From an optimization exercise on the open Yosys and OpenROAD flow, aimed at small area; shortcuts taken in it are not production practice. RTL that was checked went through simulation tests only; none was proved equivalent to the original. Not every run is shown, and edits may drop behaviour that the tests do not exercise. No functional check of the RTL was part of runs 2, 4 and 5.

==> flow/design.v <==
`timescale 1ns / 1ps
module segDisplay(
	input wire [3:0] number,
	output wire [7:0] segment
    );
reg[7:0] segment_reg;
always @ (*) begin
	segment_reg[7] = 1'b1; 
	segment_reg[6] = (number[3] & number[2]) | 
						  (number[3] & number[1]) | 
						  (number[2] & number[1] & number[0]) |
						  (~number[3] & (~number[2]) & (~number[1]));
	segment_reg[5] = (number[3] & number[2]) | 
						  (number[1] & number[0]) |
						  (~number[2] & number[1]) |
						  (~number[3] & (~number[2]) & number[0]);
	segment_reg[4] = number[0] |
						 (number[3] & number[1]) |
						 (number[2] & ~number[1]);
	segment_reg[3] = (number[3] & number[2]) | 
						  (number[3] & number[1]) | 
						  (number[2] & number[1] & number[0]) |
						  (number[2] & (~number[1]) & (~number[0])) |
						  (~number[3] & (~number[2]) & (~number[1]) & number[0]);
	segment_reg[2] = (number[3] & number[2]) | 
						  (number[3] & number[1]) | 
						  (~number[2] & number[1] & ~number[0]);
	segment_reg[1] = (number[3] & number[2]) | 
						  (number[3] & number[1]) |
						  (number[2] & number[1] & ~number[0]) |
						  (number[2] & (~number[1]) & number[0]);
	segment_reg[0] = (number[3] & number[2]) | 
						  (number[3] & number[1]) |
						  (number[2] & (~number[1]) & ~number[0]) |
						  (~number[3] & (~number[2]) & (~number[1]) & number[0]);
end
assign segment = segment_reg;
endmodule
`timescale 1ns / 1ps
module segSignDisplay(
    input sign,
    output reg [7:0] segment
    );
	 always @(*) begin
		if(sign)  
		begin
			segment <= 8'b10111111;
		end
		else
		begin
			segment <= 8'b11111111;
		end
	 end
endmodule
`timescale 1ns / 1ps
module twoc_to_sm(
    input [10:0] T,
    output [10:0] SM,
	 output signbit
    );
	 reg [10:0] D;
	 reg sign;
	 always @(*)
	 begin
		D = T;
		if (D == 11'b10000000000)
			begin
				D = 11'b01111111111;
			end
		sign = D[10];
		if (sign)
		begin
			D = ~D + 1;
		end
	end
	assign SM = D;
	assign signbit = sign;
endmodule
`timescale 1ns / 1ps
module extract_digits(
    input [10:0] number,  
    output [3:0] digit_1,
    output [3:0] digit_2,
    output [3:0] digit_3
    );
	 reg [10:0] temp;
	 reg [3:0] digit_1_reg;
	 reg [3:0] digit_2_reg;
	 reg [3:0] digit_3_reg;
	 always @(*)
	 begin
		temp = number;
		digit_1_reg = temp % 10;
		temp = temp / 10;
		digit_2_reg = temp % 10;
		temp = temp / 10;
		digit_3_reg = temp % 10;
	 end
	 assign digit_1 = digit_1_reg;
	 assign digit_2 = digit_2_reg;
	 assign digit_3 = digit_3_reg;
endmodule
`timescale 1ns / 1ps
module display_number(
	 input clk,
	 input rst,
	 input en,  
    input [10:0] number,
    output reg [3:0] n_cnt,
    output reg [7:0] seg
    );
	 wire [10:0] sm_wire;
	 wire sign_wire;
	 wire [3:0] digit_1_wire, digit_2_wire, digit_3_wire;
	 wire [7:0] seg_sign, seg_digit1, seg_digit2, seg_digit3;
	 twoc_to_sm task1 (
		.T(number), 
		.SM(sm_wire),
		.signbit(sign_wire)
	);
	extract_digits task2(
		.number(sm_wire),
		.digit_1(digit_1_wire),
		.digit_2(digit_2_wire),
		.digit_3(digit_3_wire)
	);
	segDisplay digit_1(
		.number(digit_1_wire),
		.segment(seg_digit1)
		);
	segDisplay digit_2 (
		.number(digit_2_wire),
		.segment(seg_digit2)
		);
	segDisplay digit_3 (
		.number(digit_3_wire),
		.segment(seg_digit3)
		);
	segSignDisplay digit_sign (
		.sign(sign_wire),
		.segment(seg_sign)
	);
	reg [1:0] count;
	always @ (posedge clk) begin
		if (rst) begin
		  count <= 0;
		  n_cnt <= 4'b1111;
		  seg <= 8'b11111111;
		end
		else if (en) begin
		if (count == 0) begin  
		  n_cnt <= 4'b0111;
		  seg <= seg_sign;
		  count <= count + 1;
		end
		if (count == 1) begin
		  n_cnt <= 4'b1011;
		  seg <= seg_digit3;
		  count <= count + 1;
		end
		if (count == 2) begin
		  n_cnt <= 4'b1101;
		  seg <= seg_digit2;
		  count <= count + 1;
		end
		if (count == 3) begin
		  n_cnt <= 4'b1110;
		  seg <= seg_digit1;  
		  count <= count + 1;
		end
		end
	 end
endmodule
`timescale 1ns / 1ps
module choose_display(
	 input gameClk,
	 input rst,
    input status_btn,
    input [10:0] current_money_invested,
    input [10:0] current_balance,
    output reg [10:0] number_to_display
    );
	 always @(posedge gameClk)
	 begin
		if(rst)
		begin
			number_to_display <= 0;
		end
		else if(status_btn)
		begin
			number_to_display <= current_balance - current_money_invested;
		end
		else
		begin
			number_to_display <= current_balance;
		end
	 end
endmodule
`timescale 1ns / 1ps
module displayNum(
	num,
	array
    );
input wire [2:0]num;
output reg [63:0]array;
always @ (num)
	case(num)
		0:begin
				array = 64'b0000000001111110100000011000000110000001100000011000000101111110;
		  end
		1:begin
				array = 64'b0000000001111110000110000001100000011000000110110001111000011100;
			end
		2:begin
				array = 64'b0000000011111111000000010000000111111111100000001000000011111111;
			end
		3:begin
				array = 64'b0000000011111111100000001000000011111111100000001000000011111111;
			end
		4:begin
				array = 64'b0000000010000000100000001000000011111111100000011000000110000001;
			end
		5:begin
				array = 64'b0000000011111111100000001000000011111111000000010000000111111111;
			end
		6:begin
				array = 64'b0000000011111111100000011000000111111111000000010000000111111111;
			end
		7:begin
				array = 64'b0000000010000000100000001000000010000000100000001000000011111111;
			end
	endcase
endmodule
`timescale 1ns / 1ps
module calculate_result(
    input [2:0] card_1,
    input [2:0] card_2,
    input [2:0] card_3,
    output reg [2:0] multiplier
    );
	 always@(*)
	 begin
		multiplier = 0;
		if((card_1 == card_2) ||
			(card_2 == card_3) ||
			(card_3 == card_1))
		begin
			multiplier = 1;
		end
		if((card_1 == card_2) && (card_2 == card_3))
		begin
			multiplier = 2;
			if (card_1 == 3'b111)
			begin
				multiplier = 3;
			end
		end
	 end
endmodule
`timescale 1ns / 1ps
module random    (
	output [2:0] out             ,   
	input enable          ,   
	input clk             ,   
	input rst             ,   
	input tick            ,   
	input reset,             
	input [2:0] seed
);
reg [2:0] out_reg;
wire linear_feedback;
assign linear_feedback = !(out[2] ^ out[0] ^ seed[2] ^ seed[1] ^ seed[0]);
always @(posedge clk)
if (rst) begin
  out_reg <= 3'b0 ;
end else if (tick) begin
  if (reset) begin  
    out_reg <= 3'b0 ;
  end else if (enable) begin
    out_reg <= {out[2] ^ seed[1], out[1] ^ seed[0], out[0], linear_feedback};
  end
end
assign out = out_reg;
endmodule  
`timescale 1ns / 1ps
module generate_seed(
    input clk,
    input rst,
	 input [2:0] initial_seed,
	 input run_game,
    output [2:0] seed
    );
	 reg [2:0] counter;
	 reg [2:0] seed_reg;
	 always @(posedge clk)
	 begin
		if(rst)
		begin
			counter <= initial_seed;
			seed_reg <= initial_seed;
		end
		else
		begin
			counter <= counter + initial_seed;
			if(run_game == 1)
				seed_reg <= counter + initial_seed;
		end
	 end
	 assign seed = seed_reg;
endmodule
`timescale 1ns / 1ps
module balance_buttons(
	 input gameClk,
	 input rst,
	 input changeEn,  
	 input hold,
	 input compute,
    input cash_out_btn,  
    input add_btn,  
    input gamble_btn,  
	 input buffer_5,  
	 input buffer_10,  
	 input buffer_20,  
	 output [10:0] current_money_invested,  
    output [10:0] current_balance,  
	 output run_game,
	 output [2:0] digit_1,
	 output [2:0] digit_2,
	 output [2:0] digit_3
    );
	 reg [10:0] total_buffer;
	 reg [10:0] buffer_5_reg;
	 reg [10:0] buffer_10_reg;
	 reg [10:0] buffer_20_reg;
	 reg [10:0] money_invested_reg;
	 reg [10:0] balance_reg;
	 reg run_game_reg;
	 reg [2:0] multiplier_reg;
	 wire [2:0] out1;
	 wire [2:0] out2;
	 wire [2:0] out3;
	 wire [2:0] multiplier_wire;
	 wire [2:0] seed1_wire;
	 wire [2:0] seed2_wire;
	 wire [2:0] seed3_wire;
	 reg [10:0] money_invested_nxt;
	 reg [10:0] balance_nxt;
	 reg run_game_nxt;
	 always @(posedge gameClk)
	 if(rst)
	 begin
		total_buffer = 0;
		buffer_5_reg = 0;
		buffer_10_reg = 0;
		buffer_20_reg = 0;
		money_invested_reg <= 0;
		balance_reg <= 0;
		run_game_reg <= 0;
		multiplier_reg = 0;
	 end
	 else
	 begin
		money_invested_nxt = money_invested_reg;
		balance_nxt = balance_reg;
		run_game_nxt = run_game_reg;
		if(hold == 1)
		begin
			if(compute == 1)
			begin
				multiplier_reg = multiplier_wire;
				balance_nxt = balance_nxt + (total_buffer * multiplier_reg);
				total_buffer = 0;
				run_game_nxt = 0;
			end
		end
		else
		begin
			if(buffer_5)
				buffer_5_reg = 11'b0000000101;
			else
				buffer_5_reg = 0;
			if(buffer_10)
				buffer_10_reg = 11'b0000001010;
			else
				buffer_10_reg = 0;
			if(buffer_20)
				buffer_20_reg = 11'b0000010100;
			else
				buffer_20_reg = 0;
			total_buffer = buffer_5_reg + buffer_10_reg + buffer_20_reg;
			if(add_btn)
			begin
				money_invested_nxt = money_invested_nxt + total_buffer;
				if(money_invested_nxt > 11'b01111100111)
				begin
					money_invested_nxt = 11'b01111100111;
				end
				balance_nxt = balance_nxt + total_buffer;
				if(balance_nxt > 11'b01111100111)
				begin
					balance_nxt = 11'b01111100111;
				end
			end
			else if(gamble_btn)
			begin
				if(balance_nxt >= total_buffer) 
				begin
					balance_nxt = balance_nxt - total_buffer;
					run_game_nxt = 1;  
				end
			end
			if(cash_out_btn)
			begin
				money_invested_nxt = 0;
				balance_nxt = 0;
			end
		end
		money_invested_reg <= money_invested_nxt;
		balance_reg <= balance_nxt;
		run_game_reg <= run_game_nxt;
	end
	generate_seed gs1 (
		.clk(gameClk),
		.rst(rst),
		.initial_seed(3'b001),
		.run_game(run_game_reg),
		.seed(seed1_wire)
	);
	generate_seed gs2 (
		.clk(gameClk),
		.rst(rst),
		.initial_seed(3'b011),
		.run_game(run_game_reg),
		.seed(seed2_wire)
	);
	generate_seed gs3 (
		.clk(gameClk),
		.rst(rst),
		.initial_seed(3'b110),
		.run_game(run_game_reg),
		.seed(seed3_wire)
	);
	random digit_1_mod (
		.clk(gameClk),
		.rst(rst),
		.tick(changeEn),
		.seed(seed1_wire),
		.reset(cash_out_btn),
		.enable(run_game_reg),
		.out(out1)
	);
	random digit_2_mod (
		.clk(gameClk),
		.rst(rst),
		.tick(changeEn),
		.seed(seed2_wire),
		.reset(cash_out_btn),
		.enable(run_game_reg),
		.out(out2)
	);
	random digit_3_mod (
		.clk(gameClk),
		.rst(rst),
		.tick(changeEn),
		.seed(seed3_wire),
		.reset(cash_out_btn),
		.enable(run_game_reg),
		.out(out3)
	);
	 calculate_result calculate (
		.card_1(out1),
		.card_2(out2),
		.card_3(out3),
		.multiplier(multiplier_wire)
    );
	 assign current_money_invested = money_invested_reg;
	 assign current_balance = balance_reg;
	 assign run_game = run_game_reg;
	 assign digit_1 = out1;
	 assign digit_2 = out2;
	 assign digit_3 = out3;
endmodule
`timescale 1ns / 1ps
module counter(
    input clk,
    input rst,
    input en,
    input run_game,
    output compute,
	 output hold
    );
	 reg compute_reg;
	 reg [2:0] counter;
	 reg hold_reg;
	 always @(posedge clk)
	 if(rst)
	 begin
		compute_reg <= 0;
		counter <= 0;
		hold_reg <= 0;
	 end
	 else if(en)
	 begin
		if(run_game == 1)
		begin
			hold_reg <= 1;
			if(counter + 3'd1 == 3'b101)
			begin
				compute_reg <= 1;
				counter <= 0;
			end
			else
				counter <= counter + 1;
		end
		else
		begin
			compute_reg <= 0;
			counter <= 0;
			hold_reg <= 0;
		end
	 end
	 assign compute = compute_reg;
	 assign hold = hold_reg;
endmodule
`timescale 1ns / 1ps
module debouncer(
    input clk,
    input rst,
    input btn,
    output btnState
    );
		reg button_reg;
		localparam [15:0] DEB_COUNT = 16'd255;
		reg [15:0] count;
		always @ (posedge clk)
		begin
			if(rst)
			begin
				count <= 0;
				button_reg <= 0;
			end
			else if(btn > 0 || btn < 0)
			begin
				count <= count +1;
				if(count == DEB_COUNT)
				begin
					button_reg <= 1;
					count <= 0;
				end
			end
			else
			begin
				count <= 0;
				button_reg <= 0;
			end
		end
		assign btnState = button_reg;
endmodule
`timescale 1ns / 1ps
module edge_detect (input async_sig,
                    input clk,
                    input rst,
                    output reg rise,
                    output reg fall);
  reg [1:3] resync;
  always @(posedge clk)
  if (rst)
  begin
    rise <= 1'b0;
    fall <= 1'b0;
    resync <= 3'b000;
  end
  else
  begin
    rise <= resync[2] & !resync[3];
    fall <= resync[3] & !resync[2];
    resync <= {async_sig , resync[1:2]};
  end
endmodule
`timescale 1ns / 1ps
module clock(
	input wire clk,
	input wire rst,
	output wire hzSegClk,
	output wire gameClk,
	output wire clk1hz,
	output wire pix_en,
	output wire changeClk,
	output wire clk1hz_tick,	 
	output wire changeClk_tick,	 
	output wire hzSegClk_tick	 
    );
	localparam [31:0] TERM_1HZ    = 32'd5000;
	localparam [31:0] TERM_GAME   = 32'd500;
	localparam [31:0] TERM_CHANGE = 32'd100;
	localparam [31:0] TERM_SEG    = 32'd500;
	reg hzSegClkReg;
	reg gameClkReg;
	reg clk1hzReg;
	reg changeClkReg;
	reg [31:0] cnt_seg;
	reg [31:0] cnt_game;
	reg [31:0] cnt_1hz;
	reg [31:0] cnt_change;
	reg [1:0] q;
	always @ (posedge clk)
	begin
		if(rst)
		begin
			cnt_1hz <= 32'b0;
			clk1hzReg <= 1'b0;
		end
		else if(cnt_1hz == TERM_1HZ)
		begin
			cnt_1hz <= 32'b0;
			clk1hzReg <= ~clk1hz;
		end
		else
		begin
			cnt_1hz <= cnt_1hz + 32'b1;
			clk1hzReg <= clk1hz;
		end
	end
	always @ (posedge clk)
	begin
		if(rst)
		begin
			cnt_game <= 32'b0;
			gameClkReg <= 1'b0;
		end
		else if(cnt_game == TERM_GAME)
		begin
			cnt_game <= 32'b0;
			gameClkReg <= ~gameClk;
		end
		else
		begin
			cnt_game <= cnt_game + 32'b1;
			gameClkReg <= gameClk;
		end
	end
	always @ (posedge clk)
	begin
		if(rst)
		begin
			cnt_change <= 32'b0;
			changeClkReg <= 1'b0;
		end
		else if(cnt_change == TERM_CHANGE)
		begin
			cnt_change <= 32'b0;
			changeClkReg <= ~changeClk;
		end
		else
		begin
			cnt_change <= cnt_change + 32'b1;
			changeClkReg <= changeClk;
		end
	end
	always @ (posedge clk)
	begin
		if(rst)
		begin
			cnt_seg <= 32'b0;
			hzSegClkReg <= 1'b0;
		end
		else if(cnt_seg == TERM_SEG)
		begin
			cnt_seg <= 32'b0;
			hzSegClkReg <= ~hzSegClk;
		end
		else
		begin
			cnt_seg <= cnt_seg + 32'b1;
			hzSegClkReg <= hzSegClk;
		end
	end
	always @(posedge clk)
	begin
		if (rst == 1)
			q <= 0;
		else
			q <= q+1;
	end
	assign changeClk = changeClkReg;
	assign clk1hz = clk1hzReg;
	assign gameClk = gameClkReg;
	assign hzSegClk = hzSegClkReg;
	assign pix_en = ~q[1] & ~q[0];
	assign clk1hz_tick = (cnt_1hz == TERM_1HZ) & ~clk1hzReg & ~rst;
	assign changeClk_tick = (cnt_change == TERM_CHANGE) & ~changeClkReg & ~rst;
	assign hzSegClk_tick = (cnt_seg == TERM_SEG) & ~hzSegClkReg & ~rst;
endmodule
`timescale 1ns / 1ps
module vga640x480(
	input wire pix_en,		 
	input wire clk,			 
	input wire rst,			 
	input wire [63:0]array1,  
	input wire [63:0]array2,  
	input wire [63:0]array3,  
	output wire hsync,		 
	output wire vsync,		 
	output reg [2:0] red,	 
	output reg [2:0] green,  
	output reg [1:0] blue	 
	);
parameter hpixels = 800; 
parameter vlines = 521;  
parameter hpulse = 96; 	 
parameter vpulse = 2; 	 
parameter hbp = 144; 	 
parameter hfp = 784; 	 
parameter vbp = 31; 		 
parameter vfp = 511; 	 
reg [9:0] hc;
reg [9:0] vc;
always @(posedge clk)
begin
	if (rst == 1)
	begin
		hc <= 0;
		vc <= 0;
	end
	else if (pix_en == 1)
	begin
		if (hc < hpixels - 1)
			hc <= hc + 1;
		else
		begin
			hc <= 0;
			if (vc < vlines - 1)
				vc <= vc + 1;
			else
				vc <= 0;
		end
	end
end
assign hsync = (hc < hpulse) ? 0:1;
assign vsync = (vc < vpulse) ? 0:1;
always @(*)
begin
	if (vc >= vbp && vc < vfp)
	begin
		if (hc >= hbp && hc < (hbp+640) && vc >= vbp && vc < (vbp+160))
		begin
			red = 3'b111;
			green = 3'b111;
			blue = 2'b11;
		end
		else if (hc >= hbp && hc < (hbp+640) && vc >= (vbp+320) && vc < (vbp+480))
		begin
			red = 3'b111;
			green = 3'b111;
			blue = 2'b11;
		end
		else if (hc >= hbp && hc < (hbp+40) && vc >= (vbp+160) && vc < (vbp+320))
		begin
			red = 3'b111;
			green = 3'b111;
			blue = 2'b11;
		end
		else if (hc >= (hbp+40) && hc < (hbp+200) && vc >= (vbp+160) && vc < (vbp+320))
		begin
			if(array1[(hc - (hbp+40))/20 + 8*((vc - (vbp+160))/20)] == 1 && hc >= (hbp+50) && hc < (hbp+190) && vc >= (vbp+170) && vc < (vbp+310))
			begin
				red = 3'b000;
				green = 3'b000;
				blue = 2'b11;
			end
			else begin
				red = 3'b111;
				green = 3'b111;
				blue = 2'b00;
			end
		end
		else if (hc >= (hbp+200) && hc < (hbp+240) && vc >= (vbp+160) && vc < (vbp+320))
		begin
			red = 3'b111;
			green = 3'b111;
			blue = 2'b11;
		end
		else if (hc >= (hbp+240) && hc < (hbp+400) && vc >= (vbp+160) && vc < (vbp+320))
		begin
			if(array2[(hc - (hbp+240))/20 + 8*((vc - (vbp+160))/20)] == 1 && hc >= (hbp+250) && hc < (hbp+390) && vc >= (vbp+170) && vc < (vbp+310))
			begin
				red = 3'b000;
				green = 3'b000;
				blue = 2'b11;
			end
			else begin
				red = 3'b111;
				green = 3'b111;
				blue = 2'b00;
			end
		end
		else if (hc >= (hbp+400) && hc < (hbp+440) && vc >= (vbp+160) && vc < (vbp+320))
		begin
			red = 3'b111;
			green = 3'b111;
			blue = 2'b11;
		end
		else if (hc >= (hbp+440) && hc < (hbp+600) && vc >= (vbp+160) && vc < (vbp+320))
		begin
			if(array3[(hc - (hbp+440))/20 + 8*((vc - (vbp+160))/20)] == 1 && hc >= (hbp+450) && hc < (hbp+590) && vc >= (vbp+170) && vc < (vbp+310))
			begin
				red = 3'b000;
				green = 3'b000;
				blue = 2'b11;
			end
			else begin
				red = 3'b111;
				green = 3'b111;
				blue = 2'b00;
			end
		end
		else if (hc >= (hbp+600) && hc < (hbp+640) && vc >= (vbp+160) && vc < (vbp+320))
		begin
			red = 3'b111;
			green = 3'b111;
			blue = 2'b11;
		end
		else
		begin
			red = 0;
			green = 0;
			blue = 0;
		end
	end
	else
	begin
		red = 0;
		green = 0;
		blue = 0;
	end
end
endmodule
`timescale 1ns / 1ps
module controller(
    input clk,
    input rst,
    input cash_out_btn,
    input add_btn,
    input gamble_btn,
    input status_btn,
    input buffer_5,
    input buffer_10,
    input buffer_20,
	 output wire [3:0] n_cnt,
    output wire [7:0] seg,
	 output wire [2:0] red,	 
	 output wire [2:0] green, 
	 output wire [1:0] blue,	 
	 output wire hsync,		 
	 output wire vsync			 
    );
	 wire [10:0] current_money_wire;
	 wire [10:0] current_balance_wire;
	 wire [10:0] number_to_display_wire;
	 wire run_game_wire;
	 wire hzSegClk_wire;
	 wire gameClk_wire;
	 wire clk1hz_wire;
	 wire pix_en_wire;
	 wire changeClk_wire;
	 wire clk1hz_tick_wire;
	 wire changeClk_tick_wire;
	 wire hzSegClk_tick_wire;
	 wire reset_state_wire;
	 wire add_state_wire;
	 wire gamble_state_wire;
	 wire status_state_wire;
	 wire add_signal_on;
	 wire add_signal_off;
	 wire gamble_signal_on;
	 wire gamble_signal_off;
	 wire reset_signal_on;
	 wire reset_signal_off;
	 wire compute_wire;
	 wire hold_wire;
	 wire [2:0] out1_wire;
	 wire [2:0] out2_wire;
	 wire [2:0] out3_wire;
	 wire [63:0] array_1_wire;
	 wire [63:0] array_2_wire;
	 wire [63:0] array_3_wire;
	 debouncer add_deb(
		.clk(clk),
		.rst(rst),
		.btn(add_btn),
		.btnState(add_state_wire)
    );
	 debouncer gamble_deb(
		.clk(clk),
		.rst(rst),
		.btn(gamble_btn),
		.btnState(gamble_state_wire)
    );
	 debouncer status_deb(
		.clk(clk),
		.rst(rst),
		.btn(status_btn),
		.btnState(status_state_wire)
    );
    debouncer reset_deb(
		.clk(clk),
		.rst(rst),
		.btn(cash_out_btn),
		.btnState(reset_state_wire)
    );
    edge_detect ed_add(
        .async_sig(add_state_wire),
        .clk(clk),
        .rst(rst),
        .rise(add_signal_on),
        .fall(add_signal_off)
        );
	 edge_detect ed_gamble(
        .async_sig(gamble_state_wire),
        .clk(clk),
        .rst(rst),
        .rise(gamble_signal_on),
        .fall(gamble_signal_off)
        );
	 edge_detect ed_reset(
        .async_sig(reset_state_wire),
        .clk(clk),
        .rst(rst),
        .rise(reset_signal_on),
        .fall(reset_signal_off)
        );
	  clock m_clk(
		.clk(clk),
		.rst(rst),
		.clk1hz(clk1hz_wire),
		.hzSegClk(hzSegClk_wire),
		.gameClk(gameClk_wire),
		.pix_en(pix_en_wire),
		.changeClk(changeClk_wire),
		.clk1hz_tick(clk1hz_tick_wire),
		.changeClk_tick(changeClk_tick_wire),
		.hzSegClk_tick(hzSegClk_tick_wire)
		);
	 counter count (
		.clk(clk),
		.rst(rst),
		.en(clk1hz_tick_wire),
		.run_game(run_game_wire),
		.compute(compute_wire),
		.hold(hold_wire)
	 );
	 balance_buttons brain (
		.gameClk(clk),
		.rst(rst),
		.changeEn(changeClk_tick_wire),
		.hold(hold_wire),
		.compute(compute_wire),
		.cash_out_btn(reset_signal_on), 
		.add_btn(add_signal_on), 
		.gamble_btn(gamble_signal_on), 
		.buffer_5(buffer_5), 
		.buffer_10(buffer_10), 
		.buffer_20(buffer_20), 
		.current_money_invested(current_money_wire), 
		.current_balance(current_balance_wire), 
		.run_game(run_game_wire),
		.digit_1(out1_wire),
		.digit_2(out2_wire),
		.digit_3(out3_wire)
	 );
	 choose_display choose_disp (
		.gameClk(clk),
		.rst(rst),
		.status_btn(status_state_wire),
		.current_money_invested(current_money_wire),
		.current_balance(current_balance_wire),
		.number_to_display(number_to_display_wire)
	 );
	 display_number display (
		.clk(clk),
		.rst(rst),
		.en(hzSegClk_tick_wire),
		.number(number_to_display_wire), 
		.n_cnt(n_cnt), 
		.seg(seg)
	 );
	displayNum dnum1 (
		.num(out1_wire),
		.array(array_1_wire)
	);
	displayNum dnum2 (
		.num(out2_wire),
		.array(array_2_wire)
	);
	displayNum dnum3 (
		.num(out3_wire),
		.array(array_3_wire)
	);
	vga640x480 U3(
		.pix_en(pix_en_wire),
		.clk(clk),
		.rst(rst | reset_signal_on),
		.hsync(hsync),
		.vsync(vsync),
		.red(red),
		.green(green),
		.blue(blue),
		.array1(array_1_wire),
		.array2(array_2_wire),
		.array3(array_3_wire)
	);
endmodule
==> flow/run.sh <==
#!/bin/bash
# synth_recipe.tcl (not shown) runs the flow's synth.tcl, then flattens the netlist and writes it again
# the make line also repeats each setting of config.mk as NAME=value (left out here)
make -C /OpenROAD-flow-scripts/flow DESIGN_CONFIG=/design/flow/config.mk WORK_HOME=/design/flow/orfs CLKGATE_MAP_FILE= SYNTH_SCRIPT=/design/flow/synth_recipe.tcl finish
==> flow/config.mk <==
export PLATFORM = sky130hd
export DESIGN_NAME = controller
export DESIGN_NICKNAME = controller
export VERILOG_FILES = /design/flow/design.v
export SDC_FILE = /design/flow/constraint.sdc
export NUM_CORES = 4
export LEC_CHECK = 0
export CAP_MARGIN = 20
export CORE_MARGIN = 2
export CORE_UTILIZATION = 40
export SLEW_MARGIN = 20
==> flow/constraint.sdc <==
create_clock -name core_clock -period 15.0 [get_ports {clk}]
set_input_delay 3.0000 -clock core_clock [delete_from_list [all_inputs] [get_ports {clk}]]
set_output_delay 3.0000 -clock core_clock [all_outputs]
set_load 0.01 [all_outputs]
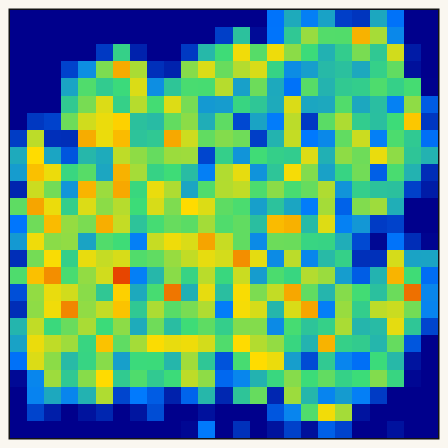
**Above:** run 1 (cell density map).
25 x 25 tiles, from dark blue (low) to red (high), 0 to 100% covered.
mean over tiles: 41%
nearly empty tiles: 15%
tiles over 75% full: 5.6%
fullest tile: 92%
emptiest ninth of the die: top left
CORE AREA: 58900 um2
Initial Util: 40.4%
final core occ: 43.9%

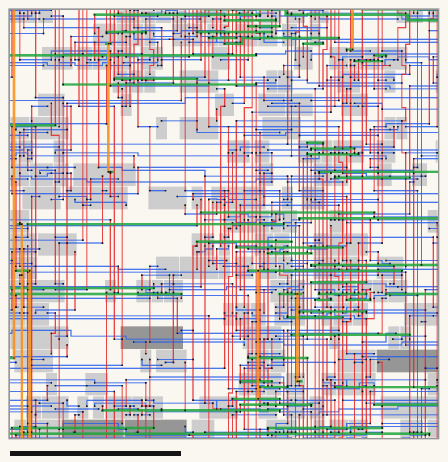
**Above:** run 1 (zoomed window).
Bar = 20 um. Window x 161 to 211, y 161 to 211 um. Cells in grey, sequential cells in the stronger grey; small squares are vias.
| layer | colour |
|---|---|
| met1 | blue |
| met2 | red |
| met3 | green |
| met4 | orange |
sequential cells in the window: 4
most frequent: nor2_1 (21), ha_1 (18)
cells with their middle in the window: 175
netlist names of flops here include: U3.hc (4)

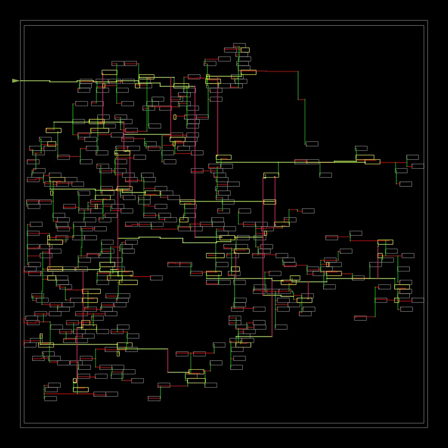
**Above:** run 1 (clock wiring as the flow saved it).
TritonCTS Buffers: 38
Worst-Skew Late Latency: 0.55 ns
CTS Sinks: 329
clock buffer count: 54

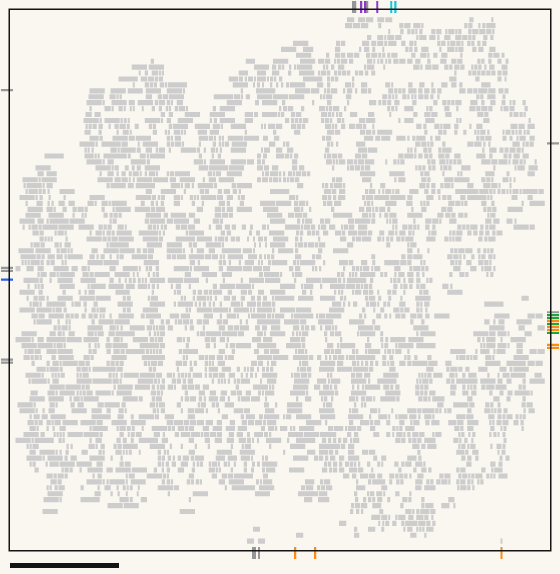
**Above:** run 1 (ports around the boundary).
Bar = 50 um. Pins as bars across the die edge, other pins in grey.
| port | colour | pins | direction | edge |
|---|---|---|---|---|
| gamble_btn | blue | 1 | input | left |
| blue | cyan | 2 | output | top |
| n_cnt | green | 4 | output | right |
| green | purple | 3 | output | top |
| seg | orange | 8 | output | 5 right, 3 bottom |
all pins by edge: 11 right, 8 top, 6 left, 6 bottom
Die H: 248 um
Die W: 248 um
IO Port Bufs: 29

==> results_dict.tcl, run 1 <==
set metrics [dict create \
    status "no timing/DRC/antenna violations" \
    fin_skew_ns 0.0181 \
    synth_top_family_by_area "simple AND/OR/NAND/NOR gates" \
    fmax_mhz 76.7 \
    drive_gt1_share_pct 5.43 \
    grt_use_total_pct 19.4 \
    regArea_um2 6590 \
    firstDrtPassIters 6 \
    max_slew.worst_pin.slew_ns 1.19 \
    taps 773 \
    reg2regPathDepth 24 \
    drt-initial-drc-count 1620 \
    diodes 0 \
    wl_met1_um 28900 \
    cts_root_buf "clkbuf_16" \
    hold_viol_final 0 \
    finalSetupViolCount 0 \
    cts_tree "yes" \
    synth_compound_area_share_pct 21.6 \
    vias 21900 \
    synth_xor_area_share_pct 9.68 \
    use_met1_pct 26.8 \
    synth_top_area_share_pct 27.7 \
    reg.largest.list "m_clk.cnt_1hz x32, m_clk.cnt_change x32, m_clk.cnt_seg x32" \
    sh_seq_area_pct 25.5 \
    rows 89 \
    grt_start_max_net_pins 71 \
    crit_fanout 11 \
    top_usage_layer "met2" \
    syn-cell-area_um2 23800 \
    clock_cell_area_share_pct 5.10 \
    slowest_delay_ns 0.65 \
    crit_family "compound AO/OA/AOI/OAI gates" \
    synth-simple-area-share_pct 26.4 \
    synthCells 3099 \
    setup_slack_ns 1.96 \
    postLayoutCellArea_um2 25900 \
    period_share_pct 86.9 \
    hold_ws_ns 0.380 \
    multi_input_gates 2470 \
    mostFrequentLayoutCell "nor2_1" \
    seq_cells 329 \
    slowest_stage "xnor2_1" \
    hold_buffers 0 \
    post-route-min-period_ns 13.04 \
    hold_path_class "flip-flop to flip-flop" \
    r2r-end "display.seg[3]" \
    end_kind "output port" \
    dp_cells 3762 \
    n_all_inverters 146 \
    dpl-instance-area_um2 24500 \
    clockBufferDepth 3 \
    use_met2_pct 31.6 \
    critPathKind "flip-flop to output port" \
    drc 0 \
    syn_avg_cell_area_um2 7.68 \
    cts_setup_buffers 0 \
    reg2reg_slack_ns 7.38 \
    maxSlewHeadroom_pct 20.6 \
    stdcell_count 3829 \
    first_global_vias 20500 \
    synth_area_leaders "dfxtp_1 (28%), ha_1 (6.5%), nor2_1 (6.1%)" \
    yosys_warnings 16 \
    yosys.area.top_type "dfxtp_1" \
    top_layer "met4" \
    overflow 0 \
    multi_input_area_share_pct 62.0 \
    path_depth 34 \
    buffer_area_share_pct 1.55 \
    synth_mux_area_share_pct 1.85 \
    hold_start "ed_reset.resync[3]" \
    final_cell_mix "nor2_1 (389), dfxtp_1 (329), nand2_1 (269), a21oi_1 (157), xor2_1 (140)" \
    hold_end "ed_reset.rise" \
    avgRoutedWirePerCell_um 15.9 \
    cap_violations 0 \
    ys_seq_elements 329 \
    pre_cts_ws_ns 2.25 \
    required_ns 12.00 \
    largest_class "multi-input gates" \
    clkSlewWorstSetupHoldPaths_ns 0.06 \
    synthTopCellsByCount "nor2_1 (389), dfxtp_1 (329), nand2_1 (269)" \
    ioPinCount 31 \
    dpl.hpwl_um 44400 \
    synth.most_common_cell "nor2_1" \
    drtAntennaViolNets 0 \
    min_path_cells 1 \
    critical_path_buf_inv_count 1 \
    routabilityCongestion 0.946 \
    finalSetupTns_ns 0 \
    area_growth_pct 8.70 \
    wl_um 60800 \
    r2r_start "choose_disp.number_to_display[10]" \
    grt_pass1_wl_um 101000 \
    vias_per_cell 5.72 \
    antenna_found_initial 0 \
    dr_wl_met2_um 27600 \
    worstSetupEndpoint "blue[0]" \
    met3WireLength_um 3050 \
    multi_input_area_um2 16000 \
    yosysUniqueCellTypes 116 \
    fill_cells 5830 \
    worst_ep_arrival_time_ns 10.04 \
    cts_resized 0 \
    crit_path_start "U3.vc[0]" \
    final_nets 3174 \
    synthAdderAreaFrac_pct 7.69 \
    dieArea_um2 61500 \
    met3_usage_pct 2.53 \
    start_kind "flip-flop" \
    synth-edff-count 0 \
    seq_area_frac_synth_pct 27.7 \
    htreeDepth 2 \
    drv_slew 0 \
    synthArstFlopShare_pct 0 \
    grt_setup_unrepaired "false" \
    signal_buffers 44 \
    synth_ff_type "dfxtp_1" \
]
**Run 1: cells by drive strength**

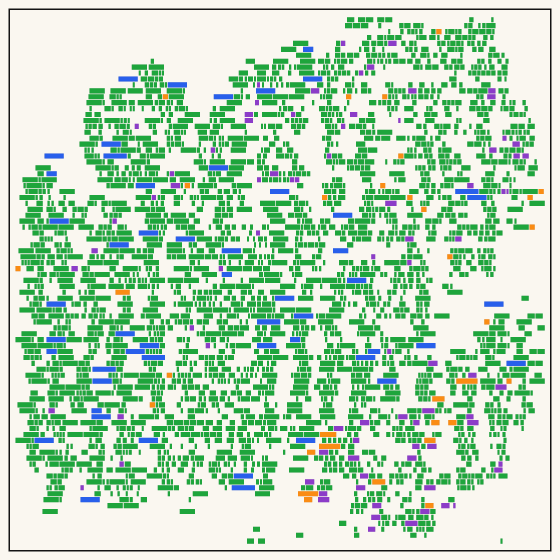

## Run 2: files that changed since run 1, shown whole
==> flow/design.v <==
`timescale 1ns / 1ps
module controller(
    input clk,
    input rst,
    input cash_out_btn,
    input add_btn,
    input gamble_btn,
    input status_btn,
    input buffer_5,
    input buffer_10,
    input buffer_20,
    output wire [3:0] n_cnt,
    output wire [7:0] seg,
    output wire [2:0] red,
    output wire [2:0] green,
    output wire [1:0] blue,
    output wire hsync,
    output wire vsync
    );
    reg [2:0]  q8;
    reg [6:0]  c101;
    reg [8:0]  c501;
    reg [12:0] c5001;
    wire c101_end  = c101[6] & c101[5] & c101[2];                           
    wire c501_end  = c501[8] & c501[7] & c501[6] & c501[5] & c501[4] & c501[2];  
    wire c5001_end = c5001[12] & c5001[9] & c5001[8] & c5001[7] & c5001[3];      
    always @(posedge clk) begin
        q8    <= rst ? 3'd0 : q8 + 3'd1;
        c101  <= (rst | c101_end)  ? 7'd0  : c101 + 7'd1;
        c501  <= (rst | c501_end)  ? 9'd0  : c501 + 9'd1;
        c5001 <= (rst | c5001_end) ? 13'd0 : c5001 + 13'd1;
    end
    wire pix_en      = (q8[1:0] == 2'd0);
    wire change_tick = c101_end  & ~q8[0];
    wire seg_tick    = c501_end  & ~q8[0];
    wire game_tick   = c5001_end & ~q8[0];
    wire add_b, gamble_b, cash_b, status_b;
    wire add_p, gamble_p, cash_p;
    sm_deb deb_add   (.clk(clk), .rst(rst), .btn(add_btn),      .b(add_b));
    sm_deb deb_gam   (.clk(clk), .rst(rst), .btn(gamble_btn),   .b(gamble_b));
    sm_deb deb_cash  (.clk(clk), .rst(rst), .btn(cash_out_btn), .b(cash_b));
    sm_deb deb_stat  (.clk(clk), .rst(rst), .btn(status_btn),   .b(status_b));
    sm_rise rise_add (.clk(clk), .rst(rst), .b(add_b),    .rise(add_p));
    sm_rise rise_gam (.clk(clk), .rst(rst), .b(gamble_b), .rise(gamble_p));
    sm_rise rise_cash(.clk(clk), .rst(rst), .b(cash_b),   .rise(cash_p));
    reg [2:0] g;
    reg run;
    always @(posedge clk)
        if (rst) g <= 3'd0;
        else if (game_tick) g <= run ? g + 3'd1 : 3'd0;
    wire hold    = |g;
    wire compute = g[2] & g[0];
    reg [2:0] s;
    reg [2:0] o1, o2, o3;
    wire [2:0] sd1 = s;
    wire [2:0] sd2 = s * 3'd3;
    wire [2:0] sd3 = s * 3'd6;
    always @(posedge clk)
        if (rst) s <= 3'd1;
        else if (run) s <= q8 + 3'd2;
    always @(posedge clk)
        if (rst) begin
            o1 <= 3'd0; o2 <= 3'd0; o3 <= 3'd0;
        end else if (change_tick) begin
            if (cash_p) begin
                o1 <= 3'd0; o2 <= 3'd0; o3 <= 3'd0;
            end else if (run) begin
                o1 <= {o1[1] ^ sd1[0], o1[0], ~(o1[2] ^ o1[0] ^ sd1[2] ^ sd1[1] ^ sd1[0])};
                o2 <= {o2[1] ^ sd2[0], o2[0], ~(o2[2] ^ o2[0] ^ sd2[2] ^ sd2[1] ^ sd2[0])};
                o3 <= {o3[1] ^ sd3[0], o3[0], ~(o3[2] ^ o3[0] ^ sd3[2] ^ sd3[1] ^ sd3[0])};
            end
        end
    wire e12 = (o1 == o2);
    wire e23 = (o2 == o3);
    wire e13 = (o1 == o3);
    wire [1:0] mult = (e12 & e23) ? ((&o1) ? 2'd3 : 2'd2) : ((e12 | e23 | e13) ? 2'd1 : 2'd0);
    reg [10:0] bal;
    reg [9:0]  inv;
    reg [2:0]  k;
    wire [2:0]  sw  = {buffer_20, buffer_10, buffer_5};
    wire [5:0]  tot = {1'b0, sw, 2'b00} + {3'b000, sw};
    wire [5:0]  ktot = {1'b0, k, 2'b00} + {3'b000, k};
    wire [10:0] win = ktot * mult;
    wire [10:0] bal_add = bal + {5'd0, tot};
    wire [10:0] inv_add = {1'b0, inv} + {5'd0, tot};
    wire        can_gamble = (bal >= {5'd0, tot});
    always @(posedge clk)
        if (rst) begin
            bal <= 11'd0; inv <= 10'd0; k <= 3'd0; run <= 1'b0;
        end else if (hold) begin
            if (compute) begin
                bal <= bal + win;
                k   <= 3'd0;
                run <= 1'b0;
            end
        end else begin
            k <= sw;
            if (cash_p) begin
                bal <= 11'd0;
                inv <= 10'd0;
            end else if (add_p) begin
                bal <= (bal_add > 11'd999) ? 11'd999 : bal_add;
                inv <= (inv_add > 11'd999) ? 10'd999 : inv_add[9:0];
            end else if (gamble_p & can_gamble) begin
                bal <= bal - {5'd0, tot};
            end
            if (~add_p & gamble_p & can_gamble) run <= 1'b1;
        end
    wire [10:0] num = status_b ? (bal - {1'b0, inv}) : bal;
    wire is_min = num[10] & (num[9:0] == 10'd0);
    wire sign   = num[10] & ~is_min;
    wire [9:0] mag = is_min ? 10'd1023 : (num[10] ? (~num[9:0] + 10'd1) : num[9:0]);
    reg [15:0] bcd;
    integer i;
    always @(*) begin
        bcd = 16'd0;
        for (i = 9; i >= 0; i = i - 1) begin
            if (bcd[3:0]  >= 4'd5) bcd[3:0]  = bcd[3:0]  + 4'd3;
            if (bcd[7:4]  >= 4'd5) bcd[7:4]  = bcd[7:4]  + 4'd3;
            if (bcd[11:8] >= 4'd5) bcd[11:8] = bcd[11:8] + 4'd3;
            bcd = {bcd[14:0], mag[i]};
        end
    end
    reg [1:0] cnt;
    reg [3:0] P, H;
    always @(posedge clk) begin
        case (cnt)
            2'd0: P <= {3'b101, ~sign};
            2'd1: P <= bcd[11:8];
            2'd2: P <= bcd[7:4];
            default: P <= bcd[3:0];
        endcase
        if (rst) begin
            cnt <= 2'd0;
            H <= 4'b1111;
        end else if (seg_tick) begin
            cnt <= cnt + 2'd1;
            H <= P;
        end
    end
    reg [6:0] sg;
    always @(*) begin
        case (H)
            4'd0: sg = 7'b1000000;
            4'd1: sg = 7'b1111001;
            4'd2: sg = 7'b0100100;
            4'd3: sg = 7'b0110000;
            4'd4: sg = 7'b0011001;
            4'd5: sg = 7'b0010010;
            4'd6: sg = 7'b0000010;
            4'd7: sg = 7'b1111000;
            4'd8: sg = 7'b0000000;
            4'd9: sg = 7'b0010000;
            4'd10: sg = 7'b0111111;
            default: sg = 7'b1111111;
        endcase
    end
    assign seg = {1'b1, sg};
    wire started = ~(H[3] & H[2]);
    assign n_cnt = ~started    ? 4'b1111 :
                   (cnt == 2'd1) ? 4'b0111 :
                   (cnt == 2'd2) ? 4'b1011 :
                   (cnt == 2'd3) ? 4'b1101 : 4'b1110;
    reg [3:0] hs;
    reg [4:0] hh;
    reg [1:0] hB;
    reg [3:0] vs;
    reg [5:0] vh;
    wire vrst     = rst | cash_p;
    wire hs_end   = hs[3] & hs[0];
    wire hh_end   = hh[4] & hh[1] & hh[0];
    wire vs_end   = vs[3] & vs[0];
    wire v_end    = vh[5] & vh[4] & vh[2];
    wire line_end = (hB == 2'd3) & (hh == 5'd1) & (hs == 4'd5);
    always @(posedge clk)
        if (vrst) begin
            hs <= 4'd6; hh <= 5'd1; hB <= 2'd3;
            vs <= 4'd0; vh <= 6'd49;
        end else if (pix_en) begin
            hs <= hs_end ? 4'd0 : hs + 4'd1;
            if (hs_end) begin
                hh <= hh_end ? 5'd0 : hh + 5'd1;
                if (hh_end) hB <= hB + 2'd1;
            end
            if (line_end) begin
                if (v_end) begin
                    vs <= 4'd0; vh <= 6'd0;
                end else begin
                    vs <= vs_end ? 4'd0 : vs + 4'd1;
                    if (vs_end) vh <= vh + 6'd1;
                end
            end
        end
    wire vact    = ~(vh[5] & vh[4]);
    wire midband = ~vh[5] & vh[4];
    wire black_h = (hB == 2'd3) & ~hh[4];
    wire box     = midband & ~hh[4] & ~(hB == 2'd3);
    wire drow    = (vh[3:0] != 4'd0) & (vh[3:0] != 4'd15);
    wire dcol    = (hh[3:0] != 4'd0) & (hh[3:0] != 4'd15);
    wire [2:0] reel = (hB == 2'd0) ? o1 : (hB == 2'd1) ? o2 : o3;
    reg [63:0] arr;
    always @(*)
        case (reel)
            3'd0: arr = 64'b0000000001111110100000011000000110000001100000011000000101111110;
            3'd1: arr = 64'b0000000001111110000110000001100000011000000110110001111000011100;
            3'd2: arr = 64'b0000000011111111000000010000000111111111100000001000000011111111;
            3'd3: arr = 64'b0000000011111111100000001000000011111111100000001000000011111111;
            3'd4: arr = 64'b0000000010000000100000001000000011111111100000011000000110000001;
            3'd5: arr = 64'b0000000011111111100000001000000011111111000000010000000111111111;
            3'd6: arr = 64'b0000000011111111100000011000000111111111000000010000000111111111;
            default: arr = 64'b0000000010000000100000001000000010000000100000001000000011111111;
        endcase
    wire pbit = arr[{vh[3:1], hh[3:1]}];
    wire dp   = box & drow & dcol & pbit;
    wire R    = vact & ~black_h & ~dp;
    wire B    = vact & ~black_h & (~box | dp);
    assign red   = {3{R}};
    assign green = {3{R}};
    assign blue  = {2{B}};
    assign hsync = ~((hB == 2'd3) & (((hh == 5'd1) & (hs >= 4'd6)) |
                                     ((hh >= 5'd2) & (hh <= 5'd10)) |
                                     ((hh == 5'd11) & (hs < 4'd2))));
    assign vsync = ~((vh == 6'd49) & (vs <= 4'd1));
endmodule
module sm_deb(
    input clk,
    input rst,
    input btn,
    output reg b
    );
    reg [7:0] cnt;
    always @(posedge clk)
        if (rst | ~btn) begin
            cnt <= 8'd0;
            b <= 1'b0;
        end else begin
            cnt <= cnt + 8'd1;
            if (&cnt) b <= 1'b1;
        end
endmodule
module sm_rise(
    input clk,
    input rst,
    input b,
    output reg rise
    );
    reg [2:0] r;
    always @(posedge clk)
        if (rst) begin
            r <= 3'd0;
            rise <= 1'b0;
        end else begin
            r <= {r[1:0], b};
            rise <= r[1] & ~r[2];
        end
endmodule
==> flow/config.mk <==
export PLATFORM = sky130hd
export DESIGN_NAME = controller
export DESIGN_NICKNAME = controller
export VERILOG_FILES = /design/flow/design.v
export SDC_FILE = /design/flow/constraint.sdc
export NUM_CORES = 4
export LEC_CHECK = 0
export ABC_AREA = 1
export CAP_MARGIN = 20
export CORE_MARGIN = 2
export CORE_UTILIZATION = 40
export SLEW_MARGIN = 20
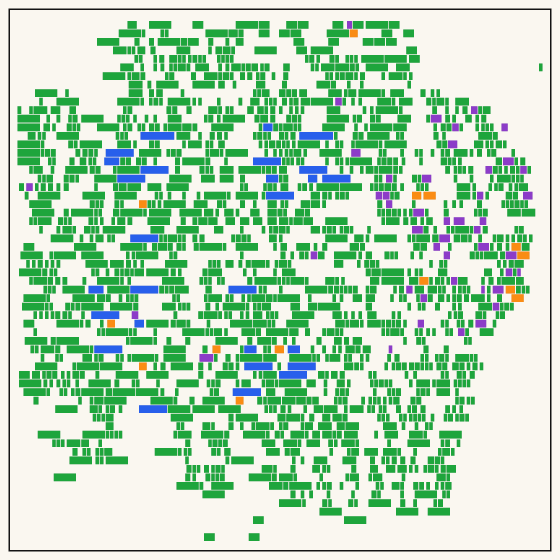
**Above:** run 2 (cells by drive strength).
| size | colour | cells | share |
|---|---|---|---|
| drive 1 or less | green | 1626 | 95% |
| drive 3 to 4 | orange | 14 | 0.82% |
| drive 6 and up | blue | 27 | 1.6% |
| drive 2 | purple | 45 | 2.6% |
Final Cell Area: 12500 um2
final worst slack: 7.20 ns
synth-to-layout area growth: 10.8%

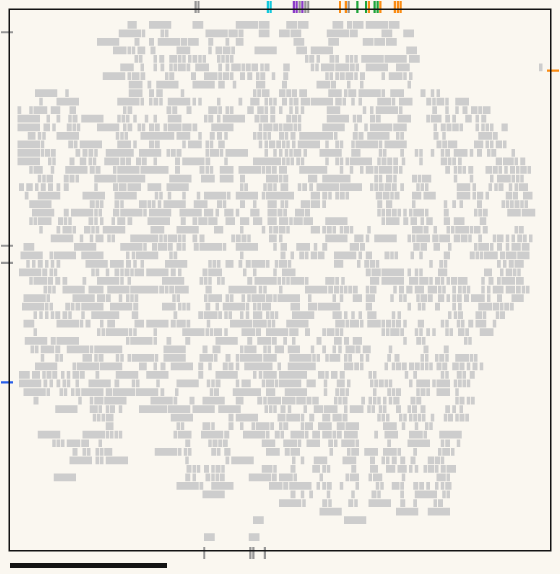
**Above:** run 2 (ports around the boundary).
Bar = 50 um. Pins as bars across the die edge, other pins in grey.
| port | colour | pins | direction | edge |
|---|---|---|---|---|
| blue | cyan | 2 | output | top |
| green | purple | 3 | output | top |
| seg | orange | 8 | output | 7 top, 1 right |
| gamble_btn | blue | 1 | input | left |
| n_cnt | green | 4 | output | top |
all pins by edge: 22 top, 4 left, 4 bottom, 1 right
Die H: 172 um
Die W: 172 um

==> run 2 against run 1 <==
Net effect:
- register-to-register slack worse by 0.18 ns
- synthesized cell count is 46% lower
- critical path depth grew 26
- core utilization up 1.1 points
- die area decreased by 52%
- via count down 53%
- sequential cell count shrank 171
- clock skew down 0.0082 ns
- worst setup slack improved by 5.2 ns
- sequential share of layout area shrank 0.18 points
==> results_dict.tcl, run 2 <==
set metrics [dict create \
    fmax_mhz 128 \
    ys_seq_elements 158 \
    cts_setup_buffers 0 \
    hold_start "rise_add.r[2]" \
    finalSetupTns_ns 0 \
    synth_top_family_by_area "simple AND/OR/NAND/NOR gates" \
    reg2reg_slack_ns 7.20 \
    met3_usage_pct 1.99 \
    drt-initial-drc-count 474 \
    grt_setup_unrepaired "false" \
    drc 0 \
    min_path_cells 1 \
    regArea_um2 3160 \
    critical_path_buf_inv_count 11 \
    sh_seq_area_pct 25.3 \
    hold_buffers 0 \
    synth_area_leaders "dfxtp_1 (28%), nand2_1 (12%), ha_1 (11%)" \
    avgRoutedWirePerCell_um 12.0 \
    synth-simple-area-share_pct 29.7 \
    top_usage_layer "met2" \
    yosys_warnings 3 \
    hold_end "rise_add.rise" \
    crit_fanout 7 \
    worstSetupEndpoint "P[2]" \
    rows 61 \
    io_buffers 29 \
    fin_util_pct 45.0 \
    dp_cells 2058 \
    r2r_start "bal[1]" \
    cts_resized 0 \
    final_nets 1817 \
    yosys.area.top_type "dfxtp_1" \
    clockBufferDepth 2 \
    htreeDepth 4 \
    pre_cts_ws_ns 7.26 \
    required_ns 15.31 \
    crit_path_start "bal[1]" \
    first_global_vias 9835 \
    final_cell_mix "nand2_1 (352), inv_1 (276), nor2_1 (191), dfxtp_1 (158), nand3_1 (108)" \
    synth.most_common_cell "nand2_1" \
    period_share_pct 52.0 \
    synth_compound_area_share_pct 13.7 \
    clkSlewWorstSetupHoldPaths_ns 0.06 \
    n_all_inverters 287 \
    cts_root_buf "clkbuf_16" \
    fill_cells 2932 \
    syn_avg_cell_area_um2 6.71 \
    cts_buffers 17 \
    antenna_found_initial 0 \
    synth-edff-count 0 \
    taps 378 \
    cap_violations 0 \
    synth_xor_area_share_pct 4.66 \
    crit_family "simple AND/OR/NAND/NOR gates" \
    path_depth 60 \
    synthCells 1683 \
    end_kind "flip-flop" \
    top_layer "met4" \
    start_util_pct 40.6 \
    core_area_um2 27800 \
    fin_skew_ns 0.00988 \
    start_kind "flip-flop" \
    post-route-min-period_ns 7.80 \
    worst_ep_arrival_time_ns 8.11 \
    drive_gt1_share_pct 5.02 \
    critPathKind "flip-flop to flip-flop" \
    synthArstFlopShare_pct 0 \
    r2r-end "P[2]" \
    clock_cell_area_share_pct 4.86 \
    wl_met1_um 12200 \
    vias 10300 \
    slowest_stage "fa_1" \
    reg.largest.list "c5001 x13, bal x11, inv x10" \
    met3WireLength_um 639 \
    status "no timing/DRC/antenna violations" \
    overflow 0 \
    synthAdderAreaFrac_pct 12.7 \
    drv_slew 0 \
    routabilityCongestion 0.861 \
    maxSlewHeadroom_pct 43.3 \
    dpl.hpwl_um 19300 \
    use_met1_pct 23.0 \
    buffer_area_share_pct 2.46 \
    synth_ff_type "dfxtp_1" \
    dr_wl_met2_um 11700 \
    drtAntennaViolNets 0 \
    grt_start_max_net_pins 59 \
    ioPinCount 31 \
]
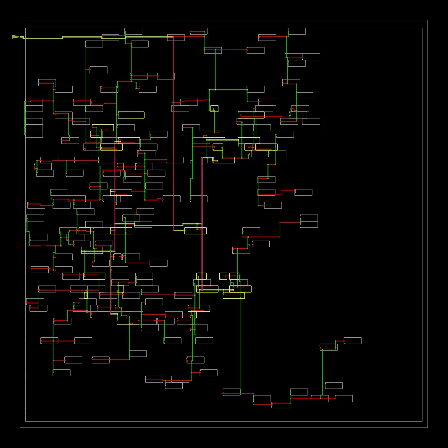
**Above:** run 2 (clock wiring as the flow saved it).
CTS Sinks: 158
clock buffer count: 20
Worst-Skew Late Latency: 0.42 ns

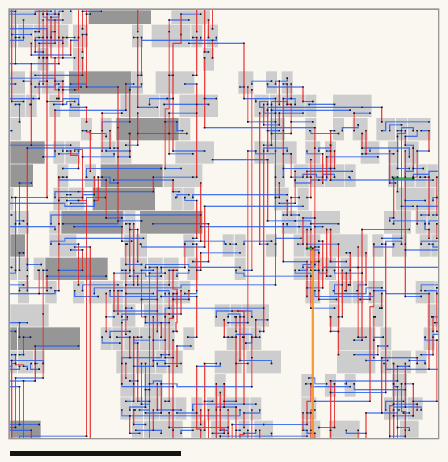
**Above:** run 2 (zoomed window).
Bar = 20 um. Window x 104 to 154, y 104 to 154 um. Cells in grey, sequential cells in the stronger grey; small squares are vias.
| layer | colour |
|---|---|
| met1 | blue |
| met3 | green |
| met2 | red |
| met4 | orange |
sequential cells in the window: 10
netlist names of flops here include: P (4), H (2), cnt (2)
most frequent: nand2_1 (67), inv_1 (31), nand3_1 (20)
cells with their middle in the window: 200

**Run 2: cell density map**

17 x 17 tiles, from dark blue (low) to red (high), 0 to 100% covered.
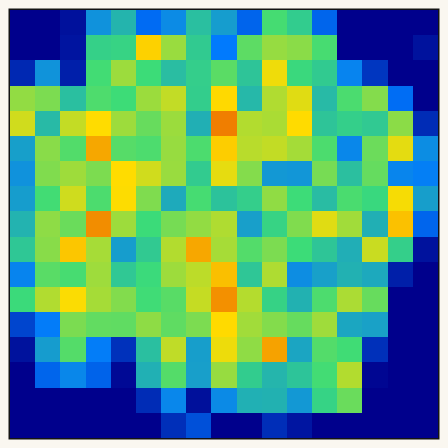

--- run 3 (diff from run 2) ---
--- a/flow/design.v
+++ b/flow/design.v
@@ -21,14 +21,14 @@
     reg [6:0]  c101;
     reg [8:0]  c501;
     reg [12:0] c5001;
-    wire c101_end  = c101[6] & c101[5] & c101[2];                           
-    wire c501_end  = c501[8] & c501[7] & c501[6] & c501[5] & c501[4] & c501[2];  
-    wire c5001_end = c5001[12] & c5001[9] & c5001[8] & c5001[7] & c5001[3];      
+    wire c101_end  = c101[6] & ~c101[3] & ~c101[2] & ~c101[1] & ~c101[0];
+    wire c501_end  = ~c501[8] & c501[7] & ~c501[6] & ~c501[5] & ~c501[4] & ~c501[3] & c501[2] & c501[1] & c501[0];
+    wire c5001_end = ~c5001[12] & c5001[11] & c5001[10] & ~c5001[9] & ~c5001[7] & c5001[4] & ~c5001[3] & ~c5001[2] & ~c5001[1] & ~c5001[0];
     always @(posedge clk) begin
         q8    <= rst ? 3'd0 : q8 + 3'd1;
-        c101  <= (rst | c101_end)  ? 7'd0  : c101 + 7'd1;
-        c501  <= (rst | c501_end)  ? 9'd0  : c501 + 9'd1;
-        c5001 <= (rst | c5001_end) ? 13'd0 : c5001 + 13'd1;
+        c101  <= (rst | c101_end)  ? 7'd0  : {c101[5:0],   ~(c101[6] ^ c101[3])};
+        c501  <= (rst | c501_end)  ? 9'd0  : {c501[7:0],   ~(c501[8] ^ c501[3])};
+        c5001 <= (rst | c5001_end) ? 13'd0 : {c5001[11:0], ~(c5001[12] ^ c5001[5])};
     end
     wire pix_en      = (q8[1:0] == 2'd0);
     wire change_tick = c101_end  & ~q8[0];
@@ -78,18 +78,21 @@
     reg [9:0]  inv;
     reg [2:0]  k;
     wire [2:0]  sw  = {buffer_20, buffer_10, buffer_5};
-    wire [5:0]  tot = {1'b0, sw, 2'b00} + {3'b000, sw};
-    wire [5:0]  ktot = {1'b0, k, 2'b00} + {3'b000, k};
-    wire [10:0] win = ktot * mult;
-    wire [10:0] bal_add = bal + {5'd0, tot};
-    wire [10:0] inv_add = {1'b0, inv} + {5'd0, tot};
-    wire        can_gamble = (bal >= {5'd0, tot});
+    wire [2:0]  z   = hold ? k : sw;
+    wire [5:0]  t5  = {1'b0, z, 2'b00} + {3'b000, z};
+    wire [1:0]  m   = hold ? mult : 2'd1;
+    wire [6:0]  Y   = ({7{m[0]}} & {1'b0, t5}) + ({7{m[1]}} & {t5, 1'b0});
+    wire        sub = ~hold & ~add_p;
+    wire [10:0] Yx  = sub ? ~{4'd0, Y} : {4'd0, Y};
+    wire [11:0] sum = {1'b0, bal} + {1'b0, Yx} + {11'd0, sub};
+    wire        ge  = sum[11];
+    wire [10:0] inv_add = {1'b0, inv} + {5'd0, t5};
     always @(posedge clk)
         if (rst) begin
             bal <= 11'd0; inv <= 10'd0; k <= 3'd0; run <= 1'b0;
         end else if (hold) begin
             if (compute) begin
-                bal <= bal + win;
+                bal <= sum[10:0];
                 k   <= 3'd0;
                 run <= 1'b0;
             end
@@ -99,12 +102,12 @@
                 bal <= 11'd0;
                 inv <= 10'd0;
             end else if (add_p) begin
-                bal <= (bal_add > 11'd999) ? 11'd999 : bal_add;
+                bal <= (sum[10:0] > 11'd999) ? 11'd999 : sum[10:0];
                 inv <= (inv_add > 11'd999) ? 10'd999 : inv_add[9:0];
-            end else if (gamble_p & can_gamble) begin
-                bal <= bal - {5'd0, tot};
-            end
-            if (~add_p & gamble_p & can_gamble) run <= 1'b1;
+            end else if (gamble_p & ge) begin
+                bal <= sum[10:0];
+            end
+            if (~add_p & gamble_p & ge) run <= 1'b1;
         end
     wire [10:0] num = status_b ? (bal - {1'b0, inv}) : bal;
     wire is_min = num[10] & (num[9:0] == 10'd0);
@@ -229,13 +232,14 @@
     output reg b
     );
     reg [7:0] cnt;
+    wire fb = ~(cnt[7] ^ cnt[5] ^ cnt[4] ^ cnt[3]) ^ (&cnt[6:0]);
     always @(posedge clk)
         if (rst | ~btn) begin
             cnt <= 8'd0;
             b <= 1'b0;
         end else begin
-            cnt <= cnt + 8'd1;
-            if (&cnt) b <= 1'b1;
+            cnt <= {cnt[6:0], fb};
+            if (cnt == 8'b10000000) b <= 1'b1;
         end
 endmodule
 module sm_rise(
==> flow/flow/run.sh (new file) <==
#!/bin/bash
# Layout flow: the standard synthesis, then the combinational logic between
# the (unchanged) registers is re-mapped with an area-oriented ABC script, then
# the standard layout (floorplan to finish) on that netlist.
set -euo pipefail
W=$PWD
R=$W/orfs/results/$FLOW_PLATFORM/controller/base
YOSYS=$(command -v yosys || echo "$FLOW_HOME/../tools/install/yosys/bin/yosys")

bash standard.sh synth > $W/log_1_standard_synth.log 2>&1
cp $R/1_2_yosys.v $W/std_1_2_yosys.v

# 2. re-map the logic between the registers
export RESYN_LIB=$FLOW_HOME/platforms/$FLOW_PLATFORM/lib/sky130_fd_sc_hd__tt_025C_1v80.lib
export RESYN_IN=$W/std_1_2_yosys.v
export RESYN_OUT=$W/resyn_1_2_yosys.v
export RESYN_ABC=$W/flow/resyn.abc
export RESYN_DONT_USE="$(sed -n '/DONT_USE_CELLS +=/,/^$/p' $FLOW_HOME/platforms/$FLOW_PLATFORM/config.mk | grep -o 'sky130_fd_sc_hd__[a-z0-9_]*' | tr '\n' ' ')"
$YOSYS -c $W/flow/resyn.tcl > $W/log_2_resyn.log 2>&1
cp $RESYN_OUT $R/1_2_yosys.v
rm -f $R/1_synth.odb $R/1_synth.sdc

# 3. standard layout from the new netlist
bash standard.sh > $W/log_3_standard_layout.log 2>&1
==> flow/flow/resyn.abc (new file) <==
strash; &get -n; &deepsyn -T 30; &dch -f; &nf -a; &put
==> flow/flow/resyn.tcl (new file) <==
# Re-map the combinational logic of the standard synthesis netlist.
# Registers stay as they are (same instances, names and cell types).
set lib $::env(RESYN_LIB)
set du {}
foreach c $::env(RESYN_DONT_USE) { lappend du -dont_use $c }
# 1. flatten the mapped cells into plain logic, keeping the flip-flops as cells
yosys read_liberty -ignore_miss_func -ignore_miss_data_latch $lib
yosys read_verilog $::env(RESYN_IN)
yosys hierarchy -top controller
yosys tee -o resyn_stat_before.txt stat -liberty $lib
yosys blackbox sky130_fd_sc_hd__df* sky130_fd_sc_hd__edf* sky130_fd_sc_hd__sdf* sky130_fd_sc_hd__dl*
yosys flatten
yosys opt_clean -purge
yosys select controller
yosys write_verilog -selected -noattr resyn_flat.v
yosys design -reset
# 2. map the logic again
yosys read_liberty -lib $lib
yosys read_verilog resyn_flat.v
yosys hierarchy -top controller
yosys techmap
yosys opt -purge
yosys abc -liberty $lib {*}$du -script $::env(RESYN_ABC)
yosys opt_clean -purge
yosys splitnets
yosys opt_clean -purge
yosys hilomap -singleton -hicell sky130_fd_sc_hd__conb_1 HI -locell sky130_fd_sc_hd__conb_1 LO
yosys insbuf -buf sky130_fd_sc_hd__buf_1 A X
yosys check -assert -mapped
yosys tee -o resyn_stat_after.txt stat -liberty $lib
yosys write_verilog -noattr -nohex -nodec $::env(RESYN_OUT)
==> flow/standard.sh (new file) <==
#!/bin/bash
# synth_recipe.tcl (not shown) runs the flow's synth.tcl, then flattens the netlist and writes it again
# the make line also repeats each setting of config.mk as NAME=value (left out here)
make -C /OpenROAD-flow-scripts/flow DESIGN_CONFIG=/design/flow/config.mk WORK_HOME=/design/flow/orfs CLKGATE_MAP_FILE= SYNTH_SCRIPT=/design/flow/synth_recipe.tcl "${@:-finish}"
removed: flow/run.sh
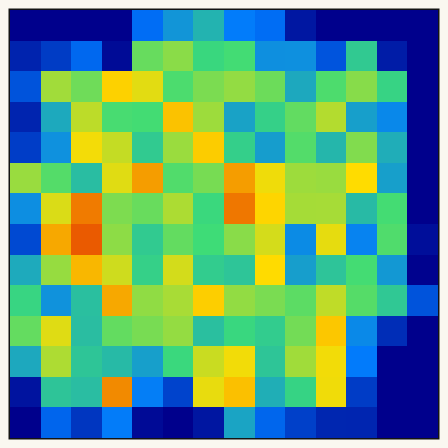
**Above:** run 3 (cell density map).
14 x 14 tiles, from dark blue (low) to red (high), 0 to 100% covered.
nearly empty tiles: 12%
fullest tile: 90%
mean over tiles: 42%
tiles over 75% full: 8.7%
Initial Util: 40.6%
CORE AREA: 19400 um2
final core occ: 46.9%

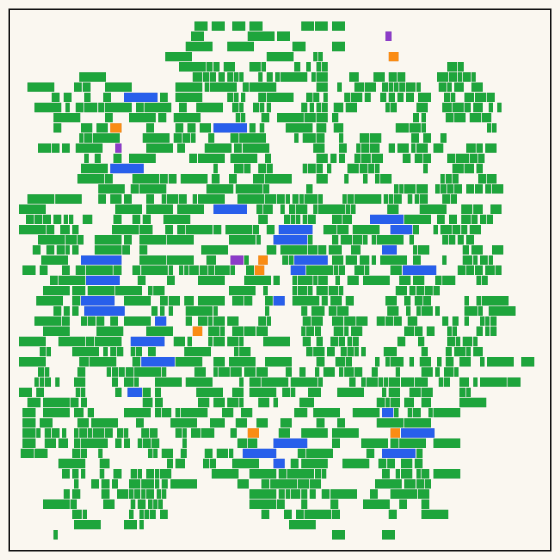
**Above:** run 3 (cells by drive strength).
| size | colour | cells | share |
|---|---|---|---|
| drive 6 and up | blue | 27 | 2.7% |
| drive 1 or less | green | 968 | 96% |
| drive 2 | purple | 3 | 0.30% |
| drive 3 to 4 | orange | 7 | 0.70% |
synth-to-layout area growth: 15.3%
Final Cell Area: 9090 um2
final worst slack: 7.18 ns
non-clock buffer total of the final layout: 33

==> run 3 against run 2 <==
Net effect:
- highest routed layer unchanged
- synthesized cell count decreased by 43%
- register-to-register slack worse by 0.02 ns
- critical path depth fell by 35
- sequential cell count stayed put
- largest cell class unchanged
- final cell count shrank 39%
- core utilization up 1.8 points
- via count is 35% lower
- still clean on timing, DRC and antenna
==> results_dict.tcl, run 3 <==
set metrics [dict create \
    status "no timing/DRC/antenna violations" \
    vias 6702 \
    r2r-end "P[2]" \
    yosys_warnings 3 \
    avgRoutedWirePerCell_um 13.2 \
    post-route-min-period_ns 7.82 \
    critical_path_buf_inv_count 0 \
    regArea_um2 3160 \
    largest_register_ffs 13 \
    clockBufferDepth 2 \
    reg.largest.list "c5001 x13, bal x11, inv x10" \
    crit_path_start "bal[0]" \
    drv_slew 0 \
    worst_ep_arrival_time_ns 8.13 \
    final_nets 1001 \
    numClockSinks 158 \
    min_path_cells 1 \
    hold_viol_final 0 \
    worstSetupEndpoint "P[2]" \
    critPathKind "flip-flop to flip-flop" \
    met3_usage_pct 3.31 \
    diodes 0 \
    syn-cell-area_um2 7880 \
    r2r_start "bal[0]" \
    wl_um 16800 \
    final_cell_mix "dfxtp_1 (158), nand2_1 (98), nor2_1 (88), a21oi_1 (61), and2_0 (55)" \
    stdcell_count 1270 \
    path_depth 25 \
    ioPinCount 31 \
    grt_pass1_wl_um 28800 \
    largest_class "multi-input gates" \
    hold_end "rise_add.rise" \
    fmax_mhz 128 \
    drt-initial-drc-count 324 \
    hold_ws_ns 0.380 \
    dieArea_um2 20800 \
    finalSetupViolCount 0 \
    mostFrequentLayoutCell "dfxtp_1" \
    regMostFlops "c5001" \
    fin_skew_ns 0.0134 \
    start_kind "flip-flop" \
    dpl.hpwl_um 12000 \
    rows 51 \
    clockBufferCount 18 \
    buffer_area_share_pct 3.47 \
    grt_start_max_net_pins 57 \
    pre_cts_ws_ns 7.04 \
    cts_setup_buffers 0 \
    drc 0 \
    maxSlewHeadroom_pct 46.4 \
    hold_path_class "flip-flop to flip-flop" \
    routabilityCongestion 0.867 \
    period_share_pct 52.1 \
    drtAntennaViolNets 0 \
    sh_seq_area_pct 34.8 \
    top_layer "met4" \
    worstSkewPairLatency_ns 0.42 \
    required_ns 15.31 \
    overflow 0 \
    vias_per_cell 5.28 \
    dr_wl_met2_um 7540 \
    slowest_delay_ns 0.66 \
    first_global_vias 6261 \
    clkSlewWorstSetupHoldPaths_ns 0.07 \
    multi_input_gates 758 \
    multi_input_area_share_pct 50.5 \
    grt_setup_unrepaired "false" \
    taps 265 \
    crit_fanout 7 \
    multi_input_area_um2 4590 \
    wl_met1_um 8480 \
    met3WireLength_um 508 \
    fill_cells 1953 \
    hold_start "rise_add.r[2]" \
    max_slew.worst_pin.slew_ns 0.797 \
    use_met2_pct 27.5 \
    reg2regPathDepth 25 \
    cts_root_buf "clkbuf_16" \
    syn_avg_cell_area_um2 8.27 \
    drive_gt1_share_pct 3.68 \
    cap_violations 0 \
    end_kind "flip-flop" \
    dp_cells 1238 \
    cts_resized 0 \
    n_all_inverters 24 \
    top_usage_layer "met2" \
    crit_family "compound AO/OA/AOI/OAI gates" \
    hold_buffers 0 \
    dpl-instance-area_um2 8490 \
    cts_buffers 17 \
    grt_use_total_pct 17.0 \
    use_met1_pct 22.6 \
    clock_cell_area_share_pct 6.65 \
    slowest_stage "nor4b_1" \
    seq_cells 158 \
    io_buffers 29 \
    finalSetupTns_ns 0 \
    firstDrtPassIters 5 \
    reg2reg_slack_ns 7.18 \
    antenna_found_initial 0 \
    cts_tree "yes" \
    crit_top_cell "a31oi_1" \
    htreeDepth 4 \
    synthCells 953 \
]
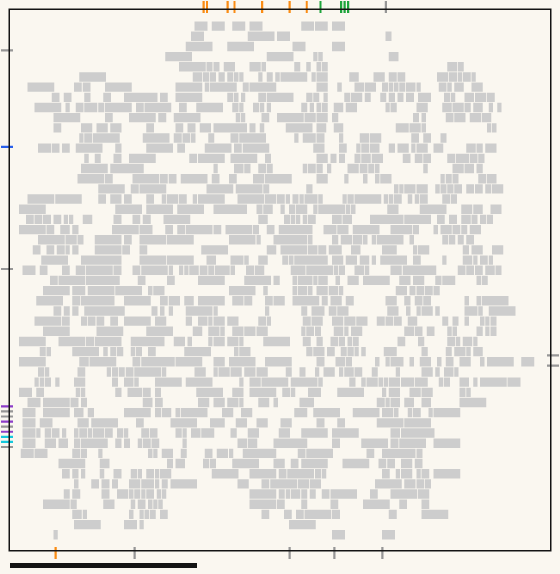
**Above:** run 3 (ports around the boundary).
Bar = 50 um. Pins as bars across the die edge, other pins in grey.
| port | colour | pins | direction | edge |
|---|---|---|---|---|
| gamble_btn | blue | 1 | input | left |
| seg | orange | 8 | output | 7 top, 1 bottom |
| n_cnt | green | 4 | output | top |
| green | purple | 3 | output | left |
| blue | cyan | 2 | output | left |
Die H: 144 um
Die W: 144 um

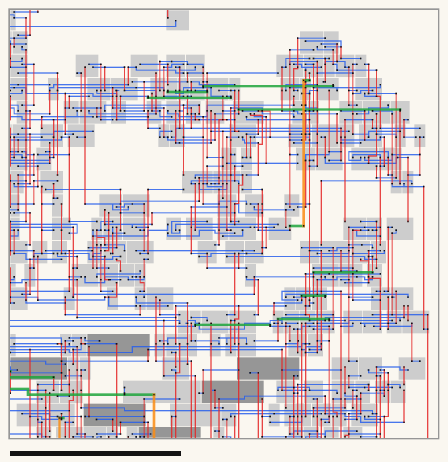
**Above:** run 3 (zoomed window).
Bar = 20 um. Window x 83 to 133, y 83 to 133 um. Cells in grey, sequential cells in the stronger grey; small squares are vias.
| layer | colour |
|---|---|
| met2 | red |
| met1 | blue |
| met4 | orange |
| met3 | green |
cells with their middle in the window: 173
most frequent: nand2_1 (17), nor2_1 (16), a21oi_1 (14)
sequential cells in the window: 5
netlist names of flops here include: bal (3), inv (2)

**Run 3: clock wiring as the flow saved it**

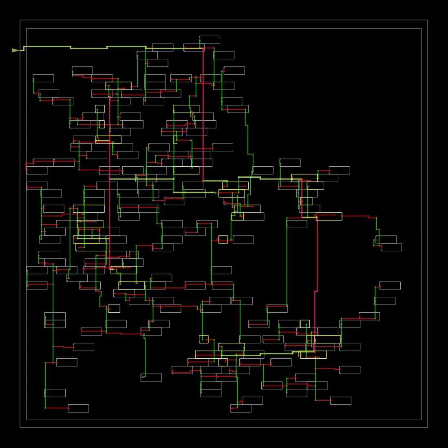

--- run 4 (diff from run 3) ---
--- a/flow/design.v
+++ b/flow/design.v
@@ -128,38 +128,30 @@
     reg [3:0] P, H;
     always @(posedge clk) begin
         case (cnt)
-            2'd0: P <= {3'b101, ~sign};
+            2'd0: P <= {1'b1, sign, ~sign, 1'b0};
             2'd1: P <= bcd[11:8];
             2'd2: P <= bcd[7:4];
             default: P <= bcd[3:0];
         endcase
         if (rst) begin
             cnt <= 2'd0;
-            H <= 4'b1111;
+            H <= 4'b1110;
         end else if (seg_tick) begin
             cnt <= cnt + 2'd1;
             H <= P;
         end
     end
-    reg [6:0] sg;
-    always @(*) begin
-        case (H)
-            4'd0: sg = 7'b1000000;
-            4'd1: sg = 7'b1111001;
-            4'd2: sg = 7'b0100100;
-            4'd3: sg = 7'b0110000;
-            4'd4: sg = 7'b0011001;
-            4'd5: sg = 7'b0010010;
-            4'd6: sg = 7'b0000010;
-            4'd7: sg = 7'b1111000;
-            4'd8: sg = 7'b0000000;
-            4'd9: sg = 7'b0010000;
-            4'd10: sg = 7'b0111111;
-            default: sg = 7'b1111111;
-        endcase
-    end
+    wire [6:0] sg;
+    wire is_minus = H[3] & H[2] & ~H[1];
+    assign sg[6] = ((H[3] & H[2]) | (H[3] & H[1]) | (H[2] & H[1] & H[0]) | (~H[3] & ~H[2] & ~H[1])) & ~is_minus;
+    assign sg[5] = (H[3] & H[2]) | (H[1] & H[0]) | (~H[2] & H[1]) | (~H[3] & ~H[2] & H[0]);
+    assign sg[4] = H[0] | (H[3] & H[1]) | (H[2] & ~H[1]);
+    assign sg[3] = (H[3] & H[2]) | (H[3] & H[1]) | (H[2] & H[1] & H[0]) | (H[2] & ~H[1] & ~H[0]) | (~H[3] & ~H[2] & ~H[1] & H[0]);
+    assign sg[2] = (H[3] & H[2]) | (H[3] & H[1]) | (~H[2] & H[1] & ~H[0]);
+    assign sg[1] = (H[3] & H[2]) | (H[3] & H[1]) | (H[2] & H[1] & ~H[0]) | (H[2] & ~H[1] & H[0]);
+    assign sg[0] = (H[3] & H[2]) | (H[3] & H[1]) | (H[2] & ~H[1] & ~H[0]) | (~H[3] & ~H[2] & ~H[1] & H[0]);
     assign seg = {1'b1, sg};
-    wire started = ~(H[3] & H[2]);
+    wire started = ~(H[3] & H[2] & H[1]);
     assign n_cnt = ~started    ? 4'b1111 :
                    (cnt == 2'd1) ? 4'b0111 :
                    (cnt == 2'd2) ? 4'b1011 :
--- a/flow/flow/run.sh
+++ b/flow/flow/run.sh
@@ -21,4 +21,4 @@
 rm -f $R/1_synth.odb $R/1_synth.sdc
 
 # 3. standard layout from the new netlist
-bash standard.sh > $W/log_3_standard_layout.log 2>&1
+bash standard.sh "CTS_ARGS=-sink_clustering_enable -repair_clock_nets -dont_use_dummy_load" "BUFFER_PORTS_ARGS=-buffer_cell sky130_fd_sc_hd__buf_1" finish > $W/log_3_standard_layout.log 2>&1
--- a/flow/config.mk
+++ b/flow/config.mk
@@ -5,7 +5,6 @@
 export SDC_FILE = /design/flow/constraint.sdc
 export NUM_CORES = 4
 export LEC_CHECK = 0
-export ABC_AREA = 1
 export CAP_MARGIN = 20
 export CORE_MARGIN = 2
 export CORE_UTILIZATION = 40
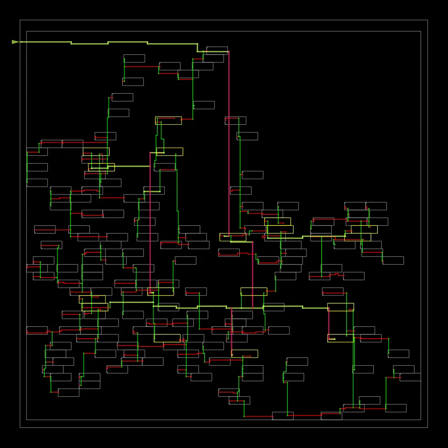
**Above:** run 4 (clock wiring as the flow saved it).
FFs & Latches: 151
clock buffer count: 17

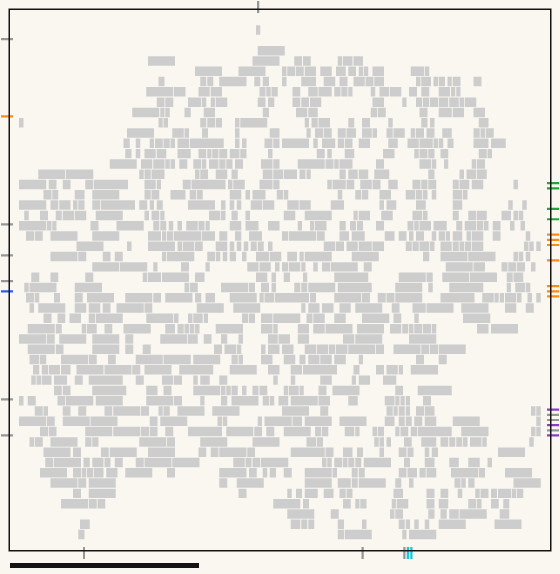
**Above:** run 4 (ports around the boundary).
Bar = 50 um. Pins as bars across the die edge, other pins in grey.
| port | colour | pins | direction | edge |
|---|---|---|---|---|
| blue | cyan | 2 | output | bottom |
| n_cnt | green | 4 | output | right |
| gamble_btn | blue | 1 | input | left |
| green | purple | 3 | output | right |
| seg | orange | 8 | output | 7 right, 1 left |
Die W: 143 um
Die H: 143 um

==> run 4 against run 3 <==
Net effect:
- global-route usage fell by 0.79 points
- clock skew rose by 0.0068 ns
- core utilization fell by 1.6 points
- non-clock buffer count rose by 2
- clock-buffer cell count fell by 1
- first-iteration DRC count fell by 15%
==> results_dict.tcl, run 4 <==
set metrics [dict create \
    status "no timing/DRC/antenna violations" \
    wl_um 15700 \
    top_layer "met4" \
    multi_input_area_um2 4500 \
    required_ns 15.29 \
    crit_fanout 7 \
    multi_input_area_share_pct 53.0 \
    largest_register_ffs 13 \
    first_global_vias 5810 \
    dpl.hpwl_um 11500 \
    hold_ws_ns 0.384 \
    min_path_cells 1 \
    fill_cells 1880 \
    critical_path_buf_inv_count 0 \
    ioPinCount 31 \
    reg2regPathDepth 26 \
    critPathKind "flip-flop to flip-flop" \
    cts_tree "yes" \
    r2r-end "P[1]" \
    cts_root_buf "clkbuf_16" \
    drive_gt1_share_pct 2.49 \
    hold_end "rise_add.rise" \
    grt_start_max_net_pins 47 \
    final_nets 976 \
    drc 0 \
    hold_path_class "flip-flop to flip-flop" \
    slowest_stage "o311ai_0" \
    cts_setup_buffers 0 \
    use_met1_pct 21.8 \
    slowest_delay_ns 0.49 \
    end_kind "flip-flop" \
    numClockSinks 151 \
    syn-cell-area_um2 7690 \
    hold_start "rise_add.r[2]" \
    avgRoutedWirePerCell_um 13.1 \
    path_depth 26 \
    syn_avg_cell_area_um2 8.24 \
    io_buffers 29 \
    routabilityCongestion 0.860 \
    synthCells 933 \
    buffer_area_share_pct 1.83 \
    post-route-min-period_ns 7.68 \
    reg.largest.list "c5001 x13, bal x11, inv x10" \
    clockBufferDepth 2 \
    htreeDepth 4 \
    hold_buffers 0 \
    diodes 0 \
    cts_buffers 17 \
    rows 50 \
    taps 234 \
    max_slew.worst_pin.slew_ns 1.04 \
    regMostFlops "c5001" \
    dpl-instance-area_um2 8060 \
    yosys_warnings 3 \
    worst_ep_arrival_time_ns 7.97 \
    stdcell_count 1199 \
    crit_family "compound AO/OA/AOI/OAI gates" \
    finalSetupViolCount 0 \
    mostFrequentLayoutCell "dfxtp_1" \
    sh_seq_area_pct 35.6 \
    grt_pass1_wl_um 27000 \
    grt_use_total_pct 16.2 \
    dieArea_um2 20400 \
    firstDrtPassIters 4 \
    use_met2_pct 26.2 \
    crit_path_start "inv[1]" \
]
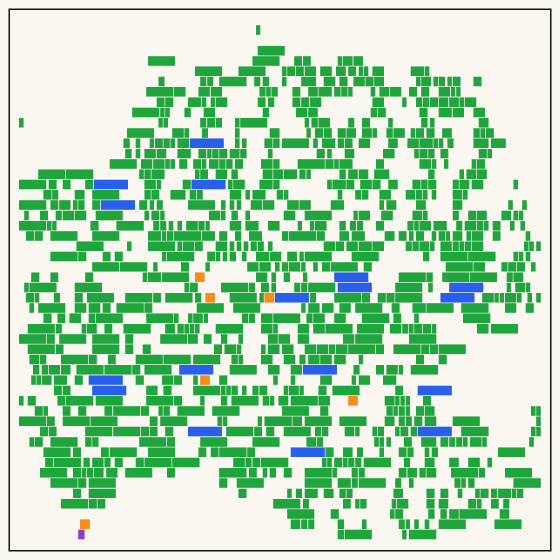
**Above:** run 4 (cells by drive strength).
| size | colour | cells | share | most used |
|---|---|---|---|---|
| drive 3 to 4 | orange | 6 | 0.62% | buf_4 |
| drive 6 and up | blue | 17 | 1.8% | clkbuf_16 |
| drive 1 or less | green | 941 | 98% | dfxtp_1 |
| drive 2 | purple | 1 | 0.10% | clkbuf_2 |
Final Cell Area: 8490 um2
synth-to-layout area growth: 10.4%
final worst slack: 7.32 ns
non-clock buffer total of the final layout: 35

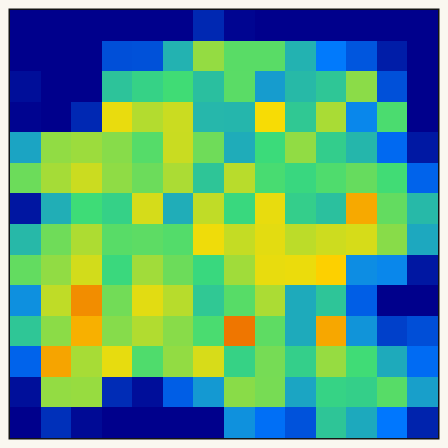
**Above:** run 4 (cell density map).
14 x 14 tiles, from dark blue (low) to red (high), 0 to 100% covered.
tiles over 75% full: 3.6%
densest ninth of the die: middle
mean over tiles: 40%
emptiest ninth of the die: top left
final core occ: 45.2%
Initial Util: 41.0%
CORE AREA: 18800 um2

**Run 4: zoomed window**

Bar = 20 um. Window x 82 to 132, y 82 to 132 um. Cells in grey, sequential cells in the stronger grey; small squares are vias.
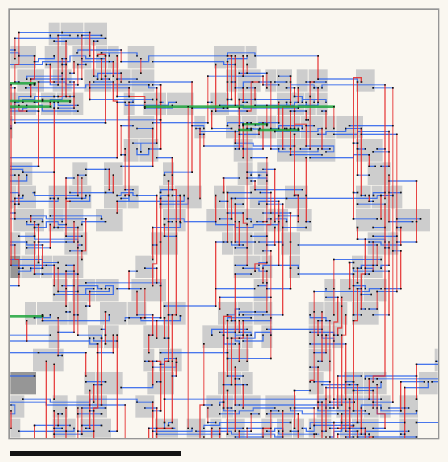

--- run 5 (diff from run 4) ---
--- a/flow/flow/run.sh
+++ b/flow/flow/run.sh
@@ -21,4 +21,4 @@
 rm -f $R/1_synth.odb $R/1_synth.sdc
 
 # 3. standard layout from the new netlist
-bash standard.sh "CTS_ARGS=-sink_clustering_enable -repair_clock_nets -dont_use_dummy_load" "BUFFER_PORTS_ARGS=-buffer_cell sky130_fd_sc_hd__buf_1" finish > $W/log_3_standard_layout.log 2>&1
+bash standard.sh "CTS_ARGS=-sink_clustering_enable -repair_clock_nets -dont_use_dummy_load -buf_list sky130_fd_sc_hd__clkbuf_8" "BUFFER_PORTS_ARGS=-buffer_cell sky130_fd_sc_hd__buf_1" finish > $W/log_3_standard_layout.log 2>&1
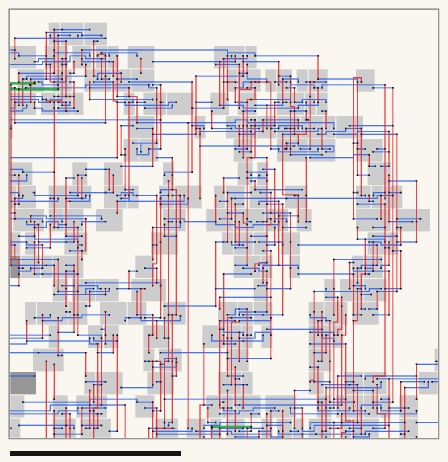
**Above:** run 5 (zoomed window).
Bar = 20 um. Window x 82 to 132, y 82 to 132 um. Cells in grey, sequential cells in the stronger grey; small squares are vias.
| layer | colour |
|---|---|
| met2 | red |
| met3 | green |
| met1 | blue |
cells with their middle in the window: 174
sequential cells in the window: 0
most frequent: nor2_1 (20), a21oi_1 (13), clkinv_1 (12)

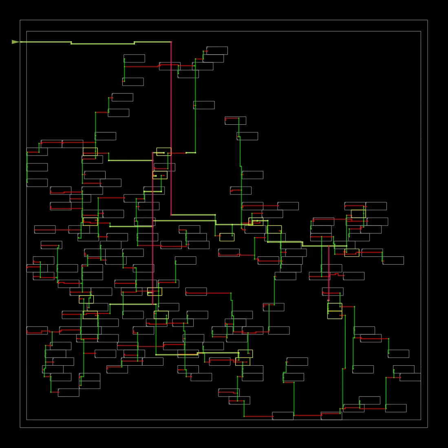
**Above:** run 5 (clock wiring as the flow saved it).
TritonCTS Buffers: 17
Worst-Skew Late Latency: 0.44 ns
CTS Sinks: 151

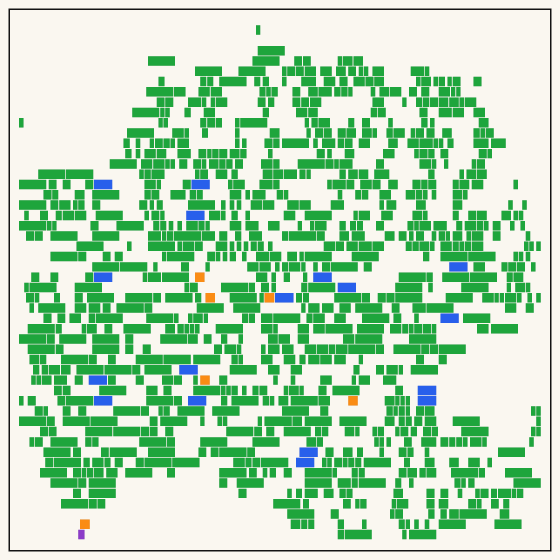
**Above:** run 5 (cells by drive strength).
| size | colour | cells | share | most used |
|---|---|---|---|---|
| drive 3 to 4 | orange | 6 | 0.62% | buf_4 |
| drive 6 and up | blue | 17 | 1.8% | clkbuf_8 |
| drive 2 | purple | 1 | 0.10% | clkbuf_2 |
| drive 1 or less | green | 941 | 98% | dfxtp_1 |
final worst slack: 7.29 ns
Final Cell Area: 8300 um2
synth-to-layout area growth: 7.89%

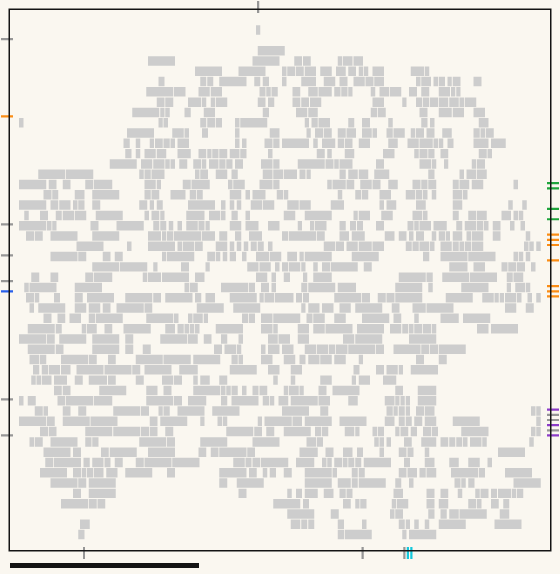
**Above:** run 5 (ports around the boundary).
Bar = 50 um. Pins as bars across the die edge, other pins in grey.
| port | colour | pins | direction | edge |
|---|---|---|---|---|
| seg | orange | 8 | output | 7 right, 1 left |
| green | purple | 3 | output | right |
| blue | cyan | 2 | output | bottom |
| n_cnt | green | 4 | output | right |
| gamble_btn | blue | 1 | input | left |
all pins by edge: 17 right, 8 left, 5 bottom, 1 top

==> run 5 against run 4 <==
Net effect:
- still clean
- sequential cell count unchanged
- non-clock buffer count unchanged
- clock skew up 0.0091 ns
- core utilization down 1.0 points
- wire length down 1.0%
- global-route usage about the same
- register-to-register slack worse by 0.03 ns
- clock-buffer cell count unchanged
- synthesized area unchanged
- critical path type unchanged
- highest routed layer unchanged
==> results_dict.tcl, run 5 <==
set metrics [dict create \
    rows 50 \
    slowest_stage "o311ai_0" \
    grt_pass1_wl_um 26800 \
    clkSlewWorstSetupHoldPaths_ns 0.07 \
    firstDrtPassIters 5 \
    fin_skew_ns 0.0293 \
    cap_violations 0 \
    met3_usage_pct 3.92 \
    maxSlewHeadroom_pct 28.9 \
    routabilityCongestion 0.860 \
    final_nets 976 \
    ioPinCount 31 \
    io_buffers 29 \
    min_path_cells 1 \
    cts_resized 0 \
    critPathKind "flip-flop to flip-flop" \
    regArea_um2 3020 \
    syn-cell-area_um2 7690 \
    hold_end "rise_gam.rise" \
    start_util_pct 41.0 \
    slowest_delay_ns 0.51 \
    drv_slew 0 \
    die_w_um 143 \
    n_all_inverters 24 \
    wl_met1_um 7900 \
    hold_start "rise_gam.r[2]" \
    grt_setup_unrepaired "false" \
    max_slew.worst_pin.slew_ns 1.05 \
    met3WireLength_um 578 \
    dpl-instance-area_um2 8060 \
    cts_tree "yes" \
    critical_path_buf_inv_count 0 \
    dpl.hpwl_um 11500 \
    overflow 0 \
    finalSetupTns_ns 0 \
    grt_use_total_pct 16.2 \
    crit_fanout 7 \
    reg.largest.list "c5001 x13, bal x11, inv x10" \
    start_kind "flip-flop" \
    top_usage_layer "met2" \
    avgRoutedWirePerCell_um 12.9 \
    vias 6418 \
    first_global_vias 5772 \
    regMostFlops "c5001" \
    clockBufferCount 17 \
    crit_path_start "inv[1]" \
    worst_ep_arrival_time_ns 8.02 \
    finalSetupViolCount 0 \
    reg2regPathDepth 26 \
    seq_cells 151 \
    fin_util_pct 44.2 \
    core_area_um2 18800 \
    hold_viol_final 0 \
    crit_top_cell "maj3_1" \
    multi_input_gates 738 \
    largest_register_ffs 13 \
    multi_input_area_share_pct 54.3 \
    syn_avg_cell_area_um2 8.24 \
    antenna_found_initial 0 \
    wl_um 15500 \
    synthCells 933 \
    drive_gt1_share_pct 2.49 \
    hold_ws_ns 0.392 \
    largest_class "multi-input gates" \
    vias_per_cell 5.35 \
    htreeDepth 4 \
    yosys_warnings 3 \
    buffer_area_share_pct 1.87 \
    pre_cts_ws_ns 7.41 \
    required_ns 15.31 \
    drtAntennaViolNets 0 \
    dr_wl_met2_um 6880 \
    period_share_pct 51.4 \
    top_layer "met4" \
    dieArea_um2 20400 \
    taps 234 \
    worstSetupEndpoint "P[1]" \
    fmax_mhz 130 \
    hold_path_class "flip-flop to flip-flop" \
    end_kind "flip-flop" \
    cts_root_buf "clkbuf_8" \
    use_met1_pct 21.8 \
    clockBufferDepth 2 \
    drt-initial-drc-count 298 \
    final_cell_mix "dfxtp_1 (151), nor2_1 (92), nand2_1 (81), and2_0 (59), o21ai_0 (56)" \
    sh_seq_area_pct 36.4 \
    cts_setup_buffers 0 \
    crit_family "compound AO/OA/AOI/OAI gates" \
    r2r-end "P[1]" \
    path_depth 26 \
    clock_cell_area_share_pct 2.82 \
    status "no timing/DRC/antenna violations" \
    signal_buffers 35 \
    grt_start_max_net_pins 47 \
    post-route-min-period_ns 7.71 \
    fill_cells 1900 \
    use_met2_pct 25.9 \
    reg2reg_slack_ns 7.29 \
    die_y_um 143 \
    r2r_start "inv[1]" \
    diodes 0 \
    dp_cells 1182 \
    stdcell_count 1199 \
    drc 0 \
    hold_buffers 0 \
    mostFrequentLayoutCell "dfxtp_1" \
    multi_input_area_um2 4500 \
]
**Run 5: cell density map**

14 x 14 tiles, from dark blue (low) to red (high), 0 to 100% covered.
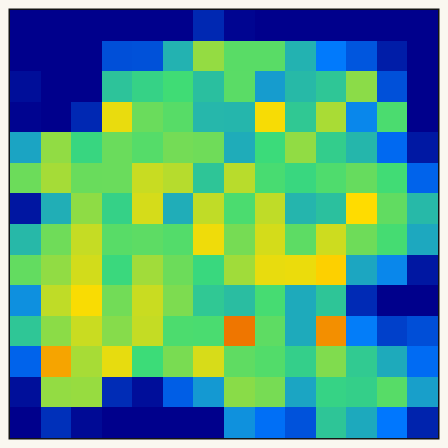

--- run 6 (diff from run 5) ---
--- a/flow/design.v
+++ b/flow/design.v
@@ -34,15 +34,12 @@
     wire change_tick = c101_end  & ~q8[0];
     wire seg_tick    = c501_end  & ~q8[0];
     wire game_tick   = c5001_end & ~q8[0];
-    wire add_b, gamble_b, cash_b, status_b;
+    wire status_b;
     wire add_p, gamble_p, cash_p;
-    sm_deb deb_add   (.clk(clk), .rst(rst), .btn(add_btn),      .b(add_b));
-    sm_deb deb_gam   (.clk(clk), .rst(rst), .btn(gamble_btn),   .b(gamble_b));
-    sm_deb deb_cash  (.clk(clk), .rst(rst), .btn(cash_out_btn), .b(cash_b));
-    sm_deb deb_stat  (.clk(clk), .rst(rst), .btn(status_btn),   .b(status_b));
-    sm_rise rise_add (.clk(clk), .rst(rst), .b(add_b),    .rise(add_p));
-    sm_rise rise_gam (.clk(clk), .rst(rst), .b(gamble_b), .rise(gamble_p));
-    sm_rise rise_cash(.clk(clk), .rst(rst), .b(cash_b),   .rise(cash_p));
+    sm_deb_rise deb_add (.clk(clk), .rst(rst), .btn(add_btn),      .rise(add_p));
+    sm_deb_rise deb_gam (.clk(clk), .rst(rst), .btn(gamble_btn),   .rise(gamble_p));
+    sm_deb_rise deb_cash(.clk(clk), .rst(rst), .btn(cash_out_btn), .rise(cash_p));
+    sm_deb      deb_stat(.clk(clk), .rst(rst), .btn(status_btn),   .b(status_b), .set());
     reg [2:0] g;
     reg run;
     always @(posedge clk)
@@ -80,24 +77,26 @@
     wire [2:0]  sw  = {buffer_20, buffer_10, buffer_5};
     wire [2:0]  z   = hold ? k : sw;
     wire [5:0]  t5  = {1'b0, z, 2'b00} + {3'b000, z};
-    wire [1:0]  m   = hold ? mult : 2'd1;
-    wire [6:0]  Y   = ({7{m[0]}} & {1'b0, t5}) + ({7{m[1]}} & {t5, 1'b0});
+    wire        dbl = hold & ~run;
+    wire        yen = ~hold | ~run | mult[0];
+    wire [6:0]  Y   = {7{yen}} & (dbl ? {t5, 1'b0} : {1'b0, t5});
     wire        sub = ~hold & ~add_p;
     wire [10:0] Yx  = sub ? ~{4'd0, Y} : {4'd0, Y};
     wire [11:0] sum = {1'b0, bal} + {1'b0, Yx} + {11'd0, sub};
     wire        ge  = sum[11];
     wire [10:0] inv_add = {1'b0, inv} + {5'd0, t5};
     always @(posedge clk)
-        if (rst) begin
-            bal <= 11'd0; inv <= 10'd0; k <= 3'd0; run <= 1'b0;
+        if (~hold) k <= sw;
+        else if (compute) k <= (run & mult[1]) ? k : 3'd0;
+    always @(posedge clk)
+        if (rst) begin
+            bal <= 11'd0; inv <= 10'd0; run <= 1'b0;
         end else if (hold) begin
             if (compute) begin
                 bal <= sum[10:0];
-                k   <= 3'd0;
                 run <= 1'b0;
             end
         end else begin
-            k <= sw;
             if (cash_p) begin
                 bal <= 11'd0;
                 inv <= 10'd0;
@@ -221,32 +220,37 @@
     input clk,
     input rst,
     input btn,
-    output reg b
+    output reg b,
+    output set
     );
     reg [7:0] cnt;
     wire fb = ~(cnt[7] ^ cnt[5] ^ cnt[4] ^ cnt[3]) ^ (&cnt[6:0]);
+    wire top = (cnt == 8'b10000000);
+    assign set = btn & top & ~b;
     always @(posedge clk)
         if (rst | ~btn) begin
             cnt <= 8'd0;
             b <= 1'b0;
         end else begin
             cnt <= {cnt[6:0], fb};
-            if (cnt == 8'b10000000) b <= 1'b1;
+            if (top) b <= 1'b1;
         end
 endmodule
-module sm_rise(
+module sm_deb_rise(
     input clk,
     input rst,
-    input b,
+    input btn,
     output reg rise
     );
-    reg [2:0] r;
-    always @(posedge clk)
-        if (rst) begin
-            r <= 3'd0;
+    wire b, set;
+    reg [1:0] p;
+    sm_deb deb(.clk(clk), .rst(rst), .btn(btn), .b(b), .set(set));
+    always @(posedge clk)
+        if (rst) begin
+            p <= 2'd0;
             rise <= 1'b0;
         end else begin
-            r <= {r[1:0], b};
-            rise <= r[1] & ~r[2];
+            p <= set ? 2'd1 : p + {1'b0, |p};
+            rise <= &p;
         end
 endmodule
==> flow/flow/resyn.abc (replaced) <==
strash; &get -n; &deepsyn -T 60; &put; dch -f; amap; strash; dch -f; amap; topo
--- a/flow/config.mk
+++ b/flow/config.mk
@@ -7,5 +7,5 @@
 export LEC_CHECK = 0
 export CAP_MARGIN = 20
 export CORE_MARGIN = 2
-export CORE_UTILIZATION = 40
+export CORE_UTILIZATION = 70
 export SLEW_MARGIN = 20
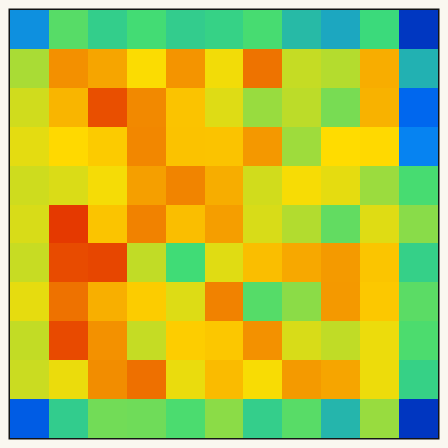
**Above:** run 6 (cell density map).
11 x 11 tiles, from dark blue (low) to red (high), 0 to 100% covered.
fullest tile: 94%
emptiest ninth of the die: top right
tiles over 75% full: 40%
CORE AREA: 10300 um2
Initial Util: 72.0%
final core occ: 76.4%

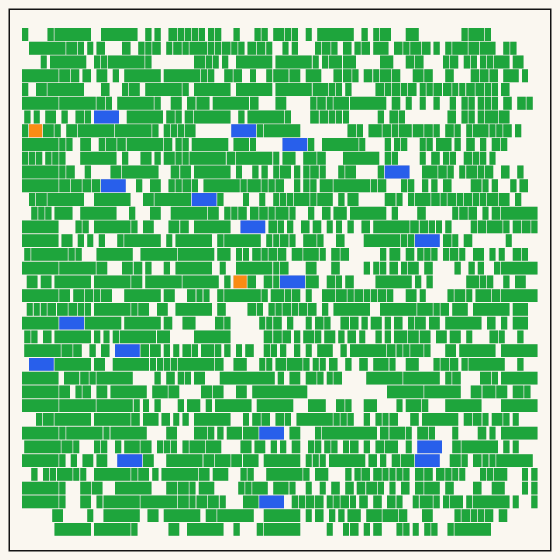
**Above:** run 6 (cells by drive strength).
| size | colour | cells | share | most used |
|---|---|---|---|---|
| drive 6 and up | blue | 17 | 1.6% | clkbuf_8 |
| drive 3 to 4 | orange | 2 | 0.18% | buf_4 |
| drive 1 or less | green | 1071 | 98% | nor2_1 |
Final Cell Area: 7860 um2
synth-to-layout area growth: 6.12%
non-clock buffer total of the final layout: 31
final worst slack: 6.36 ns

==> run 6 against run 5 <==
Net effect:
- critical path type unchanged
- first-iteration DRC count grew 84%
- critical path depth grew 24
- via count grew 13%
==> results_dict.tcl, run 6 <==
set metrics [dict create \
    status "no timing/DRC/antenna violations" \
    n_all_inverters 161 \
    htreeDepth 4 \
    cts_setup_buffers 0 \
    met3WireLength_um 817 \
    dpl-instance-area_um2 7620 \
    clkSlewWorstSetupHoldPaths_ns 0.08 \
    clockBufferCount 17 \
    dieArea_um2 11400 \
    diodes 0 \
    io_buffers 29 \
    cts_tree "yes" \
    fmax_mhz 116 \
    clock_cell_area_share_pct 2.98 \
    regArea_um2 2990 \
    met3_usage_pct 6.14 \
    crit_path_start "bal[1]" \
    first_global_vias 6342 \
    critical_path_buf_inv_count 5 \
    hold_path_class "flip-flop to flip-flop" \
    worst_ep_arrival_time_ns 9.01 \
    final_cell_mix "nor2_1 (202), clkinv_1 (161), dfxtp_1 (145), nand2_1 (107), o21ai_0 (93)" \
    post-route-min-period_ns 8.64 \
    hold_start "c5001[2]" \
    synthCells 1062 \
    hold_buffers 0 \
    crit_fanout 8 \
    critPathKind "flip-flop to flip-flop" \
    drt-initial-drc-count 549 \
    finalSetupViolCount 0 \
    dp_cells 1209 \
    syn-cell-area_um2 7400 \
    vias_per_cell 5.90 \
    required_ns 15.37 \
    cap_violations 0 \
    clockBufferDepth 2 \
    maxSlewHeadroom_pct 40.7 \
    pre_cts_ws_ns 6.55 \
    routabilityCongestion 0.922 \
    largest_register_ffs 13 \
    firstDrtPassIters 5 \
    drive_gt1_share_pct 1.74 \
    wl_met1_um 7810 \
    drc 0 \
    dr_wl_met2_um 7490 \
    largest_class "multi-input gates" \
    period_share_pct 57.6 \
    antenna_found_initial 0 \
    reg.largest.list "c5001 x13, bal x11, inv x10" \
    reg2regPathDepth 50 \
    avgRoutedWirePerCell_um 13.3 \
    yosys_warnings 3 \
    numClockSinks 148 \
    slowest_stage "o21ai_0" \
    worstSetupEndpoint "P[2]" \
    cts_resized 0 \
    multi_input_gates 733 \
    crit_family "compound AO/OA/AOI/OAI gates" \
    regMostFlops "c5001" \
    ioPinCount 31 \
    slowest_delay_ns 0.58 \
    vias 7229 \
    min_path_cells 2 \
    grt_pass1_wl_um 27700 \
    grt_setup_unrepaired "false" \
    stdcell_count 1226 \
    use_met1_pct 39.2 \
    worstSkewPairLatency_ns 0.46 \
    dpl.hpwl_um 12300 \
    drv_slew 0 \
    max_slew.worst_pin.slew_ns 0.890 \
    path_depth 50 \
    fill_cells 836 \
    multi_input_area_share_pct 47.5 \
    hold_ws_ns 0.400 \
    mostFrequentLayoutCell "nor2_1" \
    r2r_start "bal[1]" \
    wl_um 16400 \
    fin_skew_ns 0.0271 \
    reg2reg_slack_ns 6.36 \
    hold_end "c5001[3]" \
    seq_cells 148 \
    cts_buffers 17 \
    end_kind "flip-flop" \
    rows 37 \
    finalSetupTns_ns 0 \
    overflow 0 \
    final_nets 1101 \
    start_kind "flip-flop" \
    r2r-end "P[2]" \
    taps 136 \
    buffer_area_share_pct 1.58 \
    hold_viol_final 0 \
    grt_start_max_net_pins 32 \
]
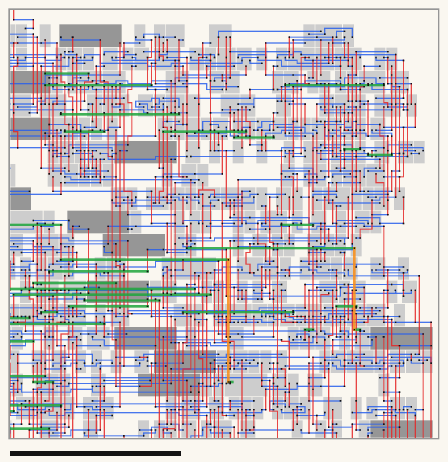
**Above:** run 6 (zoomed window).
Bar = 20 um. Window x 55 to 105, y 55 to 105 um. Cells in grey, sequential cells in the stronger grey; small squares are vias.
| layer | colour |
|---|---|
| met3 | green |
| met1 | blue |
| met2 | red |
| met4 | orange |
cells with their middle in the window: 293
netlist names of flops here include: bal (7), cnt (2), inv (2)
sequential cells in the window: 12
most frequent: nor2_1 (63), clkinv_1 (45), nand2_1 (42)

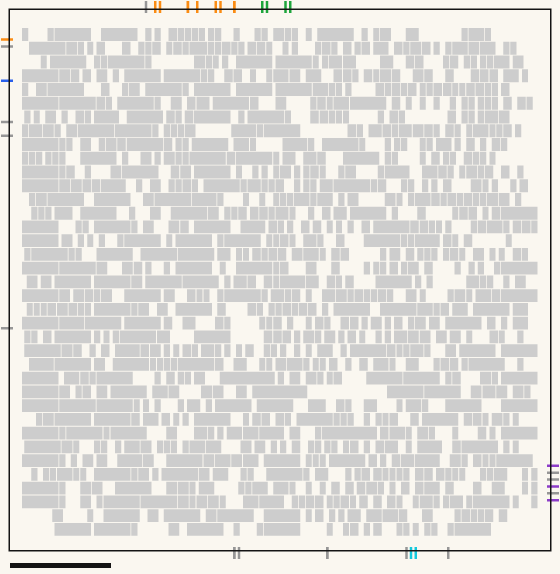
**Above:** run 6 (ports around the boundary).
Bar = 20 um. Pins as bars across the die edge, other pins in grey.
| port | colour | pins | direction | edge |
|---|---|---|---|---|
| blue | cyan | 2 | output | bottom |
| green | purple | 3 | output | right |
| gamble_btn | blue | 1 | input | left |
| n_cnt | green | 4 | output | top |
| seg | orange | 8 | output | 7 top, 1 left |
all pins by edge: 12 top, 7 bottom, 6 left, 6 right
Die W: 107 um
Die H: 107 um

**Run 6: clock wiring as the flow saved it**

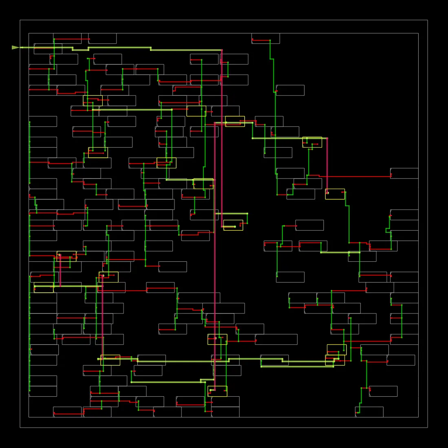

--- run 7 (diff from run 6) ---
==> flow/flow/resyn.abc (replaced) <==
strash; &get -n; &deepsyn -T 60; &dch -f; &nf -a; &put
--- a/flow/config.mk
+++ b/flow/config.mk
@@ -7,5 +7,5 @@
 export LEC_CHECK = 0
 export CAP_MARGIN = 20
 export CORE_MARGIN = 2
-export CORE_UTILIZATION = 70
+export CORE_UTILIZATION = 40
 export SLEW_MARGIN = 20
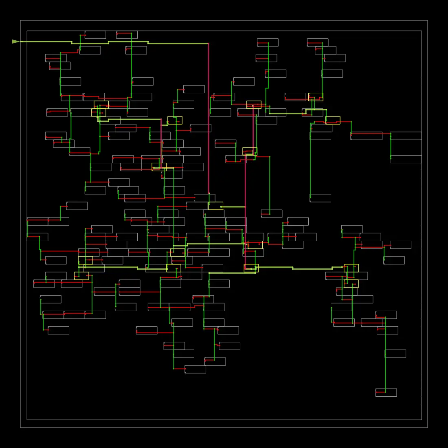
**Above:** run 7 (clock wiring as the flow saved it).
FFs & Latches: 148
Layout Skew: 0.0249 ns

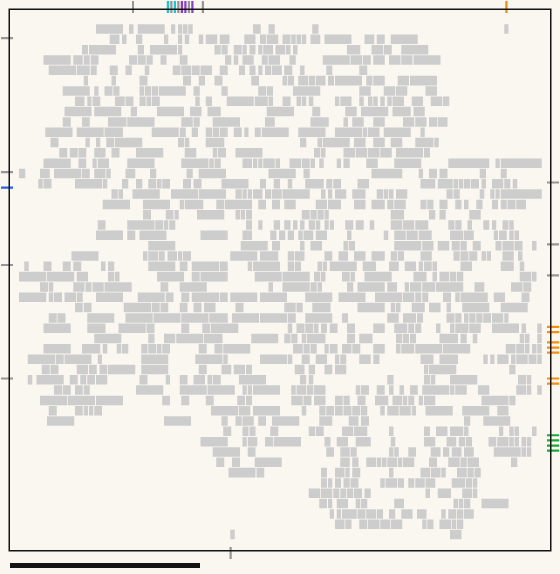
**Above:** run 7 (ports around the boundary).
Bar = 50 um. Pins as bars across the die edge, other pins in grey.
| port | colour | pins | direction | edge |
|---|---|---|---|---|
| green | purple | 3 | output | top |
| seg | orange | 8 | output | 7 right, 1 top |
| blue | cyan | 2 | output | top |
| n_cnt | green | 4 | output | right |
| gamble_btn | blue | 1 | input | left |
Die H: 142 um
Die W: 142 um

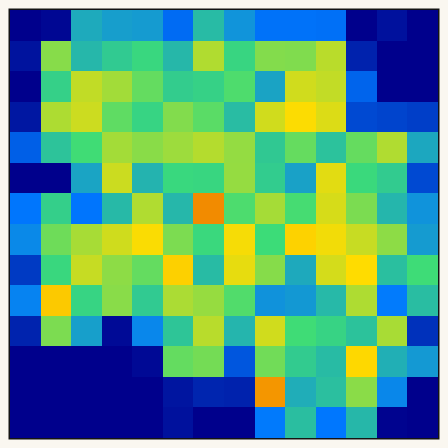
**Above:** run 7 (cell density map).
14 x 14 tiles, from dark blue (low) to red (high), 0 to 100% covered.
fullest tile: 84%
emptiest ninth of the die: bottom left
tiles over 75% full: 3.1%
CORE AREA: 18800 um2
Initial Util: 40.8%
final core occ: 44.0%

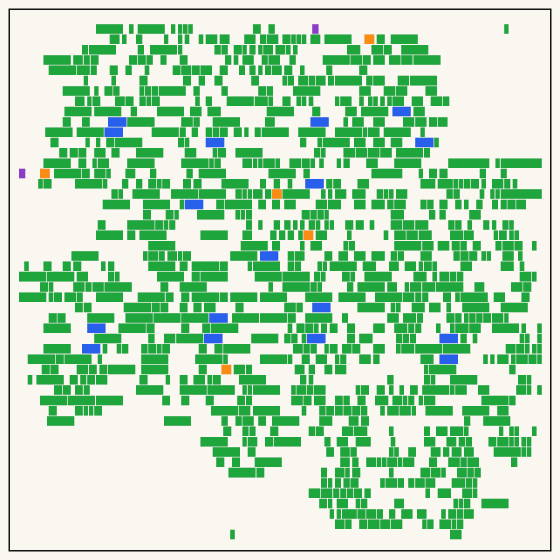
**Above:** run 7 (cells by drive strength).
| size | colour | cells | share | most used |
|---|---|---|---|---|
| drive 6 and up | blue | 17 | 1.8% | clkbuf_8 |
| drive 3 to 4 | orange | 5 | 0.52% | buf_4 |
| drive 1 or less | green | 941 | 98% | dfxtp_1 |
| drive 2 | purple | 2 | 0.21% | clkbuf_2 |
non-clock buffer total of the final layout: 35
Final Cell Area: 8260 um2

==> run 7 against run 6 <==
Net effect:
- worst setup slack improved by 0.31 ns
- final cell count shrank 2.2%
- final area increased by 5.2%
- highest routed layer unchanged
- critical endpoint unchanged
- still clean
- first-iteration DRC count decreased by 33%
==> results_dict.tcl, run 7 <==
set metrics [dict create \
    use_met2_pct 24.8 \
    drt-initial-drc-count 366 \
    dpl.hpwl_um 11900 \
    crit_top_cell "maj3_1" \
    largest_register_ffs 13 \
    reg2reg_slack_ns 6.67 \
    grt_use_total_pct 16.3 \
    finalSetupTns_ns 0 \
    start_kind "flip-flop" \
    diodes 0 \
    r2r-end "P[2]" \
    hold_ws_ns 0.435 \
    rows 50 \
    wl_um 16000 \
    crit_fanout 9 \
    taps 234 \
    vias 6554 \
    fmax_mhz 120 \
    required_ns 15.33 \
    post-route-min-period_ns 8.33 \
    dp_cells 1181 \
    regArea_um2 2990 \
    critPathKind "flip-flop to flip-flop" \
    dieArea_um2 20300 \
    hold_path_class "flip-flop to flip-flop" \
    antenna_found_initial 0 \
    min_path_cells 1 \
    met3WireLength_um 589 \
    grt_pass1_wl_um 27100 \
    crit_family "compound AO/OA/AOI/OAI gates" \
    drive_gt1_share_pct 2.49 \
    multi_input_area_share_pct 54.3 \
    sh_seq_area_pct 36.2 \
    dr_wl_met2_um 6820 \
    stdcell_count 1199 \
    yosys_warnings 3 \
    end_kind "flip-flop" \
    wl_met1_um 8460 \
    path_depth 26 \
    reg.largest.list "c5001 x13, bal x11, inv x10" \
    use_met1_pct 23.2 \
    first_global_vias 5841 \
    multi_input_gates 738 \
    vias_per_cell 5.47 \
    finalSetupViolCount 0 \
    reg2regPathDepth 26 \
    period_share_pct 55.5 \
    worstSetupEndpoint "P[2]" \
    hold_end "c101[5]" \
    slowest_stage "a2111oi_0" \
    worstSkewPairLatency_ns 0.44 \
    cts_buffers 17 \
    final_cell_mix "dfxtp_1 (145), nor2_1 (84), nand2_1 (83), o21ai_0 (65), a21oi_1 (59)" \
    met3_usage_pct 3.77 \
    largest_class "multi-input gates" \
    syn-cell-area_um2 7660 \
    buffer_area_share_pct 1.85 \
    overflow 0 \
    synthCells 933 \
    clockBufferCount 17 \
    syn_avg_cell_area_um2 8.21 \
    slowest_delay_ns 0.60 \
    clock_cell_area_share_pct 2.83 \
    clkSlewWorstSetupHoldPaths_ns 0.06 \
    area_growth_pct 7.89 \
    htreeDepth 4 \
    clockBufferDepth 2 \
    max_slew.worst_pin.slew_ns 1.08 \
    drtAntennaViolNets 0 \
    drv_slew 0 \
    cts_root_buf "clkbuf_8" \
    top_layer "met4" \
    hold_start "c101[4]" \
    status "no timing/DRC/antenna violations" \
    cts_resized 0 \
    cap_violations 0 \
    n_all_inverters 27 \
    crit_path_start "inv[0]" \
    critical_path_buf_inv_count 0 \
    grt_start_max_net_pins 39 \
    setup_slack_ns 6.67 \
    maxSlewHeadroom_pct 27.3 \
    regMostFlops "c5001" \
    top_usage_layer "met2" \
    hold_buffers 0 \
    routabilityCongestion 0.885 \
    avgRoutedWirePerCell_um 13.4 \
    io_buffers 29 \
    pre_cts_ws_ns 6.82 \
    r2r_start "inv[0]" \
    fill_cells 1904 \
    numClockSinks 148 \
    cts_setup_buffers 0 \
    multi_input_area_um2 4490 \
    ioPinCount 31 \
    mostFrequentLayoutCell "dfxtp_1" \
    firstDrtPassIters 5 \
    drc 0 \
    hold_viol_final 0 \
    dpl-instance-area_um2 8030 \
    final_nets 976 \
    worst_ep_arrival_time_ns 8.66 \
    cts_tree "yes" \
    grt_setup_unrepaired "false" \
]
--- run 8 (diff from run 7) ---
--- a/flow/flow/run.sh
+++ b/flow/flow/run.sh
@@ -21,4 +21,4 @@
 rm -f $R/1_synth.odb $R/1_synth.sdc
 
 # 3. standard layout from the new netlist
-bash standard.sh "CTS_ARGS=-sink_clustering_enable -repair_clock_nets -dont_use_dummy_load -buf_list sky130_fd_sc_hd__clkbuf_8" "BUFFER_PORTS_ARGS=-buffer_cell sky130_fd_sc_hd__buf_1" finish > $W/log_3_standard_layout.log 2>&1
+bash standard.sh "CTS_ARGS=-sink_clustering_enable -repair_clock_nets -dont_use_dummy_load -buf_list sky130_fd_sc_hd__clkbuf_8 -sink_clustering_size 25" "BUFFER_PORTS_ARGS=-buffer_cell sky130_fd_sc_hd__buf_1" finish > $W/log_3_standard_layout.log 2>&1
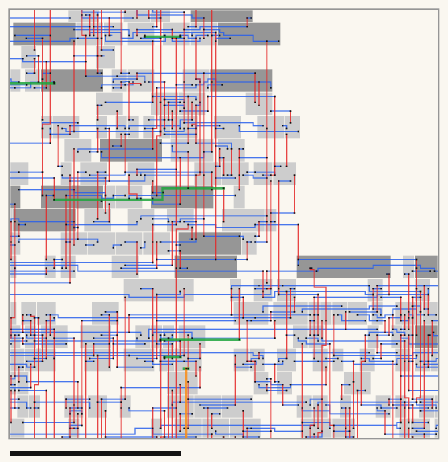
**Above:** run 8 (zoomed window).
Bar = 20 um. Window x 82 to 132, y 82 to 132 um. Cells in grey, sequential cells in the stronger grey; small squares are vias.
| layer | colour |
|---|---|
| met4 | orange |
| met1 | blue |
| met3 | green |
| met2 | red |
cells with their middle in the window: 144
netlist names of flops here include: o1 (3), o3 (3), o2 (2)
most frequent: xnor2_1 (19), nor2_1 (16)
sequential cells in the window: 12

==> run 8 against run 7 <==
Net effect:
- still clean
- worst hold slack did not move
- global-route usage did not move
- clock skew unchanged
- final cell count unchanged
- clock-buffer cell count unchanged
- worst setup slack stayed put
- sequential share of layout area did not move
- wire length is the same
- first-iteration DRC count did not move
- critical path type unchanged
==> results_dict.tcl, run 8 <==
set metrics [dict create \
    clockBufferCount 17 \
    setup_slack_ns 6.67 \
    path_depth 26 \
    die_y_um 142 \
    multi_input_gates 738 \
    fill_cells 1904 \
    avgRoutedWirePerCell_um 13.4 \
    met3_usage_pct 3.77 \
    crit_fanout 9 \
    signal_buffers 35 \
    syn_avg_cell_area_um2 8.21 \
    syn-cell-area_um2 7660 \
    die_w_um 142 \
    multi_input_area_um2 4490 \
    synthCells 933 \
    dieArea_um2 20300 \
    use_met1_pct 23.2 \
    period_share_pct 55.5 \
    cap_violations 0 \
    dp_cells 1181 \
    post-route-min-period_ns 8.33 \
    maxSlewHeadroom_pct 27.3 \
    slowest_delay_ns 0.60 \
    pre_cts_ws_ns 6.82 \
    seq_cells 148 \
    required_ns 15.33 \
    dpl-instance-area_um2 8030 \
    yosys_warnings 3 \
    min_path_cells 1 \
    grt_pass1_wl_um 27100 \
    regMostFlops "c5001" \
    clkSlewWorstSetupHoldPaths_ns 0.06 \
    cts_root_buf "clkbuf_8" \
    final_nets 976 \
    drc 0 \
    cts_tree "yes" \
    regArea_um2 2990 \
    top_usage_layer "met2" \
    vias 6554 \
    drtAntennaViolNets 0 \
    grt_use_total_pct 16.3 \
    critPathKind "flip-flop to flip-flop" \
    finalSetupViolCount 0 \
    hold_viol_final 0 \
    buffer_area_share_pct 1.85 \
    drv_slew 0 \
    n_all_inverters 27 \
    hold_end "c101[5]" \
    critical_path_buf_inv_count 0 \
    grt_setup_unrepaired "false" \
    postLayoutCellArea_um2 8260 \
    taps 234 \
    max_slew.worst_pin.slew_ns 1.08 \
    fmax_mhz 120 \
    slowest_stage "a2111oi_0" \
    crit_path_start "inv[0]" \
    r2r-end "P[2]" \
    io_buffers 29 \
    reg2regPathDepth 26 \
    overflow 0 \
    drive_gt1_share_pct 2.49 \
    worstSetupEndpoint "P[2]" \
    final_cell_mix "dfxtp_1 (145), nor2_1 (84), nand2_1 (83), o21ai_0 (65), a21oi_1 (59)" \
    hold_path_class "flip-flop to flip-flop" \
    mostFrequentLayoutCell "dfxtp_1" \
    numClockSinks 148 \
    crit_family "compound AO/OA/AOI/OAI gates" \
    wl_um 16000 \
    clock_cell_area_share_pct 2.83 \
    met3WireLength_um 589 \
    cts_resized 0 \
    area_growth_pct 7.89 \
    status "no timing/DRC/antenna violations" \
    vias_per_cell 5.47 \
    diodes 0 \
    fin_util_pct 44.0 \
    wl_met1_um 8460 \
    dr_wl_met2_um 6820 \
    rows 50 \
    hold_start "c101[4]" \
]

afterwards: timing with drivers on the ports:
No port has a modelled driver above. Below, the same layouts with a new extraction and two added sets of constraints.
Step 1 assumes that a clkbuf_16 drives the clock port and a buf_2 every other input.
Step 2 times the ports against the registers' clock, not the clock port: input delays grow and output delays shrink by t, the midpoint of the rising clock arrivals with the driver on.
Three values: ideal ports, drivers, drivers and shift; two values: the first two.
| run | t (ns) | slack for setup (ns) | hold WS [ns] | worst setup path at the end | latest minus earliest clock arrival (ns) |
|---|---|---|---|---|---|
| run 1 | 0.601 | 1.964 / 1.907 / 2.508 | 0.380 / 0.380 / 0.380 | register to output | 0.018 / 0.019 |
| run 2 | 0.462 | 7.201 / 7.201 / 7.201 | 0.389 / 0.389 / 0.389 | register to register | 0.011 / 0.012 |
| run 3 | 0.459 | 7.178 / 7.178 / 6.933 | 0.380 / 0.380 / 0.380 | input to register | 0.017 / 0.017 |
| run 4 | 0.456 | 7.322 / 7.322 / 7.322 | 0.384 / 0.384 / 0.384 | register to register | 0.027 / 0.028 |
| run 5 | 0.468 | 7.287 / 7.287 / 7.287 | 0.392 / 0.392 / 0.392 | register to register | 0.039 / 0.039 |
| run 6 | 0.480 | 6.361 / 6.361 / 6.361 | 0.400 / 0.400 / 0.400 | register to register | 0.028 / 0.027 |
| run 7 | 0.467 | 6.673 / 6.673 / 6.673 | 0.435 / 0.435 / 0.435 | register to register | 0.029 / 0.029 |
| run 8 | 0.467 | 6.673 / 6.673 / 6.673 | 0.435 / 0.435 / 0.435 | register to register | 0.029 / 0.029 |
After both steps every run listed still meets setup and hold. For run 3, which loses most, drivers alone change the setup slack by 0.000 ns; drivers and shift together by -0.245 ns.
